This is an optimization exercise on Yosys and OpenROAD, whose aim is a short achievable clock period and few clock cycles, not a production implementation. RTL that was checked went through simulation tests only; none was proved equivalent to the original. The series may have gaps, and a smaller design here may also do less where the tests do not look. Only the layout flow was run in run 2; the RTL was not checked for function there.

`run.sh`:
```
#!/bin/bash
# synth_recipe.tcl (not shown) runs the flow's synth.tcl, then flattens the netlist and writes it again
# the make line also repeats each setting of config.mk as NAME=value (left out here)
make -C /OpenROAD-flow-scripts/flow DESIGN_CONFIG=/design/flow/config.mk WORK_HOME=/design/flow/orfs CLKGATE_MAP_FILE= SYNTH_SCRIPT=/design/flow/synth_recipe.tcl finish
```
`config.mk`:
```
export PLATFORM = sky130hd
export DESIGN_NAME = Datapath
export DESIGN_NICKNAME = Datapath
export VERILOG_FILES = /design/flow/design.v
export SDC_FILE = /design/flow/constraint.sdc
export NUM_CORES = 4
export LEC_CHECK = 0
export CAP_MARGIN = 20
export CORE_MARGIN = 2
export CORE_UTILIZATION = 40
export PLACE_DENSITY = 0.6
export SLEW_MARGIN = 20
```
`design.v`:
```
module ALU (Control,Src1,Src2,Result,Zero);
	input[2:0] Control;
	input[31:0] Src1, Src2;
	output[31:0] Result;
		reg[31:0] Result;
	output Zero;
		wire Zero;
	assign Zero = ~|Result;
	always @(Control or Src1 or Src2)
	begin
		case(Control)
		3'b000:	Result = 32'd0;
		3'b010:	Result = Src1 + Src2;
		3'b011:	Result = Src1 - Src2;
		3'b100:	Result = Src1 & Src2;
		3'b101:		Result = Src1 | Src2;
		3'b110:	Result = Src1 < Src2;
		default:		Result = 32'd0;
		endcase
	end
endmodule
module ALUControl (ALU_Op,Function,Control);
	input[2:0] ALU_Op;
	input[5:0] Function;
	output[2:0] Control;
		reg[2:0] Control;
	always @(ALU_Op or Function)
	begin
		if(ALU_Op == 3'b001)
		begin
			case(Function)
			6'b100000:		Control = 3'b010;
			6'b100010:		Control = 3'b011;
			6'b100100:		Control = 3'b100;
			6'b100101:		Control = 3'b101;
			6'b101010:		Control = 3'b110;
			default: Control = 3'b000;
			endcase
		end
		else
			Control = ALU_Op;
	end
endmodule
module ControlUnit (Op,WriteReg,MemToReg,Branch,ReadMem,WriteMem,DstReg,ALUSrc,ALU_Op);
	input[5:0] Op;
	output WriteReg, MemToReg;
	output Branch, ReadMem, WriteMem;
	output DstReg, ALUSrc;
	output[2:0] ALU_Op;
		reg WriteReg, MemToReg;
		reg Branch, ReadMem, WriteMem;
		reg DstReg, ALUSrc;
		reg[2:0] ALU_Op;
	always @(Op)
	begin
		case(Op)
		6'b000000:	{WriteReg,MemToReg,Branch,ReadMem,WriteMem,DstReg,ALUSrc,ALU_Op} = {7'b1000010,3'b001};
		6'b000100:			{WriteReg,MemToReg,Branch,ReadMem,WriteMem,DstReg,ALUSrc,ALU_Op} = {7'b0010010,3'b011};
		6'b001000:		{WriteReg,MemToReg,Branch,ReadMem,WriteMem,DstReg,ALUSrc,ALU_Op} = {7'b1000001,3'b010};
		6'b100011:			{WriteReg,MemToReg,Branch,ReadMem,WriteMem,DstReg,ALUSrc,ALU_Op} = {7'b1101001,3'b010};
		6'b101011:			{WriteReg,MemToReg,Branch,ReadMem,WriteMem,DstReg,ALUSrc,ALU_Op} = {7'b0000101,3'b010};
		default: 	{WriteReg,MemToReg,Branch,ReadMem,WriteMem,DstReg,ALUSrc,ALU_Op} = {7'b0000000,3'b000};
		endcase
	end
endmodule
module EX_Ctrl (clk,rst,En,Clr,WriteReg_i,MemToReg_i,Branch_i,ReadMem_i,WriteMem_i,WriteReg,MemToReg,Branch,ReadMem,WriteMem);
	input clk, rst;
	input En, Clr;
	input WriteReg_i, MemToReg_i;
	input Branch_i, ReadMem_i, WriteMem_i;
	output WriteReg, MemToReg;
	output Branch, ReadMem, WriteMem;
		reg WriteReg, MemToReg;
		reg Branch, ReadMem, WriteMem;
	always @(posedge clk or negedge rst)
	begin
		if(!rst)
		begin
			{WriteReg,MemToReg} <= 2'b00;
			{Branch,ReadMem,WriteMem} <= 3'b00;
		end
		else
		begin
			if(Clr)
			begin
				{WriteReg,MemToReg} <= 2'b00;
				{Branch,ReadMem,WriteMem} <= 3'b00;
			end
			else if(En)
			begin
				{WriteReg,MemToReg} <= {WriteReg_i,MemToReg_i};
				{Branch,ReadMem,WriteMem} <= {Branch_i,ReadMem_i,WriteMem_i};
			end
		end
	end
endmodule
module EX_Register (clk,rst,En,Clr,JumpAddr_i,Result_i,Zero_i,rData2_i,wAddr_i,JumpAddr,Result,Zero,rData2,wAddr);
	input clk, rst;
	input En, Clr;
	input[31:0] JumpAddr_i,Result_i;
	input Zero_i;
	input[31:0] rData2_i;
	input[4:0] wAddr_i;
	output[31:0] JumpAddr,Result;
	output Zero;
	output[31:0] rData2;
	output[4:0] wAddr;
		reg[31:0] JumpAddr,Result;
		reg Zero;
		reg[31:0] rData2;
		reg[4:0] wAddr;
	always @(posedge clk or negedge rst)
	begin
		if(!rst)
			{JumpAddr,Result,Zero,rData2,wAddr} <= {32'd0,32'd0,1'b0,32'd0,5'd0};
		else
			if(Clr)
				{JumpAddr,Result,Zero,rData2,wAddr} <= {32'd0,32'd0,1'b0,32'd0,5'd0};
			else if(En)
				{JumpAddr,Result,Zero,rData2,wAddr} <= {JumpAddr_i,Result_i,Zero_i,rData2_i,wAddr_i};
	end
endmodule
module EX_Stage (clk,rst,En,Clr,RefAddr,rData1,rData2_i,Offset,RtAddr,RdAddr,DstReg,ALUSrc,ALU_Op,JumpAddr,Result,Zero,rData2,wAddr);
	input clk, rst;
	input En, Clr;
	input[31:0] RefAddr;
	input[31:0] rData1, rData2_i;
	input[31:0] Offset;
	input[4:0] RtAddr, RdAddr;
	input DstReg, ALUSrc;
	input[2:0] ALU_Op;
	output[31:0] JumpAddr;
	output[31:0] Result;
	output Zero;
	output[31:0] rData2;
	output[4:0] wAddr;
		wire[31:0] JumpAddr;
		wire[31:0] Result;
		wire Zero;
		wire[31:0] rData2;
		wire[4:0] wAddr;
	wire[31:0] Src2;
	wire[2:0] Control;
	wire[31:0] JumpAddr_a;
	wire[31:0] Result_a;
	wire Zero_a;
	wire[4:0] wAddr_a;
	JumpAddressAdder JumpAddressAdder (
		.RefAddr(RefAddr),
		.Offset(Offset[29:0]),
		.JumpAddr(JumpAddr_a)
	);
	Mux32_2to1 SrcMux (
		.Sel(ALUSrc),
		.In0(rData2_i),
		.In1(Offset),
		.Out(Src2)
	);
	ALU ALU (
		.Control(Control),
		.Src1(rData1),
		.Src2(Src2),
		.Result(Result_a),
		.Zero(Zero_a)
	);
	ALUControl ALUControl (
		.ALU_Op(ALU_Op),
		.Function(Offset[5:0]),
		.Control(Control)
	);
	Mux5_1to2 Mux5_1to2 (
		.Sel(DstReg),
		.In0(RtAddr),
		.In1(RdAddr),
		.Out(wAddr_a)
	);
	EX_Register EX_Register (
		.clk(clk),
		.rst(rst),
		.En(En),
		.Clr(Clr),
		.JumpAddr_i(JumpAddr_a),
		.Result_i(Result_a),
		.Zero_i(Zero_a),
		.rData2_i(rData2_i),
		.wAddr_i(wAddr_a),
		.JumpAddr(JumpAddr),
		.Result(Result),
		.Zero(Zero),
		.rData2(rData2),
		.wAddr(wAddr)
	);
endmodule
module ForwardingUnit (ID_RsAddr,ID_RtAddr,EX_wAddr,MEM_wAddr,EX_WriteReg,MEM_WriteReg,Fwd1,Fwd2);
	input[4:0] ID_RsAddr, ID_RtAddr;
	input[4:0] EX_wAddr, MEM_wAddr;
	input EX_WriteReg, MEM_WriteReg;
	output[1:0] Fwd1, Fwd2;
		reg[1:0] Fwd1, Fwd2;
	always @(ID_RsAddr or EX_wAddr or MEM_wAddr or EX_WriteReg or MEM_WriteReg)
	begin
		if(EX_WriteReg & (|EX_wAddr) & (EX_wAddr==ID_RsAddr))
			Fwd1 = 2'b01;
		else if(MEM_WriteReg & (|MEM_wAddr) & (MEM_wAddr==ID_RsAddr))
			Fwd1 = 2'b10;
		else
			Fwd1 = 2'b00;
	end
	always @(ID_RtAddr or EX_wAddr or MEM_wAddr or EX_WriteReg or MEM_WriteReg)
	begin
		if(EX_WriteReg & (|EX_wAddr) & (EX_wAddr==ID_RtAddr))
			Fwd2 = 2'b01;
		else if(MEM_WriteReg & (|MEM_wAddr) & (MEM_wAddr==ID_RtAddr))
			Fwd2 = 2'b10;
		else
			Fwd2 = 2'b00;
	end
endmodule
module HazardControlUnit (Enable,LoadStall,SetBranch,nStall,Flush);
	input Enable, LoadStall, SetBranch;
	output[3:0] nStall, Flush;
		reg[3:0] nStall, Flush;
	always @(Enable or LoadStall or SetBranch)
	begin
		if(!Enable)
			{nStall,Flush} = {4'b0000,4'b0000};
		else if(LoadStall)
			{nStall,Flush} = {4'b0011,4'b0010};
		else if(SetBranch)
			{nStall,Flush} = {4'b1111,4'b0110};
		else
			{nStall,Flush} = {4'b1111,4'b0000};
	end
endmodule
module ID_Ctrl (clk,rst,En,Clr,WriteReg_i,MemToReg_i,Branch_i,ReadMem_i,WriteMem_i,DstReg_i,ALUSrc_i,ALU_Op_i,WriteReg,MemToReg,Branch,ReadMem,WriteMem,DstReg,ALUSrc,ALU_Op);
	input clk, rst;
	input En, Clr;
	input WriteReg_i, MemToReg_i;
	input Branch_i, ReadMem_i, WriteMem_i;
	input DstReg_i, ALUSrc_i;
	input[2:0] ALU_Op_i;
	output WriteReg, MemToReg;
	output Branch, ReadMem, WriteMem;
	output DstReg, ALUSrc;
	output[2:0] ALU_Op;
		reg WriteReg, MemToReg;
		reg Branch, ReadMem, WriteMem;
		reg DstReg, ALUSrc;
		reg[2:0] ALU_Op;
	always @(posedge clk or negedge rst)
	begin
		if(!rst)
		begin
			{WriteReg,MemToReg} <= 2'b00;
			{Branch,ReadMem,WriteMem} <= 3'b00;
			{DstReg,ALUSrc,ALU_Op} <= {2'b00,3'b000};
		end
		else
		begin
			if(Clr)
			begin
				{WriteReg,MemToReg} <= 2'b00;
				{Branch,ReadMem,WriteMem} <= 3'b00;
				{DstReg,ALUSrc,ALU_Op} <= {2'b00,3'b000};
			end
			else if(En)
			begin
				{WriteReg,MemToReg} <= {WriteReg_i,MemToReg_i};
				{Branch,ReadMem,WriteMem} <= {Branch_i,ReadMem_i,WriteMem_i};
				{DstReg,ALUSrc,ALU_Op} <= {DstReg_i,ALUSrc_i,ALU_Op_i};
			end
		end
	end
endmodule
module ID_Register (clk,rst,En,Clr,Upd,fData1,fData2,RefAddr_i,rData1_i,rData2_i,Offset_i,RsAddr_i,RtAddr_i,RdAddr_i,RefAddr,rData1,rData2,Offset,RsAddr,RtAddr,RdAddr);
	input clk, rst;
	input En,Clr;
	input Upd;
	input[31:0] fData1, fData2;
	input[31:0] RefAddr_i;
	input[31:0] rData1_i, rData2_i;
	input[31:0] Offset_i;
	input[4:0] RsAddr_i, RtAddr_i, RdAddr_i;
	output[31:0] RefAddr;
	output[31:0] rData1, rData2;
	output[31:0] Offset;
	output[4:0] RsAddr, RtAddr, RdAddr;
		reg[31:0] RefAddr;
		reg[31:0] rData1, rData2;
		reg[31:0] Offset;
		reg[4:0] RsAddr, RtAddr, RdAddr;
	always @(posedge clk or negedge rst)
	begin
		if(!rst)
			{RefAddr,rData1,rData2,Offset,RsAddr,RtAddr,RdAddr} <= {32'd0,32'd0,32'd0,32'd0,5'd0,5'd0,5'd0};
		else
			if(Clr)
				{RefAddr,rData1,rData2,Offset,RsAddr,RtAddr,RdAddr} <= {32'd0,32'd0,32'd0,32'd0,5'd0,5'd0,5'd0};
			else if(En)
				{RefAddr,rData1,rData2,Offset,RsAddr,RtAddr,RdAddr} <= {RefAddr_i,rData1_i,rData2_i,Offset_i,RsAddr_i,RtAddr_i,RdAddr_i};
			else if(Upd)
				{rData1,rData2} <= {fData1,fData2};
	end
endmodule
module ID_Stage (clk,rst,En,Clr,Upd,fData1,fData2,RefAddr_i,Instr,WriteReg,wAddr,wData,RefAddr,rData1,rData2,Offset,RsAddr,RtAddr,RdAddr);
	input clk, rst;
	input En, Clr;
	input Upd;
	input[31:0] fData1, fData2;
	input[31:0] RefAddr_i;
	input[25:0] Instr;
	input WriteReg;
	input[4:0] wAddr;
	input[31:0] wData;
	output[31:0] RefAddr;
	output[31:0] rData1, rData2;
	output[31:0] Offset;
	output[4:0] RsAddr, RtAddr, RdAddr;
		wire[31:0] RefAddr;
		wire[31:0] rData1, rData2;
		wire[31:0] Offset;
		wire[4:0] RsAddr, RtAddr, RdAddr;
	wire[31:0] rData1_a, rData2_a;
	wire[31:0] Offset_a;
	RegisterFile RegisterFile (
		.clk(clk),
		.rst(rst),
		.WriteReg(WriteReg),
		.rAddr1(Instr[25:21]),
		.rAddr2(Instr[20:16]),
		.wAddr(wAddr),
		.wData(wData),
		.rData1(rData1_a),
		.rData2(rData2_a)
	);
	SignExtension SignExtension (
		.In(Instr[15:0]),
		.Out(Offset_a)
	);
	ID_Register ID_Register (
		.clk(clk),
		.rst(rst),
		.En(En),
		.Clr(Clr),
		.Upd(Upd),
		.fData1(fData1),
		.fData2(fData2),
		.RefAddr_i(RefAddr_i),
		.rData1_i(rData1_a),
		.rData2_i(rData2_a),
		.Offset_i(Offset_a),
		.RsAddr_i(Instr[25:21]),
		.RtAddr_i(Instr[20:16]),
		.RdAddr_i(Instr[15:11]),
		.RefAddr(RefAddr),
		.rData1(rData1),
		.rData2(rData2),
		.Offset(Offset),
		.RsAddr(RsAddr),
		.RtAddr(RtAddr),
		.RdAddr(RdAddr)
	);
endmodule
module IF_Register (clk,rst,En,Clr,RefAddr_i,Instr_i,RefAddr,Instr);
	input clk, rst;
	input En, Clr;
	input[31:0] RefAddr_i, Instr_i;
	output[31:0] RefAddr, Instr;
		reg[31:0] RefAddr, Instr;
	always @(posedge clk or negedge rst)
	begin
		if(!rst)
			{RefAddr,Instr} <= {32'd0,32'd0};
		else
			if(Clr)
				{RefAddr,Instr} <= {32'd0,32'd0};
			else if(En)
				{RefAddr,Instr} <= {RefAddr_i,Instr_i};
	end
endmodule
module IF_Stage (clk,rst,En,Clr,PCSrc,JumpAddr,Instr_i,iAddr,RefAddr,Instr);
	input clk, rst;
	input En, Clr;
	input PCSrc;
	input[31:0] JumpAddr, Instr_i;
	output[31:0] iAddr;
	output[31:0] RefAddr, Instr;
		wire[31:0] iAddr;
		wire[31:0] RefAddr, Instr;
	wire[31:0] PC, RefAddr_a;
	PC_Register PC_Register (
		.clk(clk),
		.rst(rst),
		.En(En),
		.Clr(Clr),
		.PC_i(RefAddr_a),
		.PC(PC)
	);
	Mux32_2to1 AddressMux (
		.Sel(PCSrc),
		.In0(PC),
		.In1(JumpAddr),
		.Out(iAddr)
	);
	PCAddressAdder PCAddressAdder (
		.In(iAddr),
		.Out(RefAddr_a)
	);
	IF_Register IF_Register (
		.clk(clk),
		.rst(rst),
		.En(En),
		.Clr(Clr),
		.RefAddr_i(RefAddr_a),
		.Instr_i(Instr_i),
		.RefAddr(RefAddr),
		.Instr(Instr)
	);
endmodule
module JumpAddressAdder (RefAddr,Offset,JumpAddr);
	input[31:0] RefAddr;
	input[29:0] Offset;
	output[31:0] JumpAddr;
		wire[31:0] JumpAddr;
	assign JumpAddr = RefAddr + {Offset,2'b00};
endmodule
module MEM_Ctrl (clk,rst,En,Clr,WriteReg_i,MemToReg_i,WriteReg,MemToReg);
	input clk, rst;
	input En, Clr;
	input WriteReg_i, MemToReg_i;
	output WriteReg, MemToReg;
		reg WriteReg, MemToReg;
	always @(posedge clk or negedge rst)
	begin
		if(!rst)
			{WriteReg,MemToReg} <= 2'b00;
		else
			if(Clr)
				{WriteReg,MemToReg} <= 2'b00;
			else if(En)
				{WriteReg,MemToReg} <= {WriteReg_i,MemToReg_i};
	end
endmodule
module MEM_Register (clk,rst,En,Clr,rData_i,Result_i,wAddr_i,rData,Result,wAddr);
	input clk, rst;
	input En, Clr;
	input[31:0] rData_i, Result_i;
	input[4:0] wAddr_i;
	output[31:0] rData, Result;
	output[4:0] wAddr;
		reg[31:0] rData, Result;
		reg[4:0] wAddr;
	always @(posedge clk or negedge rst)
	begin
		if(!rst)
			{rData,Result,wAddr} <= {32'd0,32'd0,5'd0};
		else
			if(Clr)
				{rData,Result,wAddr} <= {32'd0,32'd0,5'd0};
			else if(En)
				{rData,Result,wAddr} <= {rData_i,Result_i,wAddr_i};
	end
endmodule
module MEM_Stage (clk,rst,En,Clr,rData_i,Result_i,wAddr_i,rData,Result,wAddr);
	input clk, rst;
	input En, Clr;
	input[31:0] rData_i, Result_i;
	input[4:0] wAddr_i;
	output[31:0] rData, Result;
	output[4:0] wAddr;
		wire[31:0] rData;
		wire[31:0] Result;
		wire[4:0] wAddr;
	MEM_Register MEM_Register (
		.clk(clk),
		.rst(rst),
		.En(En),
		.Clr(Clr),
		.rData_i(rData_i),
		.Result_i(Result_i),
		.wAddr_i(wAddr_i),
		.rData(rData),
		.Result(Result),
		.wAddr(wAddr)
	);
endmodule
module Mux32_2to1 (Sel,In0,In1,Out);
	input Sel;
	input[31:0] In0, In1;
	output[31:0] Out;
		reg[31:0] Out;
	always @(Sel or In0 or In1)
	begin
		if(Sel)
			Out = In1;
		else
			Out = In0;
	end
endmodule
module Mux32_3to1 (Sel,In0,In1,In2,Out);
	input[1:0] Sel;
	input[31:0] In0, In1, In2;
	output[31:0] Out;
		reg[31:0] Out;
	always @(Sel or In0 or In1 or In2)
	begin
		case(Sel)
		2'b00: Out = In0;
		2'b01: Out = In1;
		2'b10: Out = In2;
		default: Out = In0;
		endcase
	end
endmodule
module Mux5_1to2 (Sel,In0,In1,Out);
	input Sel;
	input[4:0] In0, In1;
	output[4:0] Out;
		wire[4:0] Out;
	assign Out = (Sel)?(In1):(In0);
endmodule
module PCAddressAdder (In,Out);
	input[31:0] In;
	output[31:0] Out;
		wire[31:0] Out;
	assign Out = In + 32'd4;
endmodule
module PC_Register (clk,rst,En,Clr,PC_i,PC);
	input clk, rst;
	input En, Clr;
	input[31:0] PC_i;
	output[31:0] PC;
		reg[31:0] PC;
	always @(posedge clk or negedge rst)
	begin
		if(!rst)
			PC <= 32'd0;
		else
			if(Clr)
				PC <= 32'd0;
			else if(En)
				PC <= PC_i;
	end
endmodule
module RegisterFile (clk,rst,WriteReg,rAddr1,rAddr2,wAddr,wData,rData1,rData2);
	input clk, rst;
	input WriteReg;
	input[4:0] rAddr1, rAddr2, wAddr;
	input[31:0] wData;
	output[31:0] rData1, rData2;
		wire[31:0] rData1, rData2;
	integer i;
	reg[31:0] Register[1:31];
	assign rData1 = (rAddr1==5'd0)?(32'd0):(Register[rAddr1]);
	assign rData2 = (rAddr2==5'd0)?(32'd0):(Register[rAddr2]);
	always @(negedge clk or negedge rst)
	begin
		if(!rst)
			for(i=1; i<32; i=i+1)
				Register[i] <= 32'd0;
		else
			if(WriteReg & (|wAddr))
				Register[wAddr] <= wData;
	end
endmodule
module SignExtension (In,Out);
	input[15:0] In;
	output[31:0] Out;
		wire[31:0] Out;
	assign Out = {{16{In[15]}},In};
endmodule
module StallDetection (ID_RsAddr,ID_RtAddr,ID_ALUSrc,ID_WriteMem,EX_wAddr,EX_ReadMem,LoadStall);
	input[4:0] ID_RsAddr, ID_RtAddr;
	input ID_ALUSrc, ID_WriteMem;
	input[4:0] EX_wAddr;
	input EX_ReadMem;
	output LoadStall;
		wire LoadStall;
	assign LoadStall = EX_ReadMem & ((ID_RsAddr==EX_wAddr) | ((~ID_ALUSrc|ID_WriteMem)&(ID_RtAddr==EX_wAddr)));
endmodule
module Datapath (clk,rst,Enable,Instr,rData,dWriteMem,dReadMem,iAddr,dAddr,wData);
	input clk, rst;
	input Enable;
	input[31:0] Instr, rData;
	output dWriteMem, dReadMem;
	output[31:0] iAddr, dAddr, wData;
		wire dWriteMem, dReadMem;
		wire[31:0] iAddr, dAddr, wData;
	wire[31:0] IF_RefAddr, IF_Instr;
	wire[31:0] ID_RefAddr, ID_rData1, ID_rData2, ID_Offset;
	wire[4:0] ID_RsAddr, ID_RtAddr, ID_RdAddr;
	wire[31:0] EX_JumpAddr, EX_Result;
	wire Zero;
	wire[31:0] EX_rData2;
	wire[4:0] EX_wAddr;
	wire[31:0] MEM_rData, MEM_Result;
	wire[4:0] MEM_wAddr;
	wire[31:0] MEM_wData;
	wire[1:0] Fwd1, Fwd2;
	wire[31:0] FWD_rData1, FWD_rData2;
	wire SetBranch;
	wire LoadStall;
	wire[3:0] nStall, Flush;
	wire WriteReg, MemToReg;
	wire Branch, ReadMem, WriteMem;
	wire DstReg, ALUSrc;
	wire[2:0] ALU_Op;
	wire ID_WriteReg, ID_MemToReg;
	wire ID_Branch, ID_ReadMem, ID_WriteMem;
	wire ID_DstReg, ID_ALUSrc;
	wire[2:0] ID_ALU_Op;
	wire EX_WriteReg, EX_MemToReg;
	wire EX_Branch, EX_ReadMem, EX_WriteMem;
	wire MEM_WriteReg, MEM_MemToReg;
	IF_Stage IF_Stage (
		.clk(clk),
		.rst(rst),
		.En(nStall[3]),
		.Clr(Flush[3]),
		.PCSrc(SetBranch),
		.JumpAddr(EX_JumpAddr),
		.Instr_i(Instr),
		.iAddr(iAddr),
		.RefAddr(IF_RefAddr),
		.Instr(IF_Instr)
	);
	ID_Stage ID_Stage (
		.clk(clk),
		.rst(rst),
		.En(nStall[2]),
		.Clr(Flush[2]),
		.Upd(Enable & LoadStall),
		.fData1(FWD_rData1),
		.fData2(FWD_rData2),
		.RefAddr_i(IF_RefAddr),
		.Instr(IF_Instr[25:0]),
		.WriteReg(MEM_WriteReg),
		.wAddr(MEM_wAddr),
		.wData(MEM_wData),
		.RefAddr(ID_RefAddr),
		.rData1(ID_rData1),
		.rData2(ID_rData2),
		.Offset(ID_Offset),
		.RsAddr(ID_RsAddr),
		.RtAddr(ID_RtAddr),
		.RdAddr(ID_RdAddr)
	);
	EX_Stage EX_Stage (
		.clk(clk),
		.rst(rst),
		.En(nStall[1]),
		.Clr(Flush[1]),
		.RefAddr(ID_RefAddr),
		.rData1(FWD_rData1),
		.rData2_i(FWD_rData2),
		.Offset(ID_Offset),
		.RtAddr(ID_RtAddr),
		.RdAddr(ID_RdAddr),
		.DstReg(ID_DstReg),
		.ALUSrc(ID_ALUSrc),
		.ALU_Op(ID_ALU_Op),
		.JumpAddr(EX_JumpAddr),
		.Result(EX_Result),
		.Zero(Zero),
		.rData2(EX_rData2),
		.wAddr(EX_wAddr)
	);
	assign dAddr = EX_Result;
	assign wData = EX_rData2;
	MEM_Stage MEM_Stage (
		.clk(clk),
		.rst(rst),
		.En(nStall[0]),
		.Clr(Flush[0]),
		.rData_i(rData),
		.Result_i(EX_Result),
		.wAddr_i(EX_wAddr),
		.rData(MEM_rData),
		.Result(MEM_Result),
		.wAddr(MEM_wAddr)
	);
	Mux32_2to1 Mux32_2to1 (
		.Sel(MEM_MemToReg),
		.In0(MEM_Result),
		.In1(MEM_rData),
		.Out(MEM_wData)
	);
	Mux32_3to1 FwdMux1 (
		.Sel(Fwd1),
		.In0(ID_rData1),
		.In1(EX_Result),
		.In2(MEM_wData),
		.Out(FWD_rData1)
	);
	 Mux32_3to1 FwdMux2 (
		.Sel(Fwd2),
		.In0(ID_rData2),
		.In1(EX_Result),
		.In2(MEM_wData),
		.Out(FWD_rData2)
	);
	ForwardingUnit ForwardingUnit (
		.ID_RsAddr(ID_RsAddr),
		.ID_RtAddr(ID_RtAddr),
		.EX_wAddr(EX_wAddr),
		.MEM_wAddr(MEM_wAddr),
		.EX_WriteReg(EX_WriteReg),
		.MEM_WriteReg(MEM_WriteReg),
		.Fwd1(Fwd1),
		.Fwd2(Fwd2)
	);
	assign SetBranch = EX_Branch & Zero;
	StallDetection StallDetection (
		.ID_RsAddr(ID_RsAddr),
		.ID_RtAddr(ID_RtAddr),
		.ID_ALUSrc(ID_ALUSrc),
		.ID_WriteMem(ID_WriteMem),
		.EX_wAddr(EX_wAddr),
		.EX_ReadMem(EX_ReadMem),
		.LoadStall(LoadStall)
	);
	HazardControlUnit HazardControlUnit (
		.Enable(Enable),
		.LoadStall(LoadStall),
		.SetBranch(SetBranch),
		.nStall(nStall),
		.Flush(Flush)
	);
	ControlUnit ControlUnit (
		.Op(IF_Instr[31:26]),
		.WriteReg(WriteReg),
		.MemToReg(MemToReg),
		.Branch(Branch),
		.ReadMem(ReadMem),
		.WriteMem(WriteMem),
		.DstReg(DstReg),
		.ALUSrc(ALUSrc),
		.ALU_Op(ALU_Op)
	);
	ID_Ctrl ID_Ctrl (
		.clk(clk),
		.rst(rst),
		.En(nStall[2]),
		.Clr(Flush[2]),
		.WriteReg_i(WriteReg),
		.MemToReg_i(MemToReg),
		.Branch_i(Branch),
		.ReadMem_i(ReadMem),
		.WriteMem_i(WriteMem),
		.DstReg_i(DstReg),
		.ALUSrc_i(ALUSrc),
		.ALU_Op_i(ALU_Op),
		.WriteReg(ID_WriteReg),
		.MemToReg(ID_MemToReg),
		.Branch(ID_Branch),
		.ReadMem(ID_ReadMem),
		.WriteMem(ID_WriteMem),
		.DstReg(ID_DstReg),
		.ALUSrc(ID_ALUSrc),
		.ALU_Op(ID_ALU_Op)
	);
	EX_Ctrl EX_Ctrl (
		.clk(clk),
		.rst(rst),
		.En(nStall[1]),
		.Clr(Flush[1]),
		.WriteReg_i(ID_WriteReg),
		.MemToReg_i(ID_MemToReg),
		.Branch_i(ID_Branch),
		.ReadMem_i(ID_ReadMem),
		.WriteMem_i(ID_WriteMem),
		.WriteReg(EX_WriteReg),
		.MemToReg(EX_MemToReg),
		.Branch(EX_Branch),
		.ReadMem(EX_ReadMem),
		.WriteMem(EX_WriteMem)
	);
	assign dReadMem = EX_ReadMem;
	assign dWriteMem = EX_WriteMem;
	MEM_Ctrl MEM_Ctrl (
		.clk(clk),
		.rst(rst),
		.En(nStall[0]),
		.Clr(Flush[0]),
		.WriteReg_i(EX_WriteReg),
		.MemToReg_i(EX_MemToReg),
		.WriteReg(MEM_WriteReg),
		.MemToReg(MEM_MemToReg)
	);
endmodule
```
`constraint.sdc`:
```
create_clock -name core_clock -period 8.0 [get_ports {clk}]
set_input_delay 1.6000 -clock core_clock [delete_from_list [all_inputs] [get_ports {clk}]]
set_output_delay 1.6000 -clock core_clock [all_outputs]
set_load 0.01 [all_outputs]
```
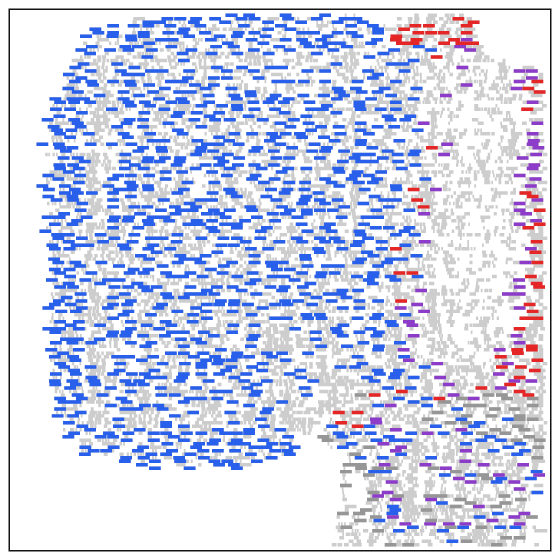
Fig. 1. Sequential cells coloured by instance or generate block (run 1).
[blue] ID_Stage | placed flops: 1114
[red] MEM_Stage | placed flops: 69
[purple] EX_Stage | placed flops: 102
not coloured: 77
Final Util: 46.2%
Post-Layout Cell Count: 10000
Die Area: 178000 um^2

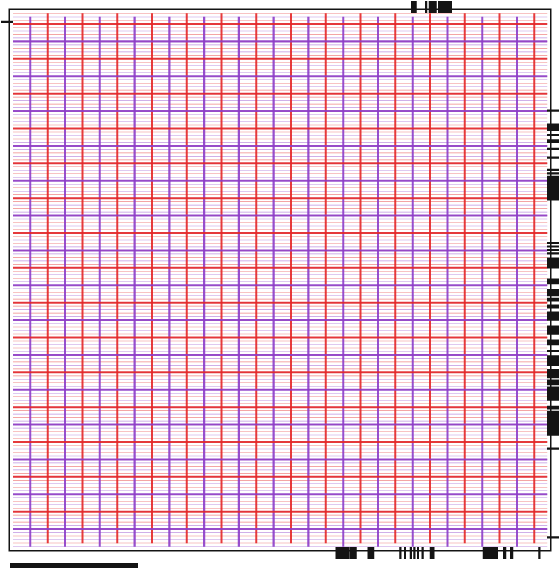
Fig. 2. Floorplan with the power grid (run 1).
The bar under the picture is 100 um long. Pins as bars on the die edge.
[purple] VSS
[red] VDD
met5 straps: 30
rows: 153
core footprint: 174000 um^2
peak supply drop: 240 uV
Die Y: 422 um
Die Width: 422 um

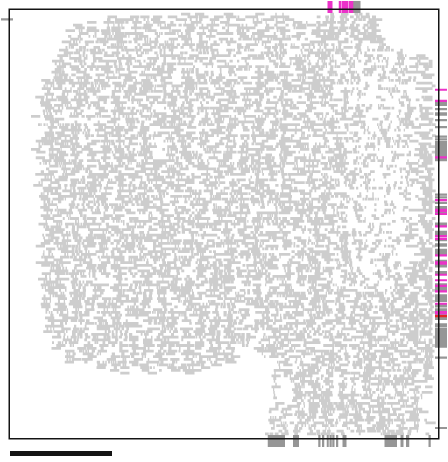
Fig. 3. Pin placement (run 1).
The bar under the picture is 100 um long. Pins as bars across the die edge, other pins in grey.
[red] dWriteMem | pins: 1 | direction: output | edge: east
[magenta] rData | pins: 32 | direction: input | edge: 20 east, 12 north
I/O Buffers: 164

==> results.py, run 1 <==
metrics = {
    "run_status": {
        "status": "complete, no violations",
    },
    "job": {
        "maxCapViolations": 0,
    },
    "timing": {
        "whs_ns": 0.455,
        "finalCriticalPeriod_ns": 7.11,
        "hold_violations": 0,
        "relSlewSlack_pct": 10.2,
        "final-max-slew-violation-count": 0,
        "worstMarginPinSlew_ns": 1.34,
        "rsz0062_at_grt": "no",
    },
    "yosys": {
        "synth_top_area_share_pct": 35.6,
        "syn_area_um2": 69800,
        "synth_fp_nets": 7880,
        "yosys.area.top_type": "dfrtn_1",
        "ys_ff_latch": 1362,
        "muxShareOfSynthArea_pct": 1.99,
        "synth_compound_area_share_pct": 27.5,
        "synth_edf_count": 0,
        "synth_xor_area_share_pct": 0.967,
        "yosys.area_share.adder_pct": 2.38,
        "yosys_most_used_dff": "dfrtn_1",
        "ys_warn_count": 17,
        "synth_area_leaders": "dfrtn_1 (36%), dfrtp_1 (13%), a21oi_1 (6.6%), nand2_1 (4.7%), nor2_1 (4.6%)",
        "yosysUniqueCellTypes": 86,
    },
    "worst_hold_path": {
        "whs_endpoint": "ID_Stage.RegisterFile.Register[1][23]$_DFFE_NN0P_",
    },
    "critical_path": {
        "worstRegToRegCells": 20,
        "worstPathMaxFanout": 31,
        "cp-end-kind": "flop",
        "worstPathRequired_ns": 8.77,
        "r2r-start": "MEM_Stage.MEM_Register.wAddr[3]$_DFFE_PN0P_",
        "max_stage_delay_ns": 0.63,
        "cp_data_arrival_time_ns": 7.88,
    },
    "power_and_ir_drop": {
        "p_leak_nw": 34.4,
        "p_comb_mw": 5.03,
        "power_clock_mw": 7.27,
        "p_switching_mw": 7.57,
        "switching_share_pct": 35.4,
    },
    "routing": {
        "drc": 0,
        "wl_met2_um": 135000,
        "drt_pass1_iterations": 11,
        "vias_per_cell": 6.72,
        "drt-met1-wl_um": 126000,
    },
    "clock_network": {
        "cts_max_path_buffers": 3,
        "clock-sinks": 1362,
    },
    "finish": {
        "nNonClkInverters": 123,
        "multi_input_area_um2": 33600,
        "largest-register": "ID_Stage.RegisterFile.Register",
        "largest_reg_flops": 992,
        "num-fill-cells": 16400,
        "regArea_um2": 34100,
        "multi_input_area_share_pct": 41.9,
        "largest_class": "flip-flops and latches",
        "nNetsFinal": 7773,
        "clock_area_share_pct": 6.31,
    },
    "global_route": {
        "grt_use_total_pct": 36.3,
        "gr-usage-met2_pct": 51.3,
        "grt_max_degree": 191,
        "grt_pass1_wl_um": 473000,
    },
    "placement": {
        "place_hpwl_um": 199000,
        "dpl_cell_area_um2": 75000,
    },
    "floorplan": {
        "start_util_pct": 40.2,
        "nWellTaps": 2325,
    },
}
Testbench counts for the RTL of run 1, summed over its fixed seeds: cycles 14,326.
Fig. 4: run 1, wires at chosen ports, followed through buffers
The bar under the picture is 100 um long.
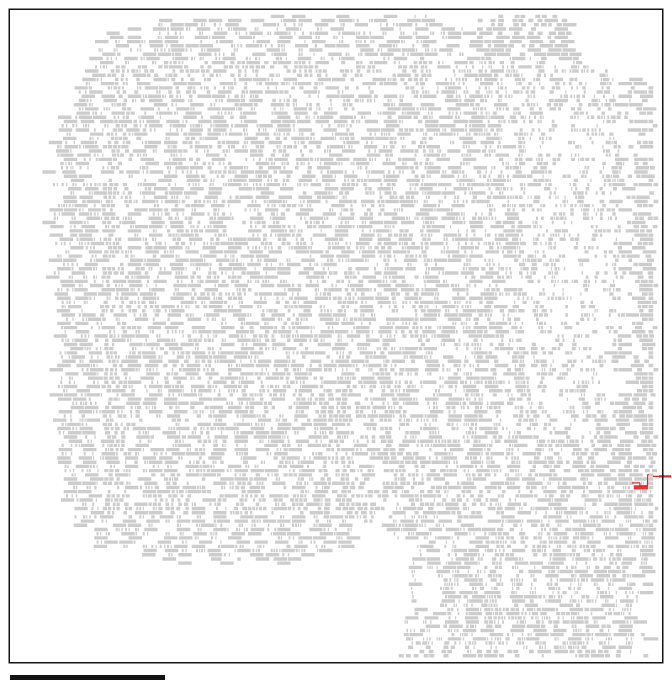

## Run 2: files that changed since run 1, shown whole
==> design.v <==
module Datapath (clk,rst,Enable,Instr,rData,dWriteMem,dReadMem,iAddr,dAddr,wData);
	input clk, rst;
	input Enable;
	input[31:0] Instr, rData;
	output dWriteMem, dReadMem;
	output[31:0] iAddr, dAddr, wData;
	reg[31:0] pc, pc4;	 
	reg[31:0] e_a, e_b, e_sd, e_pc, e_target;
	reg[4:0]  e_dest;
	reg       e_valid, e_wen, e_load, e_store, e_beq;
	reg       e_add, e_sub, e_and, e_or, e_slt;
	reg[31:0] m_res, m_sd;
	reg[4:0]  m_dest;
	reg       m_wen, m_load, m_store;
	reg[31:0] rf[1:31];
	assign dAddr = m_res;
	assign wData = m_sd;
	assign dReadMem = m_load;
	assign dWriteMem = m_store;
	wire hold = (m_load | m_store) & ~Enable;
	wire[31:0] m_val = m_load ? rData : m_res;
	wire m_commit = m_wen & ~hold;
	integer i;
	always @(posedge clk or negedge rst)
	begin
		if(!rst)
			for(i=1; i<32; i=i+1)
				rf[i] <= 32'd0;
		else if(m_commit)
			rf[m_dest] <= m_val;
	end
	wire[31:0] e_sum = e_a + e_b;
	wire[31:0] e_diff = e_a - e_b;
	wire e_ltu = e_a < e_b;
	wire[31:0] e_res = ({32{e_add}} & e_sum) | ({32{e_sub}} & e_diff) |
	                   ({32{e_and}} & (e_a & e_b)) | ({32{e_or}} & (e_a | e_b)) |
	                   {31'd0, e_slt & e_ltu};
	wire redirect = e_beq & (e_a == e_b);
	assign iAddr = pc;
	wire[31:0] pc8 = pc4 + 32'd4;
	wire[5:0] op = Instr[31:26];
	wire[4:0] rs = Instr[25:21];
	wire[4:0] rt = Instr[20:16];
	wire[4:0] rd = Instr[15:11];
	wire[5:0] fn = Instr[5:0];
	wire[31:0] imm = {{16{Instr[15]}}, Instr[15:0]};
	wire is_r   = (op == 6'h00);
	wire is_beq = (op == 6'h04);
	wire is_addi = (op == 6'h08);
	wire is_lw  = (op == 6'h23);
	wire is_sw  = (op == 6'h2b);
	wire same   = (rs == rt);
	wire taken_f = is_beq & same;		 
	wire cond_beq = is_beq & ~same;	 
	wire uses_rs = is_r | cond_beq | is_addi | is_lw | is_sw;
	wire uses_rt = is_r | cond_beq | is_sw;
	wire itype = is_addi | is_lw | is_sw;
	wire[4:0] dest = is_r ? rd : rt;
	wire wen = ((is_r & (rd != 5'd0)) | ((is_addi | is_lw) & (rt != 5'd0)));
	wire[31:0] target = pc4 + {imm[29:0], 2'b00};
	wire[31:0] target4 = pc8 + {imm[29:0], 2'b00};
	wire luse = e_load & e_wen & ((uses_rs & (e_dest == rs)) | (uses_rt & (e_dest == rt)));
	wire fe_a = e_wen & (e_dest == rs);
	wire fm_a = m_wen & (m_dest == rs);
	wire fe_b = e_wen & (e_dest == rt);
	wire fm_b = m_wen & (m_dest == rt);
	wire[31:0] rf_a = (rs == 5'd0) ? 32'd0 : rf[rs];
	wire[31:0] rf_b = (rt == 5'd0) ? 32'd0 : rf[rt];
	wire[31:0] op_a = fe_a ? e_res : (fm_a ? m_val : rf_a);
	wire[31:0] op_b = fe_b ? e_res : (fm_b ? m_val : rf_b);
	wire squash = hold | redirect | luse;
	always @(posedge clk)
	begin
		e_a <= op_a;
		e_b <= itype ? imm : op_b;
		e_sd <= op_b;
		e_pc <= pc;
		e_target <= target;
		e_dest <= dest;
		if(!hold)
		begin
			m_res <= e_res;
			m_sd <= e_sd;
			m_dest <= e_dest;
		end
	end
	always @(posedge clk or negedge rst)
	begin
		if(!rst)
		begin
			pc <= 32'd0;
			pc4 <= 32'd4;
			{e_valid, e_wen, e_load, e_store, e_beq} <= 5'd0;
			{e_add, e_sub, e_and, e_or, e_slt} <= 5'd0;
			{m_wen, m_load, m_store} <= 3'd0;
		end
		else
		begin
			if(hold)
			begin
				if(e_valid)	 
					{pc, pc4} <= {e_pc, e_pc + 32'd4};
			end
			else if(redirect)
				{pc, pc4} <= {e_target, e_target + 32'd4};
			else if(luse)
				{pc, pc4} <= {pc, pc4};
			else if(taken_f)
				{pc, pc4} <= {target, target4};
			else
				{pc, pc4} <= {pc4, pc8};
			if(!hold)
				{m_wen, m_load, m_store} <= {e_wen, e_load, e_store};
			if(squash)
			begin
				{e_valid, e_wen, e_load, e_store, e_beq} <= 5'd0;
				{e_add, e_sub, e_and, e_or, e_slt} <= 5'd0;
			end
			else
			begin
				e_valid <= 1'b1;
				e_wen <= wen;
				e_load <= is_lw;
				e_store <= is_sw;
				e_beq <= cond_beq;
				e_add <= itype | (is_r & (fn == 6'h20));
				e_sub <= is_r & (fn == 6'h22);
				e_and <= is_r & (fn == 6'h24);
				e_or  <= is_r & (fn == 6'h25);
				e_slt <= is_r & (fn == 6'h2a);
			end
		end
	end
endmodule
==> config.mk <==
export PLATFORM = sky130hd
export DESIGN_NAME = Datapath
export DESIGN_NICKNAME = Datapath
export VERILOG_FILES = /design/flow/design.v
export SDC_FILE = /design/flow/constraint.sdc
export NUM_CORES = 4
export LEC_CHECK = 0
export CAP_MARGIN = 20
export CORE_MARGIN = 2
export CORE_UTILIZATION = 40
export PLACE_DENSITY = 0.6
export SETUP_SLACK_MARGIN = 5
export SLEW_MARGIN = 20
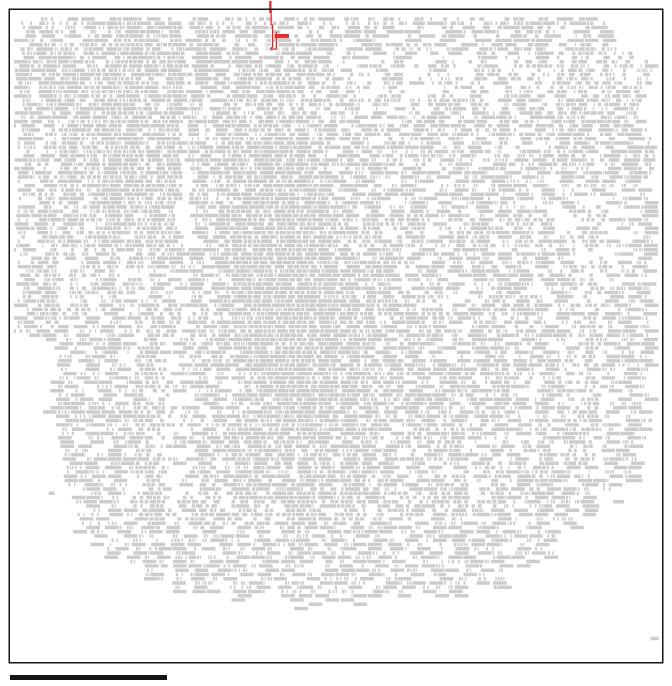
Fig. 5. Wires at chosen ports, followed through buffers (run 2).
The bar under the picture is 100 um long.
[red] dWriteMem | direction: output | edge: north | end cells: 1 | buffers: 1 | wire: 49.3 um
# IOs: 165

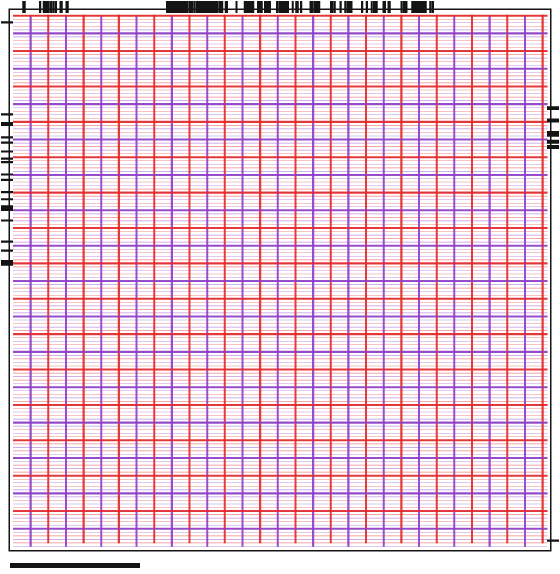
Fig. 6. Floorplan with the power grid (run 2).
The bar under the picture is 100 um long. Pins as bars on the die edge.
Die Width: 415 um
Die Y: 415 um
core footprint: 168000 um^2
peak supply drop: 269 uV

==> results.py, run 2 <==
metrics = {
    "run_status": {
        "status": "complete, no violations",
    },
    "clock_network": {
        "cts_made_buffers": 146,
        "cts_max_path_buffers": 3,
        "htreeDepth": 4,
        "path_clk_slew_ns": 0.06,
        "clock-sinks": 1303,
        "worstSkewPairLatency_ns": 0.90,
        "root_buffer": "clkbuf_16",
        "cts_setup_buffers": 530,
        "cts_tree": "done",
    },
    "finish": {
        "regArea_um2": 32200,
        "final_common_cell": "dfrtp_1",
        "multi_input_area_um2": 39500,
        "multi_input_area_share_pct": 42.2,
        "areaGrowthSynthToFinish_pct": 38.6,
        "seq_cells": 1303,
        "num-fill-cells": 14100,
        "nNetsFinal": 8594,
        "largest_reg_flops": 992,
        "largest_class": "multi-input combinational cells",
        "nNonClkInverters": 168,
        "fin_cells": 10700,
        "final_util_pct": 55.9,
        "sh_seq_area_pct": 34.4,
        "nClkBuffers": 203,
        "multi_input_gates": 5535,
        "largest-register": "rf",
        "clock_area_share_pct": 5.54,
    },
    "timing": {
        "worstMarginPinSlew_ns": 1.22,
        "finalCriticalPeriod_ns": 3.82,
        "fin_worst_skew_ns": 0.0791,
        "finalSetupViolCount": 0,
        "final-max-slew-violation-count": 0,
        "rsz0062_at_grt": "yes",
        "relSlewSlack_pct": 18.6,
        "whs_ns": 0.388,
        "fmax_ghz": 0.262,
        "tns_ns": 0,
        "hold_violations": 0,
    },
    "job": {
        "maxCapViolations": 0,
    },
    "routing": {
        "vias_per_cell": 7.14,
        "vias": 76400,
        "wl_met2_um": 151000,
        "drt_pass1_iterations": 23,
        "drt-met1-wl_um": 137000,
        "dr.max_layer_used": "met5",
        "ant_nets": 0,
        "drc": 0,
        "wl_met3_um": 66700,
    },
    "yosys": {
        "async_flop_share_pct": 82.0,
        "yosysUniqueCellTypes": 95,
        "synth_common_cells": "nor2_1 (1134), a21oi_1 (1104), dfrtp_1 (1068), a22oi_1 (596), clkbuf_1 (545)",
        "synth_compound_area_share_pct": 27.4,
        "muxShareOfSynthArea_pct": 0.918,
        "synth-simple-area-share_pct": 14.4,
        "synth_top_area_share_pct": 39.5,
        "syn_inst": 7616,
        "ys_warn_count": 2,
        "synth_edf_count": 69,
        "yosys.area.top_type": "dfrtp_1",
        "synth_fp_nets": 7852,
        "synth_area_leaders": "dfrtp_1 (40%), a21oi_1 (8.2%), a22oi_1 (6.6%), nor2_1 (6.3%), dfxtp_1 (4.9%)",
        "ys_ff_latch": 1303,
        "yosys.area_share.adder_pct": 3.17,
        "synth_xor_area_share_pct": 1.97,
        "syn_area_um2": 67600,
        "synth_top_family_by_area": "compound AO/OA/AOI/OAI gates",
        "yosys_most_used_dff": "dfrtp_1",
        "syn_area_per_cell_um2": 8.88,
    },
    "worst_hold_path": {
        "hp-class": "flop to flop",
        "whs_endpoint": "e_pc[18]$_DFF_P_",
        "min_path_cells": 0,
    },
    "critical_path": {
        "crit_type": "input port to flop",
        "setup.worst_path.start": "Instr[16]",
        "worstRegToRegCells": 16,
        "cp-end-kind": "flop",
        "worstPathRequired_ns": 8.68,
        "crit_chain": "buf_12 > buf_12 > buf_4 > buf_4 > and3_1 > a31oi_1 > nor2_1 > a221oi_1 > nand4_1 > nor3_4 > nor2_4 > nor3_2 > a21oi_2",
        "critPathBufInv": 4,
        "r2r-start": "pc4[2]$_DFFE_PN1P_",
        "endpoint": "e_sd[31]$_DFF_P_",
        "worstPathMaxFanout": 5,
        "cp_data_arrival_time_ns": 4.50,
        "r2r_end": "pc4[31]$_DFFE_PN0P_",
        "max_stage_delay_ns": 0.84,
    },
    "floorplan": {
        "die_area_um2": 172000,
        "start_util_pct": 40.3,
        "nWellTaps": 2204,
    },
    "power_and_ir_drop": {
        "p_switching_mw": 7.67,
        "finalPower_mw": 22.1,
        "p_seq_share_pct": 37.4,
        "p_per_area_nw_per_um2": 236,
        "p_comb_mw": 6.41,
        "p_leak_nw": 40.1,
        "power_clock_mw": 7.43,
        "switching_share_pct": 34.7,
    },
    "global_route": {
        "overflow": 0,
        "gr-usage-met2_pct": 57.4,
        "grt_max_degree": 162,
        "grt_use_total_pct": 43.5,
        "antenna_found_initial": 23,
        "grt_pass1_wl_um": 536000,
        "grt_use_met1_pct": 52.0,
        "grt_use_met3_pct": 24.5,
        "first_global_vias": 69500,
    },
    "placement": {
        "portBuffers": 164,
        "dpl_cell_area_um2": 73500,
        "place_hpwl_um": 212000,
    },
}
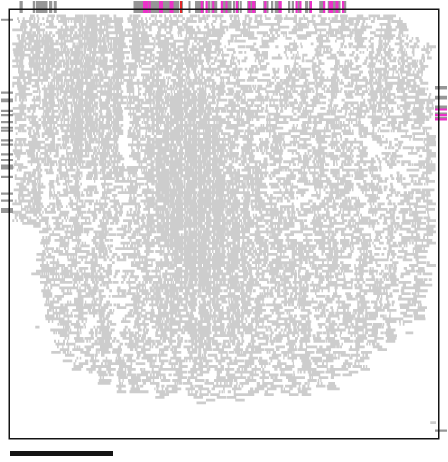
Fig. 7. Pin placement (run 2).
The bar under the picture is 100 um long. Pins as bars across the die edge, other pins in grey.

Fig. 8: run 2, routed metal, one colour a layer
The bar under the picture is 100 um long.
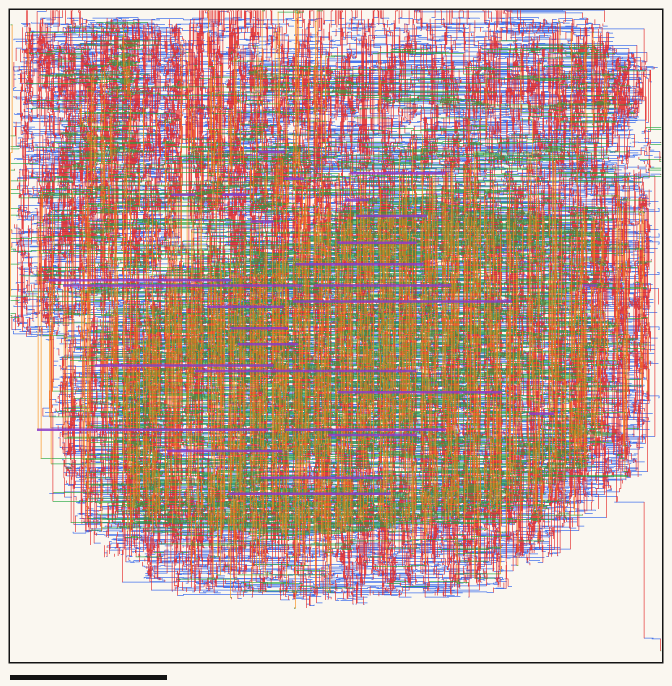

--- run 3 (diff from run 2) ---
--- a/design.v
+++ b/design.v
@@ -29,9 +29,11 @@
 		else if(m_commit)
 			rf[m_dest] <= m_val;
 	end
-	wire[31:0] e_sum = e_a + e_b;
-	wire[31:0] e_diff = e_a - e_b;
-	wire e_ltu = e_a < e_b;
+	wire[31:0] e_sum, e_diff;
+	wire e_co, e_nb;
+	KSAdd #(32, 5) AddAdder (.a(e_a), .b(e_b), .cin(1'b0), .s(e_sum), .co(e_co));
+	KSAdd #(32, 5) SubAdder (.a(e_a), .b(~e_b), .cin(1'b1), .s(e_diff), .co(e_nb));
+	wire e_ltu = ~e_nb;	 
 	wire[31:0] e_res = ({32{e_add}} & e_sum) | ({32{e_sub}} & e_diff) |
 	                   ({32{e_and}} & (e_a & e_b)) | ({32{e_or}} & (e_a | e_b)) |
 	                   {31'd0, e_slt & e_ltu};
@@ -57,8 +59,12 @@
 	wire itype = is_addi | is_lw | is_sw;
 	wire[4:0] dest = is_r ? rd : rt;
 	wire wen = ((is_r & (rd != 5'd0)) | ((is_addi | is_lw) & (rt != 5'd0)));
-	wire[31:0] target = pc4 + {imm[29:0], 2'b00};
-	wire[31:0] target4 = pc8 + {imm[29:0], 2'b00};
+	wire[29:0] target_w, target4_w;
+	wire target_co, target4_co;
+	KSAdd #(30, 5) TargetAdder (.a(pc4[31:2]), .b(imm[29:0]), .cin(1'b0), .s(target_w), .co(target_co));
+	KSAdd #(30, 5) Target4Adder (.a(pc8[31:2]), .b(imm[29:0]), .cin(1'b0), .s(target4_w), .co(target4_co));
+	wire[31:0] target = {target_w, pc4[1:0]};
+	wire[31:0] target4 = {target4_w, pc8[1:0]};
 	wire luse = e_load & e_wen & ((uses_rs & (e_dest == rs)) | (uses_rt & (e_dest == rt)));
 	wire fe_a = e_wen & (e_dest == rs);
 	wire fm_a = m_wen & (m_dest == rs);
@@ -132,3 +138,34 @@
 		end
 	end
 endmodule
+module KSAdd (a, b, cin, s, co);
+	parameter W = 32;
+	parameter L = 5;	 
+	input[W-1:0] a, b;
+	input cin;
+	output[W-1:0] s;
+	output co;
+	reg[W-1:0] g[0:L];
+	reg[W-1:0] p[0:L];
+	integer i, k;
+	always @*
+	begin
+		g[0] = a & b;
+		p[0] = a ^ b;
+		g[0][0] = (a[0] & b[0]) | ((a[0] ^ b[0]) & cin);
+		for(k=0; k<L; k=k+1)
+			for(i=0; i<W; i=i+1)
+				if(i >= (1 << k))
+				begin
+					g[k+1][i] = g[k][i] | (p[k][i] & g[k][i-(1<<k)]);
+					p[k+1][i] = p[k][i] & p[k][i-(1<<k)];
+				end
+				else
+				begin
+					g[k+1][i] = g[k][i];
+					p[k+1][i] = p[k][i];
+				end
+	end
+	assign s = (a ^ b) ^ {g[L][W-2:0], cin};
+	assign co = g[L][W-1];
+endmodule
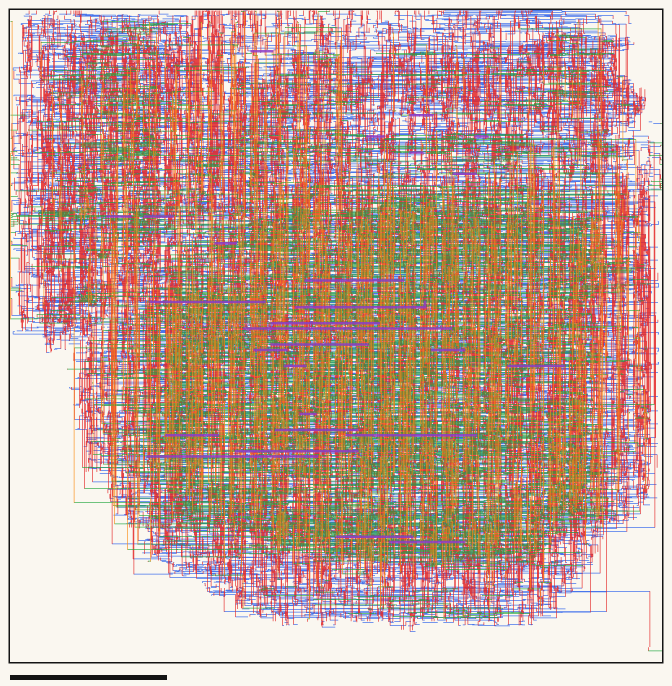
Fig. 9. Routed metal, one colour a layer (run 3).
The bar under the picture is 100 um long.
[red] metal 2 | wire length: 155 mm
[orange] metal 4 | wire length: 42.9 mm
[blue] metal 1 | wire length: 139 mm
[green] metal 3 | wire length: 66.4 mm
[purple] metal 5 | wire length: 1130 um
final wirelength: 404000 um
GRT Total Usage: 43.9%
wire per inst: 37.6 um

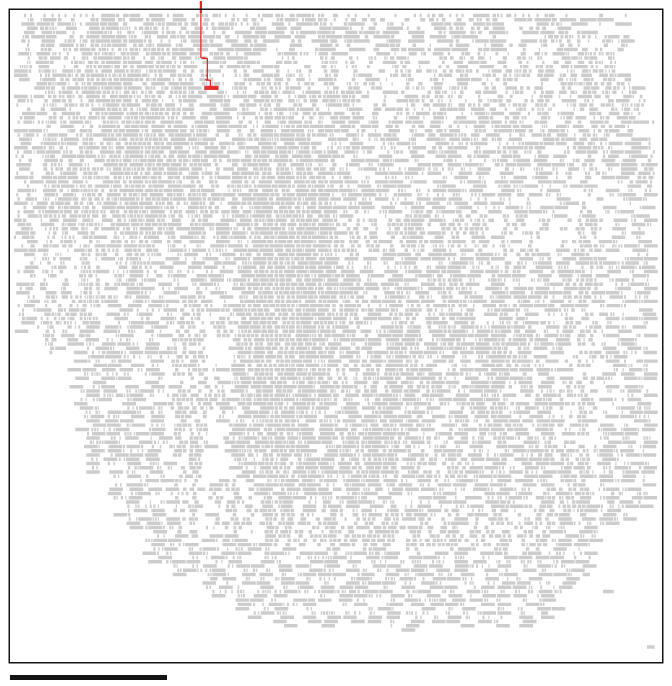
Fig. 10. Wires at chosen ports, followed through buffers (run 3).
The bar under the picture is 100 um long.
[red] dWriteMem | direction: output | edge: north | end cells: 1 | buffers: 1 | wire: 64.2 um

==> results.py, run 3 <==
metrics = {
    "yosys": {
        "yosys.area_share.adder_pct": 3.15,
        "synth_compound_area_share_pct": 26.9,
        "synth_edf_count": 69,
        "yosys.area.top_type": "dfrtp_1",
        "synth_top_area_share_pct": 39.5,
        "synth_fp_nets": 7832,
        "syn_inst": 7597,
        "synth_common_cells": "nor2_1 (1089), a21oi_1 (1068), dfrtp_1 (1068), a22oi_1 (582), clkbuf_1 (576)",
        "syn_area_per_cell_um2": 8.92,
        "ys_ff_latch": 1303,
        "synth_area_leaders": "dfrtp_1 (39%), a21oi_1 (7.9%), a22oi_1 (6.4%), nor2_1 (6.0%), dfxtp_1 (4.9%)",
        "ys_warn_count": 8,
    },
    "finish": {
        "multi_input_gates": 5534,
        "nClkBuffers": 204,
        "final_common_cell": "dfrtp_1",
        "seq_cells": 1303,
        "fin_cells": 10800,
        "sh_seq_area_pct": 34.2,
        "nNonClkInverters": 150,
        "largest_reg_flops": 992,
        "clock_area_share_pct": 5.30,
        "nNetsFinal": 8631,
        "multi_input_area_share_pct": 42.4,
        "areaGrowthSynthToFinish_pct": 39.1,
        "largest-register": "rf",
    },
    "global_route": {
        "antenna_found_initial": 36,
        "grt_use_met1_pct": 52.3,
        "first_global_vias": 68300,
        "grt_pass1_wl_um": 537000,
        "overflow": 0,
        "gr-usage-met2_pct": 58.7,
        "grt_max_degree": 149,
    },
    "timing": {
        "relSlewSlack_pct": 16.5,
        "finalSetupViolCount": 0,
        "fmax_ghz": 0.245,
        "finalCriticalPeriod_ns": 4.09,
        "tns_ns": 0,
        "hold_violations": 0,
        "whs_ns": 0.373,
        "final-max-slew-violation-count": 0,
    },
    "power_and_ir_drop": {
        "power_clock_mw": 7.20,
        "vdd_drop_max_uv": 249,
        "finalPower_mw": 21.2,
        "p_leak_nw": 40.4,
        "p_switching_mw": 7.18,
        "switching_share_pct": 33.9,
        "p_seq_share_pct": 39.1,
    },
    "floorplan": {
        "fp.coreArea_um2": 169000,
        "start_util_pct": 40.2,
        "ioPinCount": 165,
        "nWellTaps": 2218,
    },
    "clock_network": {
        "path_clk_slew_ns": 0.06,
        "worstSkewPairLatency_ns": 0.85,
        "root_buffer": "clkbuf_16",
        "cts_setup_buffers": 521,
        "clock-sinks": 1303,
        "htreeDepth": 4,
        "cts_max_path_buffers": 3,
    },
    "critical_path": {
        "crit_type": "input port to flop",
        "r2r_end": "pc4[30]$_DFFE_PN0P_",
        "worstPathMaxFanout": 7,
        "max_stage_delay_ns": 0.97,
        "crit_chain": "buf_12 > buf_12 > or2_4 > buf_6 > buf_6 > buf_4 > nor2_4 > a22oi_1 > nand4_1 > nor4_4 > o32ai_2 > nand2_1 > o21ai_2 > mux2_4",
        "setup.worst_path.start": "Instr[17]",
        "endpoint": "e_b[10]$_DFF_P_",
        "r2r-start": "pc4[4]$_DFFE_PN0P_",
        "cp_data_arrival_time_ns": 4.81,
    },
    "routing": {
        "drt_pass1_iterations": 13,
        "dr.max_layer_used": "met5",
        "drc": 0,
        "drt-met1-wl_um": 139000,
    },
    "placement": {
        "place_hpwl_um": 212000,
        "dpl_cell_area_um2": 73900,
        "portBuffers": 164,
    },
    "worst_hold_path": {
        "min_path_cells": 0,
    },
    "job": {
        "maxCapViolations": 0,
    },
    "run_status": {
        "status": "complete, no violations",
    },
}
Testbench counts for the RTL of run 3, summed over its fixed seeds: cycles 12,115.
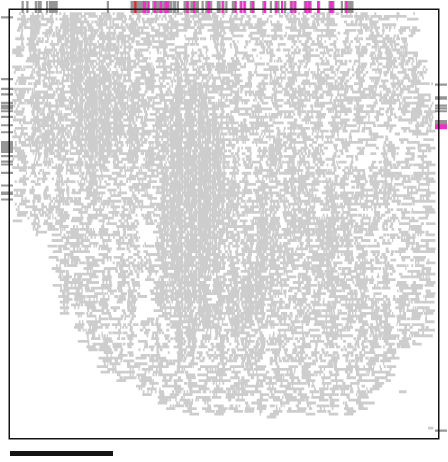
Fig. 11. Pin placement (run 3).
The bar under the picture is 100 um long. Pins as bars across the die edge, other pins in grey.
[red] dWriteMem | pins: 1 | direction: output | edge: north
[magenta] rData | pins: 32 | direction: input | edge: 29 north, 3 east
all pins by edge: 124 north, 28 west, 13 east
Die Y: 416 um
Die Width: 416 um

Fig. 12: run 3, floorplan with the power grid
The bar under the picture is 100 um long. Pins as bars on the die edge.
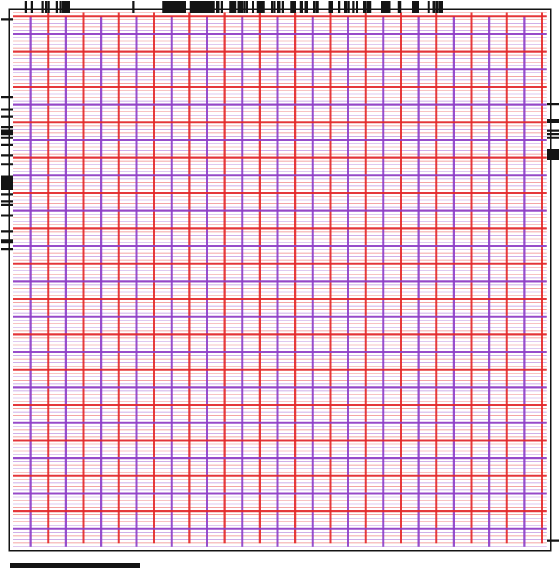

--- run 4 (changed files replaced; the others as in run 3) ---
==> design.v <==
module Datapath (clk,rst,Enable,Instr,rData,dWriteMem,dReadMem,iAddr,dAddr,wData);
	input clk, rst;
	input Enable;
	input[31:0] Instr, rData;
	output dWriteMem, dReadMem;
	output[31:0] iAddr, dAddr, wData;
	reg[31:0] pc;
	reg       d_valid;
	reg[31:0] d_instr, d_pc, d_target;
	reg[31:0] e_a, e_b, e_sd, e_pc, e_target;
	reg[4:0]  e_dest;
	reg       e_valid, e_wen, e_load, e_store, e_beq;
	reg       e_add, e_sub, e_and, e_or, e_slt;
	reg[31:0] m_res, m_sd;
	reg[4:0]  m_dest;
	reg       m_wen, m_load, m_store;
	reg[31:0] rf[1:31];
	assign dAddr = m_res;
	assign wData = m_sd;
	assign dReadMem = m_load;
	assign dWriteMem = m_store;
	wire hold = (m_load | m_store) & ~Enable;
	wire[31:0] m_val = m_load ? rData : m_res;
	wire m_commit = m_wen & ~hold;
	integer i;
	always @(posedge clk or negedge rst)
	begin
		if(!rst)
			for(i=1; i<32; i=i+1)
				rf[i] <= 32'd0;
		else if(m_commit)
			rf[m_dest] <= m_val;
	end
	wire[31:0] e_sum, e_diff;
	wire e_co, e_nb;
	KSAdd #(32, 5) AddAdder (.a(e_a), .b(e_b), .cin(1'b0), .s(e_sum), .co(e_co));
	KSAdd #(32, 5) SubAdder (.a(e_a), .b(~e_b), .cin(1'b1), .s(e_diff), .co(e_nb));
	wire e_ltu = ~e_nb;	 
	wire[31:0] e_res = ({32{e_add}} & e_sum) | ({32{e_sub}} & e_diff) |
	                   ({32{e_and}} & (e_a & e_b)) | ({32{e_or}} & (e_a | e_b)) |
	                   {31'd0, e_slt & e_ltu};
	wire redirect = e_beq & (e_a == e_b);
	wire[5:0] op = d_instr[31:26];
	wire[4:0] rs = d_instr[25:21];
	wire[4:0] rt = d_instr[20:16];
	wire[4:0] rd = d_instr[15:11];
	wire[5:0] fn = d_instr[5:0];
	wire[31:0] imm = {{16{d_instr[15]}}, d_instr[15:0]};
	wire is_r   = (op == 6'h00);
	wire is_beq = (op == 6'h04);
	wire is_addi = (op == 6'h08);
	wire is_lw  = (op == 6'h23);
	wire is_sw  = (op == 6'h2b);
	wire cond_beq = is_beq & (rs != rt);	 
	wire uses_rs = is_r | cond_beq | is_addi | is_lw | is_sw;
	wire uses_rt = is_r | cond_beq | is_sw;
	wire itype = is_addi | is_lw | is_sw;
	wire[4:0] dest = is_r ? rd : rt;
	wire wen = ((is_r & (rd != 5'd0)) | ((is_addi | is_lw) & (rt != 5'd0)));
	wire luse = d_valid & e_load & e_wen & ((uses_rs & (e_dest == rs)) | (uses_rt & (e_dest == rt)));
	wire fe_a = e_wen & (e_dest == rs);
	wire fm_a = m_wen & (m_dest == rs);
	wire fe_b = e_wen & (e_dest == rt);
	wire fm_b = m_wen & (m_dest == rt);
	wire[31:0] rf_a = (rs == 5'd0) ? 32'd0 : rf[rs];
	wire[31:0] rf_b = (rt == 5'd0) ? 32'd0 : rf[rt];
	wire[31:0] op_b = fe_b ? e_res : (fm_b ? m_val : rf_b);
	wire a_e = fe_a;
	wire a_m = ~fe_a & fm_a;
	wire a_r = ~fe_a & ~fm_a;
	wire b_i = itype;
	wire b_e = ~itype & fe_b;
	wire b_m = ~itype & ~fe_b & fm_b;
	wire b_r = ~itype & ~fe_b & ~fm_b;
	wire[31:0] e_and_r = e_a & e_b;
	wire[31:0] e_or_r = e_a | e_b;
	wire[31:0] next_a = ({32{a_e & e_add}} & e_sum) | ({32{a_e & e_sub}} & e_diff) |
	                    ({32{a_e & e_and}} & e_and_r) | ({32{a_e & e_or}} & e_or_r) |
	                    {31'd0, a_e & e_slt & e_ltu} |
	                    ({32{a_m}} & m_val) | ({32{a_r}} & rf_a);
	wire[31:0] next_b = ({32{b_e & e_add}} & e_sum) | ({32{b_e & e_sub}} & e_diff) |
	                    ({32{b_e & e_and}} & e_and_r) | ({32{b_e & e_or}} & e_or_r) |
	                    {31'd0, b_e & e_slt & e_ltu} |
	                    ({32{b_m}} & m_val) | ({32{b_r}} & rf_b) | ({32{b_i}} & imm);
	assign iAddr = pc;
	wire[31:0] pc4 = pc + 32'd4;
	wire taken_f = (Instr[31:26] == 6'h04) & (Instr[25:21] == Instr[20:16]);	 
	wire[31:0] f_imm = {{16{Instr[15]}}, Instr[15:0]};
	wire[29:0] target_w;
	wire target_co;
	KSAdd #(30, 5) TargetAdder (.a(pc[31:2]), .b(f_imm[29:0]), .cin(1'b1), .s(target_w), .co(target_co));
	wire[31:0] target = {target_w, pc[1:0]};
	wire[31:0] restart = e_valid ? e_pc : d_pc;
	always @(posedge clk)
	begin
		if(!luse)
		begin
			d_instr <= Instr;
			d_pc <= pc;
			d_target <= target;
		end
		e_a <= next_a;
		e_b <= next_b;
		e_sd <= op_b;
		e_pc <= d_pc;
		e_target <= d_target;
		e_dest <= dest;
		if(!hold)
		begin
			m_res <= e_res;
			m_sd <= e_sd;
			m_dest <= e_dest;
		end
	end
	always @(posedge clk or negedge rst)
	begin
		if(!rst)
		begin
			pc <= 32'd0;
			d_valid <= 1'b0;
			{e_valid, e_wen, e_load, e_store, e_beq} <= 5'd0;
			{e_add, e_sub, e_and, e_or, e_slt} <= 5'd0;
			{m_wen, m_load, m_store} <= 3'd0;
		end
		else
		begin
			if(hold)
			begin
				if(e_valid | d_valid)	 
					pc <= restart;
			end
			else if(redirect)
				pc <= e_target;
			else if(luse)
				pc <= pc;
			else if(taken_f)
				pc <= target;
			else
				pc <= pc4;
			if(hold | redirect)
				d_valid <= 1'b0;
			else if(!luse)
				d_valid <= 1'b1;
			if(!hold)
				{m_wen, m_load, m_store} <= {e_wen, e_load, e_store};
			if(hold | redirect | luse | ~d_valid)
			begin
				{e_valid, e_wen, e_load, e_store, e_beq} <= 5'd0;
				{e_add, e_sub, e_and, e_or, e_slt} <= 5'd0;
			end
			else
			begin
				e_valid <= 1'b1;
				e_wen <= wen;
				e_load <= is_lw;
				e_store <= is_sw;
				e_beq <= cond_beq;
				e_add <= itype | (is_r & (fn == 6'h20));
				e_sub <= is_r & (fn == 6'h22);
				e_and <= is_r & (fn == 6'h24);
				e_or  <= is_r & (fn == 6'h25);
				e_slt <= is_r & (fn == 6'h2a);
			end
		end
	end
endmodule
module KSAdd (a, b, cin, s, co);
	parameter W = 32;
	parameter L = 5;	 
	input[W-1:0] a, b;
	input cin;
	output[W-1:0] s;
	output co;
	reg[W-1:0] g[0:L];
	reg[W-1:0] p[0:L];
	integer i, k;
	always @*
	begin
		g[0] = a & b;
		p[0] = a ^ b;
		g[0][0] = (a[0] & b[0]) | ((a[0] ^ b[0]) & cin);
		for(k=0; k<L; k=k+1)
			for(i=0; i<W; i=i+1)
				if(i >= (1 << k))
				begin
					g[k+1][i] = g[k][i] | (p[k][i] & g[k][i-(1<<k)]);
					p[k+1][i] = p[k][i] & p[k][i-(1<<k)];
				end
				else
				begin
					g[k+1][i] = g[k][i];
					p[k+1][i] = p[k][i];
				end
	end
	assign s = (a ^ b) ^ {g[L][W-2:0], cin};
	assign co = g[L][W-1];
endmodule
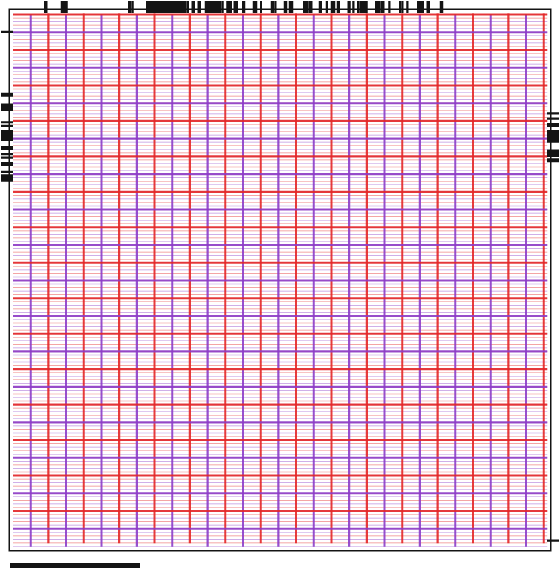
Fig. 13. Floorplan with the power grid (run 4).
The bar under the picture is 100 um long. Pins as bars on the die edge.
core footprint: 167000 um^2
Die Y: 414 um

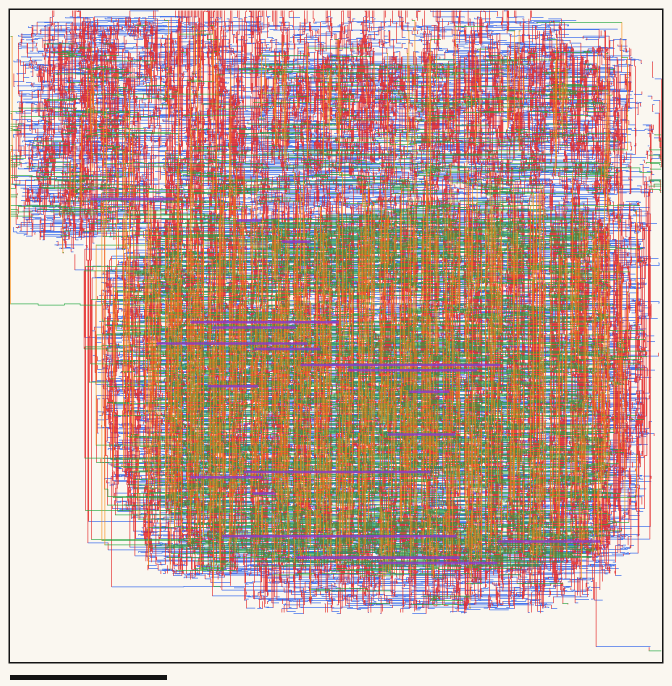
Fig. 14. Routed metal, one colour a layer (run 4).
The bar under the picture is 100 um long.
[purple] metal 5 | wire length: 1220 um
[orange] metal 4 | wire length: 39.9 mm
[red] metal 2 | wire length: 147 mm
[blue] metal 1 | wire length: 132 mm
[green] metal 3 | wire length: 63.6 mm
final wirelength: 383000 um
wire per inst: 37.5 um
vias: 72600
GRT Total Usage: 41.7%

==> results.py, run 4 <==
metrics = {
    "run_status": {
        "status": "finished with violations",
        "violatedChecks": "antenna rules",
    },
    "power_and_ir_drop": {
        "p_switching_mw": 6.71,
        "switching_share_pct": 32.4,
        "finalPower_mw": 20.7,
        "p_seq_share_pct": 40.3,
        "power_clock_mw": 7.15,
        "vdd_drop_max_uv": 240,
    },
    "clock_network": {
        "worstSkewPairLatency_ns": 0.83,
        "htreeDepth": 4,
        "path_clk_slew_ns": 0.06,
        "clock-sinks": 1364,
        "cts_made_buffers": 150,
        "root_buffer": "clkbuf_16",
        "cts_setup_buffers": 432,
        "cts_max_path_buffers": 3,
    },
    "timing": {
        "relSlewSlack_pct": 19.5,
        "hold_violations": 0,
        "whs_ns": 0.334,
        "finalSetupViolCount": 0,
        "fmax_ghz": 0.293,
        "final-max-slew-violation-count": 0,
        "finalCriticalPeriod_ns": 3.41,
        "tns_ns": 0,
        "fin_worst_skew_ns": 0.0487,
    },
    "yosys": {
        "yosys.area.top_type": "dfrtp_1",
        "syn_area_per_cell_um2": 9.29,
        "ys_ff_latch": 1364,
        "synth_top_area_share_pct": 38.6,
        "yosysSeqAreaShare_pct": 50.7,
        "synth_common_cells": "dfrtp_1 (1038), nand2_1 (904), o21ai_0 (765), a22oi_1 (730), a21oi_1 (622)",
        "synth_compound_area_share_pct": 26.1,
        "syn_area_um2": 67300,
        "synth_area_leaders": "dfrtp_1 (39%), a22oi_1 (8.1%), edfxtp_1 (7.3%), o21ai_0 (5.7%), nand2_1 (5.0%)",
        "synth_fp_nets": 7445,
        "syn_inst": 7248,
    },
    "placement": {
        "portBuffers": 164,
        "dpl_cell_area_um2": 72200,
        "place_hpwl_um": 196000,
    },
    "finish": {
        "multi_input_area_share_pct": 39.7,
        "sh_seq_area_pct": 38.0,
        "nClkBuffers": 221,
        "nNetsFinal": 8050,
        "seq_cells": 1364,
        "largest_reg_flops": 992,
        "largest-register": "rf",
        "multi_input_gates": 5143,
        "final_common_cell": "dfrtp_1",
        "nNonClkInverters": 138,
        "areaGrowthSynthToFinish_pct": 33.9,
        "fin_cells": 10200,
    },
    "floorplan": {
        "ioPinCount": 165,
        "start_util_pct": 40.2,
    },
    "critical_path": {
        "setup.worst_path.start": "d_instr[20]$_DFFE_PN_",
        "crit_chain": "buf_12 > or3b_4 > buf_6 > buf_12 > nor2_4 > buf_6 > buf_12 > a21oi_1 > nand4_1 > nor4_4 > or3_4 > o211ai_1 > o21a_1",
        "r2r-start": "d_instr[20]$_DFFE_PN_",
        "worstPathMaxFanout": 6,
        "crit_type": "flop to flop",
        "max_stage_delay_ns": 0.75,
        "endpoint": "e_sd[15]$_DFF_P_",
    },
    "routing": {
        "ant_nets": 1,
        "drt_pass1_iterations": 15,
        "vias_per_cell": 7.10,
        "drc": 0,
    },
    "global_route": {
        "grt_pass1_wl_um": 510000,
        "grt_max_degree": 182,
        "overflow": 0,
        "antenna_found_initial": 28,
        "grt_use_met1_pct": 50.9,
        "grt_use_met3_pct": 21.4,
    },
    "job": {
        "maxCapViolations": 0,
    },
    "worst_hold_path": {
        "min_path_cells": 0,
    },
}
Testbench counts for the RTL of run 4, summed over its fixed seeds: cycles 12,417.
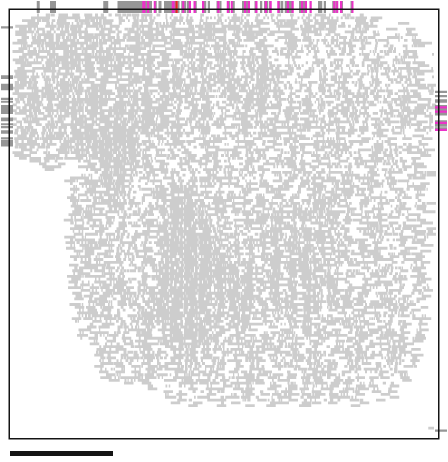
Fig. 15. Pin placement (run 4).
The bar under the picture is 100 um long. Pins as bars across the die edge, other pins in grey.
Die Width: 414 um

--- run 5 (diff from run 4) ---
--- a/config.mk
+++ b/config.mk
@@ -6,6 +6,7 @@
 export NUM_CORES = 4
 export LEC_CHECK = 0
 export CAP_MARGIN = 20
+export CELL_PAD_IN_SITES_DETAIL_PLACEMENT = 1
 export CORE_MARGIN = 2
 export CORE_UTILIZATION = 40
 export PLACE_DENSITY = 0.6
==> results.py, run 5 <==
metrics = {
    "yosys": {
        "yosys.area_share.adder_pct": 2.45,
        "yosysUniqueCellTypes": 96,
        "synth_area_leaders": "dfrtp_1 (39%), a22oi_1 (8.1%), edfxtp_1 (7.3%), o21ai_0 (5.7%), nand2_1 (5.0%)",
        "syn_inst": 7248,
        "yosys_most_used_dff": "dfrtp_1",
        "yosysSeqAreaShare_pct": 50.7,
        "synth_xor_area_share_pct": 1.08,
        "async_flop_share_pct": 76.1,
        "yosys.area.top_type": "dfrtp_1",
        "synth.most_common_cell": "dfrtp_1",
        "synth_top_family_by_area": "compound AO/OA/AOI/OAI gates",
        "synth_fp_nets": 7445,
        "ys_ff_latch": 1364,
        "synth_top_area_share_pct": 38.6,
        "ys_warn_count": 8,
        "syn_area_um2": 67300,
        "synth-simple-area-share_pct": 13.8,
        "muxShareOfSynthArea_pct": 1.49,
        "syn_area_per_cell_um2": 9.29,
        "synth_compound_area_share_pct": 26.1,
        "synth_edf_count": 163,
        "synth_common_cells": "dfrtp_1 (1038), nand2_1 (904), o21ai_0 (765), a22oi_1 (730), a21oi_1 (622)",
    },
    "placement": {
        "dp_slack_ns": 2.60,
        "dp.cells": 9181,
        "gp_congestion": 0.979,
        "portBuffers": 164,
        "dpl_cell_area_um2": 72200,
        "place_hpwl_um": 209000,
    },
    "global_route": {
        "grt_max_degree": 182,
        "antenna_found_initial": 97,
    },
    "clock_network": {
        "root_buffer": "clkbuf_16",
        "cts_made_buffers": 150,
        "cts_setup_buffers": 444,
        "cts_hold_buf": 0,
        "htreeDepth": 4,
        "cts_resized": 1363,
        "cts_max_path_buffers": 3,
        "clock-sinks": 1364,
    },
    "floorplan": {
        "chipHeight_um": 414,
        "std_cell_rows": 150,
        "start_util_pct": 40.2,
        "ioPinCount": 165,
        "die_x_um": 414,
    },
    "run_status": {
        "haltStage": "5_1_grt",
        "status": "did not finish",
        "error": "[ERROR GRT-0228] Horizontal edge usage exceeds the maximum allowed. (26, 9) usage=65535 limit=3200",
    },
    "timing": {
        "worst-ep-kind": "sequential cell input",
        "crit_endpoint": "e_sd[15]$_DFF_P_/D",
    },
}
--- run 6 (diff from run 5) ---
--- a/design.v
+++ b/design.v
@@ -85,11 +85,14 @@
 	assign iAddr = pc;
 	wire[31:0] pc4 = pc + 32'd4;
 	wire taken_f = (Instr[31:26] == 6'h04) & (Instr[25:21] == Instr[20:16]);	 
-	wire[31:0] f_imm = {{16{Instr[15]}}, Instr[15:0]};
-	wire[29:0] target_w;
-	wire target_co;
-	KSAdd #(30, 5) TargetAdder (.a(pc[31:2]), .b(f_imm[29:0]), .cin(1'b1), .s(target_w), .co(target_co));
-	wire[31:0] target = {target_w, pc[1:0]};
+	wire[15:0] t_lo;
+	wire t_c;
+	KSAdd #(16, 4) TargetAdder (.a(pc[17:2]), .b(Instr[15:0]), .cin(1'b1), .s(t_lo), .co(t_c));
+	wire[13:0] hi = pc[31:18];
+	wire[13:0] hi_inc = hi + 14'd1;
+	wire[13:0] hi_dec = hi - 14'd1;
+	wire[13:0] t_hi = Instr[15] ? (t_c ? hi : hi_dec) : (t_c ? hi_inc : hi);
+	wire[31:0] target = {t_hi, t_lo, pc[1:0]};
 	wire[31:0] restart = e_valid ? e_pc : d_pc;
 	always @(posedge clk)
 	begin
--- a/config.mk
+++ b/config.mk
@@ -6,7 +6,6 @@
 export NUM_CORES = 4
 export LEC_CHECK = 0
 export CAP_MARGIN = 20
-export CELL_PAD_IN_SITES_DETAIL_PLACEMENT = 1
 export CORE_MARGIN = 2
 export CORE_UTILIZATION = 40
 export PLACE_DENSITY = 0.6
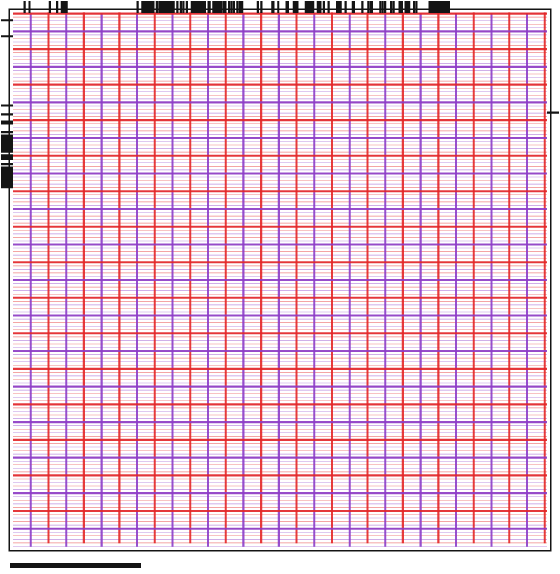
Fig. 16. Floorplan with the power grid (run 6).
The bar under the picture is 100 um long. Pins as bars on the die edge.
[purple] VSS
[red] VDD
met5 straps: 30
met1 rails: 151
met4 straps: 30
signal pins: 165
Die Y: 413 um
peak supply drop: 304 uV
Die Width: 413 um
core footprint: 167000 um^2

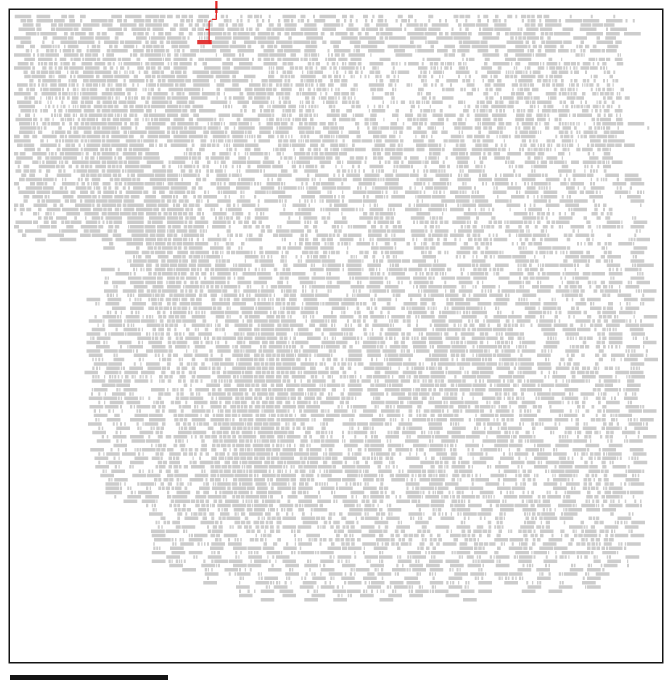
Fig. 17. Wires at chosen ports, followed through buffers (run 6).
The bar under the picture is 100 um long.
[red] dWriteMem | direction: output | edge: north | end cells: 1 | buffers: 1 | wire: 26.9 um

==> results.py, run 6 <==
metrics = {
    "yosys": {
        "synth_edf_count": 163,
        "ys_warn_count": 8,
        "async_flop_share_pct": 76.1,
        "yosysUniqueCellTypes": 106,
        "yosys.area_share.adder_pct": 2.27,
        "synth_compound_area_share_pct": 26.0,
        "synth_fp_nets": 7396,
        "synth.most_common_cell": "nor2_1",
        "synth_xor_area_share_pct": 1.08,
        "ys_ff_latch": 1364,
        "muxShareOfSynthArea_pct": 1.34,
        "syn_area_per_cell_um2": 9.30,
        "syn_inst": 7210,
        "synth_top_family_by_area": "compound AO/OA/AOI/OAI gates",
        "synth-simple-area-share_pct": 14.0,
        "yosysSeqAreaShare_pct": 50.9,
        "synth_top_area_share_pct": 38.7,
        "yosys.area.top_type": "dfrtp_1",
        "syn_area_um2": 67100,
        "synth_common_cells": "nor2_1 (1056), dfrtp_1 (1038), a21oi_1 (1021), clkbuf_1 (544), a22oi_1 (511)",
        "synth_area_leaders": "dfrtp_1 (39%), a21oi_1 (7.6%), edfxtp_1 (7.3%), nor2_1 (5.9%), a22oi_1 (5.7%)",
    },
    "clock_network": {
        "cts_resized": 1265,
        "htreeDepth": 4,
        "cts_hold_buf": 0,
        "root_buffer": "clkbuf_16",
        "cts_setup_buffers": 383,
        "cts_max_path_buffers": 3,
        "clock-sinks": 1364,
        "cts_made_buffers": 149,
    },
    "critical_path": {
        "setup.worst_path.start": "d_instr[16]$_DFFE_PN_",
        "start_kind": "flop",
    },
    "placement": {
        "dp_slack_ns": 2.67,
        "place_hpwl_um": 196000,
        "portBuffers": 164,
        "dp.cells": 9135,
        "gp_congestion": 0.993,
    },
    "power_and_ir_drop": {
        "p_int_mw": 13.8,
        "p_per_area_nw_per_um2": 229,
    },
    "floorplan": {
        "start_util_pct": 40.2,
        "ioPinCount": 165,
        "std_cell_rows": 150,
    },
    "job": {
        "maxCapViolations": 0,
    },
    "routing": {
        "drtIter0Drc": 17400,
        "wl_per_cell_um": 38.4,
    },
    "run_status": {
        "status": "complete, no violations",
    },
    "finish": {
        "largest_reg_flops": 992,
        "multi_input_gates": 5098,
    },
    "global_route": {
        "antenna_found_initial": 26,
        "grt_max_degree": 181,
    },
    "worst_hold_path": {
        "hold_start": "d_target[11]$_DFFE_PN_",
    },
    "timing": {
        "fin_worst_skew_ns": 0.0536,
    },
}
Testbench counts for the RTL of run 6, summed over its fixed seeds: cycles 12,417.
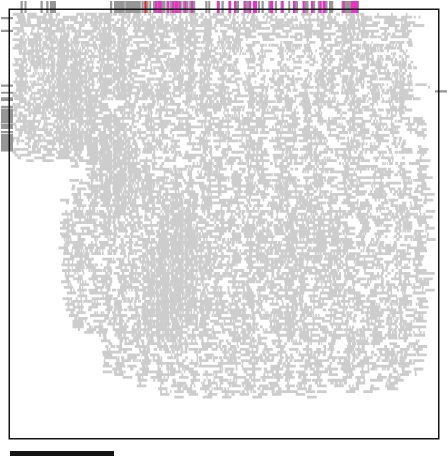
Fig. 18. Pin placement (run 6).
The bar under the picture is 100 um long. Pins as bars across the die edge, other pins in grey.
[red] dWriteMem | pins: 1 | direction: output | edge: north
[magenta] rData | pins: 32 | direction: input | edge: north
all pins by edge: 131 north, 33 west, 1 east

## re-timing with driven ports
How much do the figures lean on ideal ports? The routed layouts below were timed once more, with nothing changed but the port constraints.
Step 1: set_driving_cell puts a clkbuf_16 on clk and a buf_2 on each other input, an assumption about the parent block.
Step 2 moves the port delays by t, midway between the first and last clock arrival at a register: inputs arrive t later, outputs are due t later. That takes back most of the time a late clock gives input paths.
Three values: ideal ports, drivers, drivers and shift; two values: the first two.
run	shift t [ns]	setup WS [ns]	pins driven straight from the clock port
run 2	0.946	4.185 / 4.084 / 3.139	1
run 3	0.931	3.914 / 3.937 / 3.006	1
run 4	0.906	4.585 / 4.585 / 3.792	1
run 6	0.921	4.419 / 4.419 / 3.616	1
The setup slack of run 2, which loses most, moves by -0.101 ns with the drivers and by -1.046 ns with both steps.
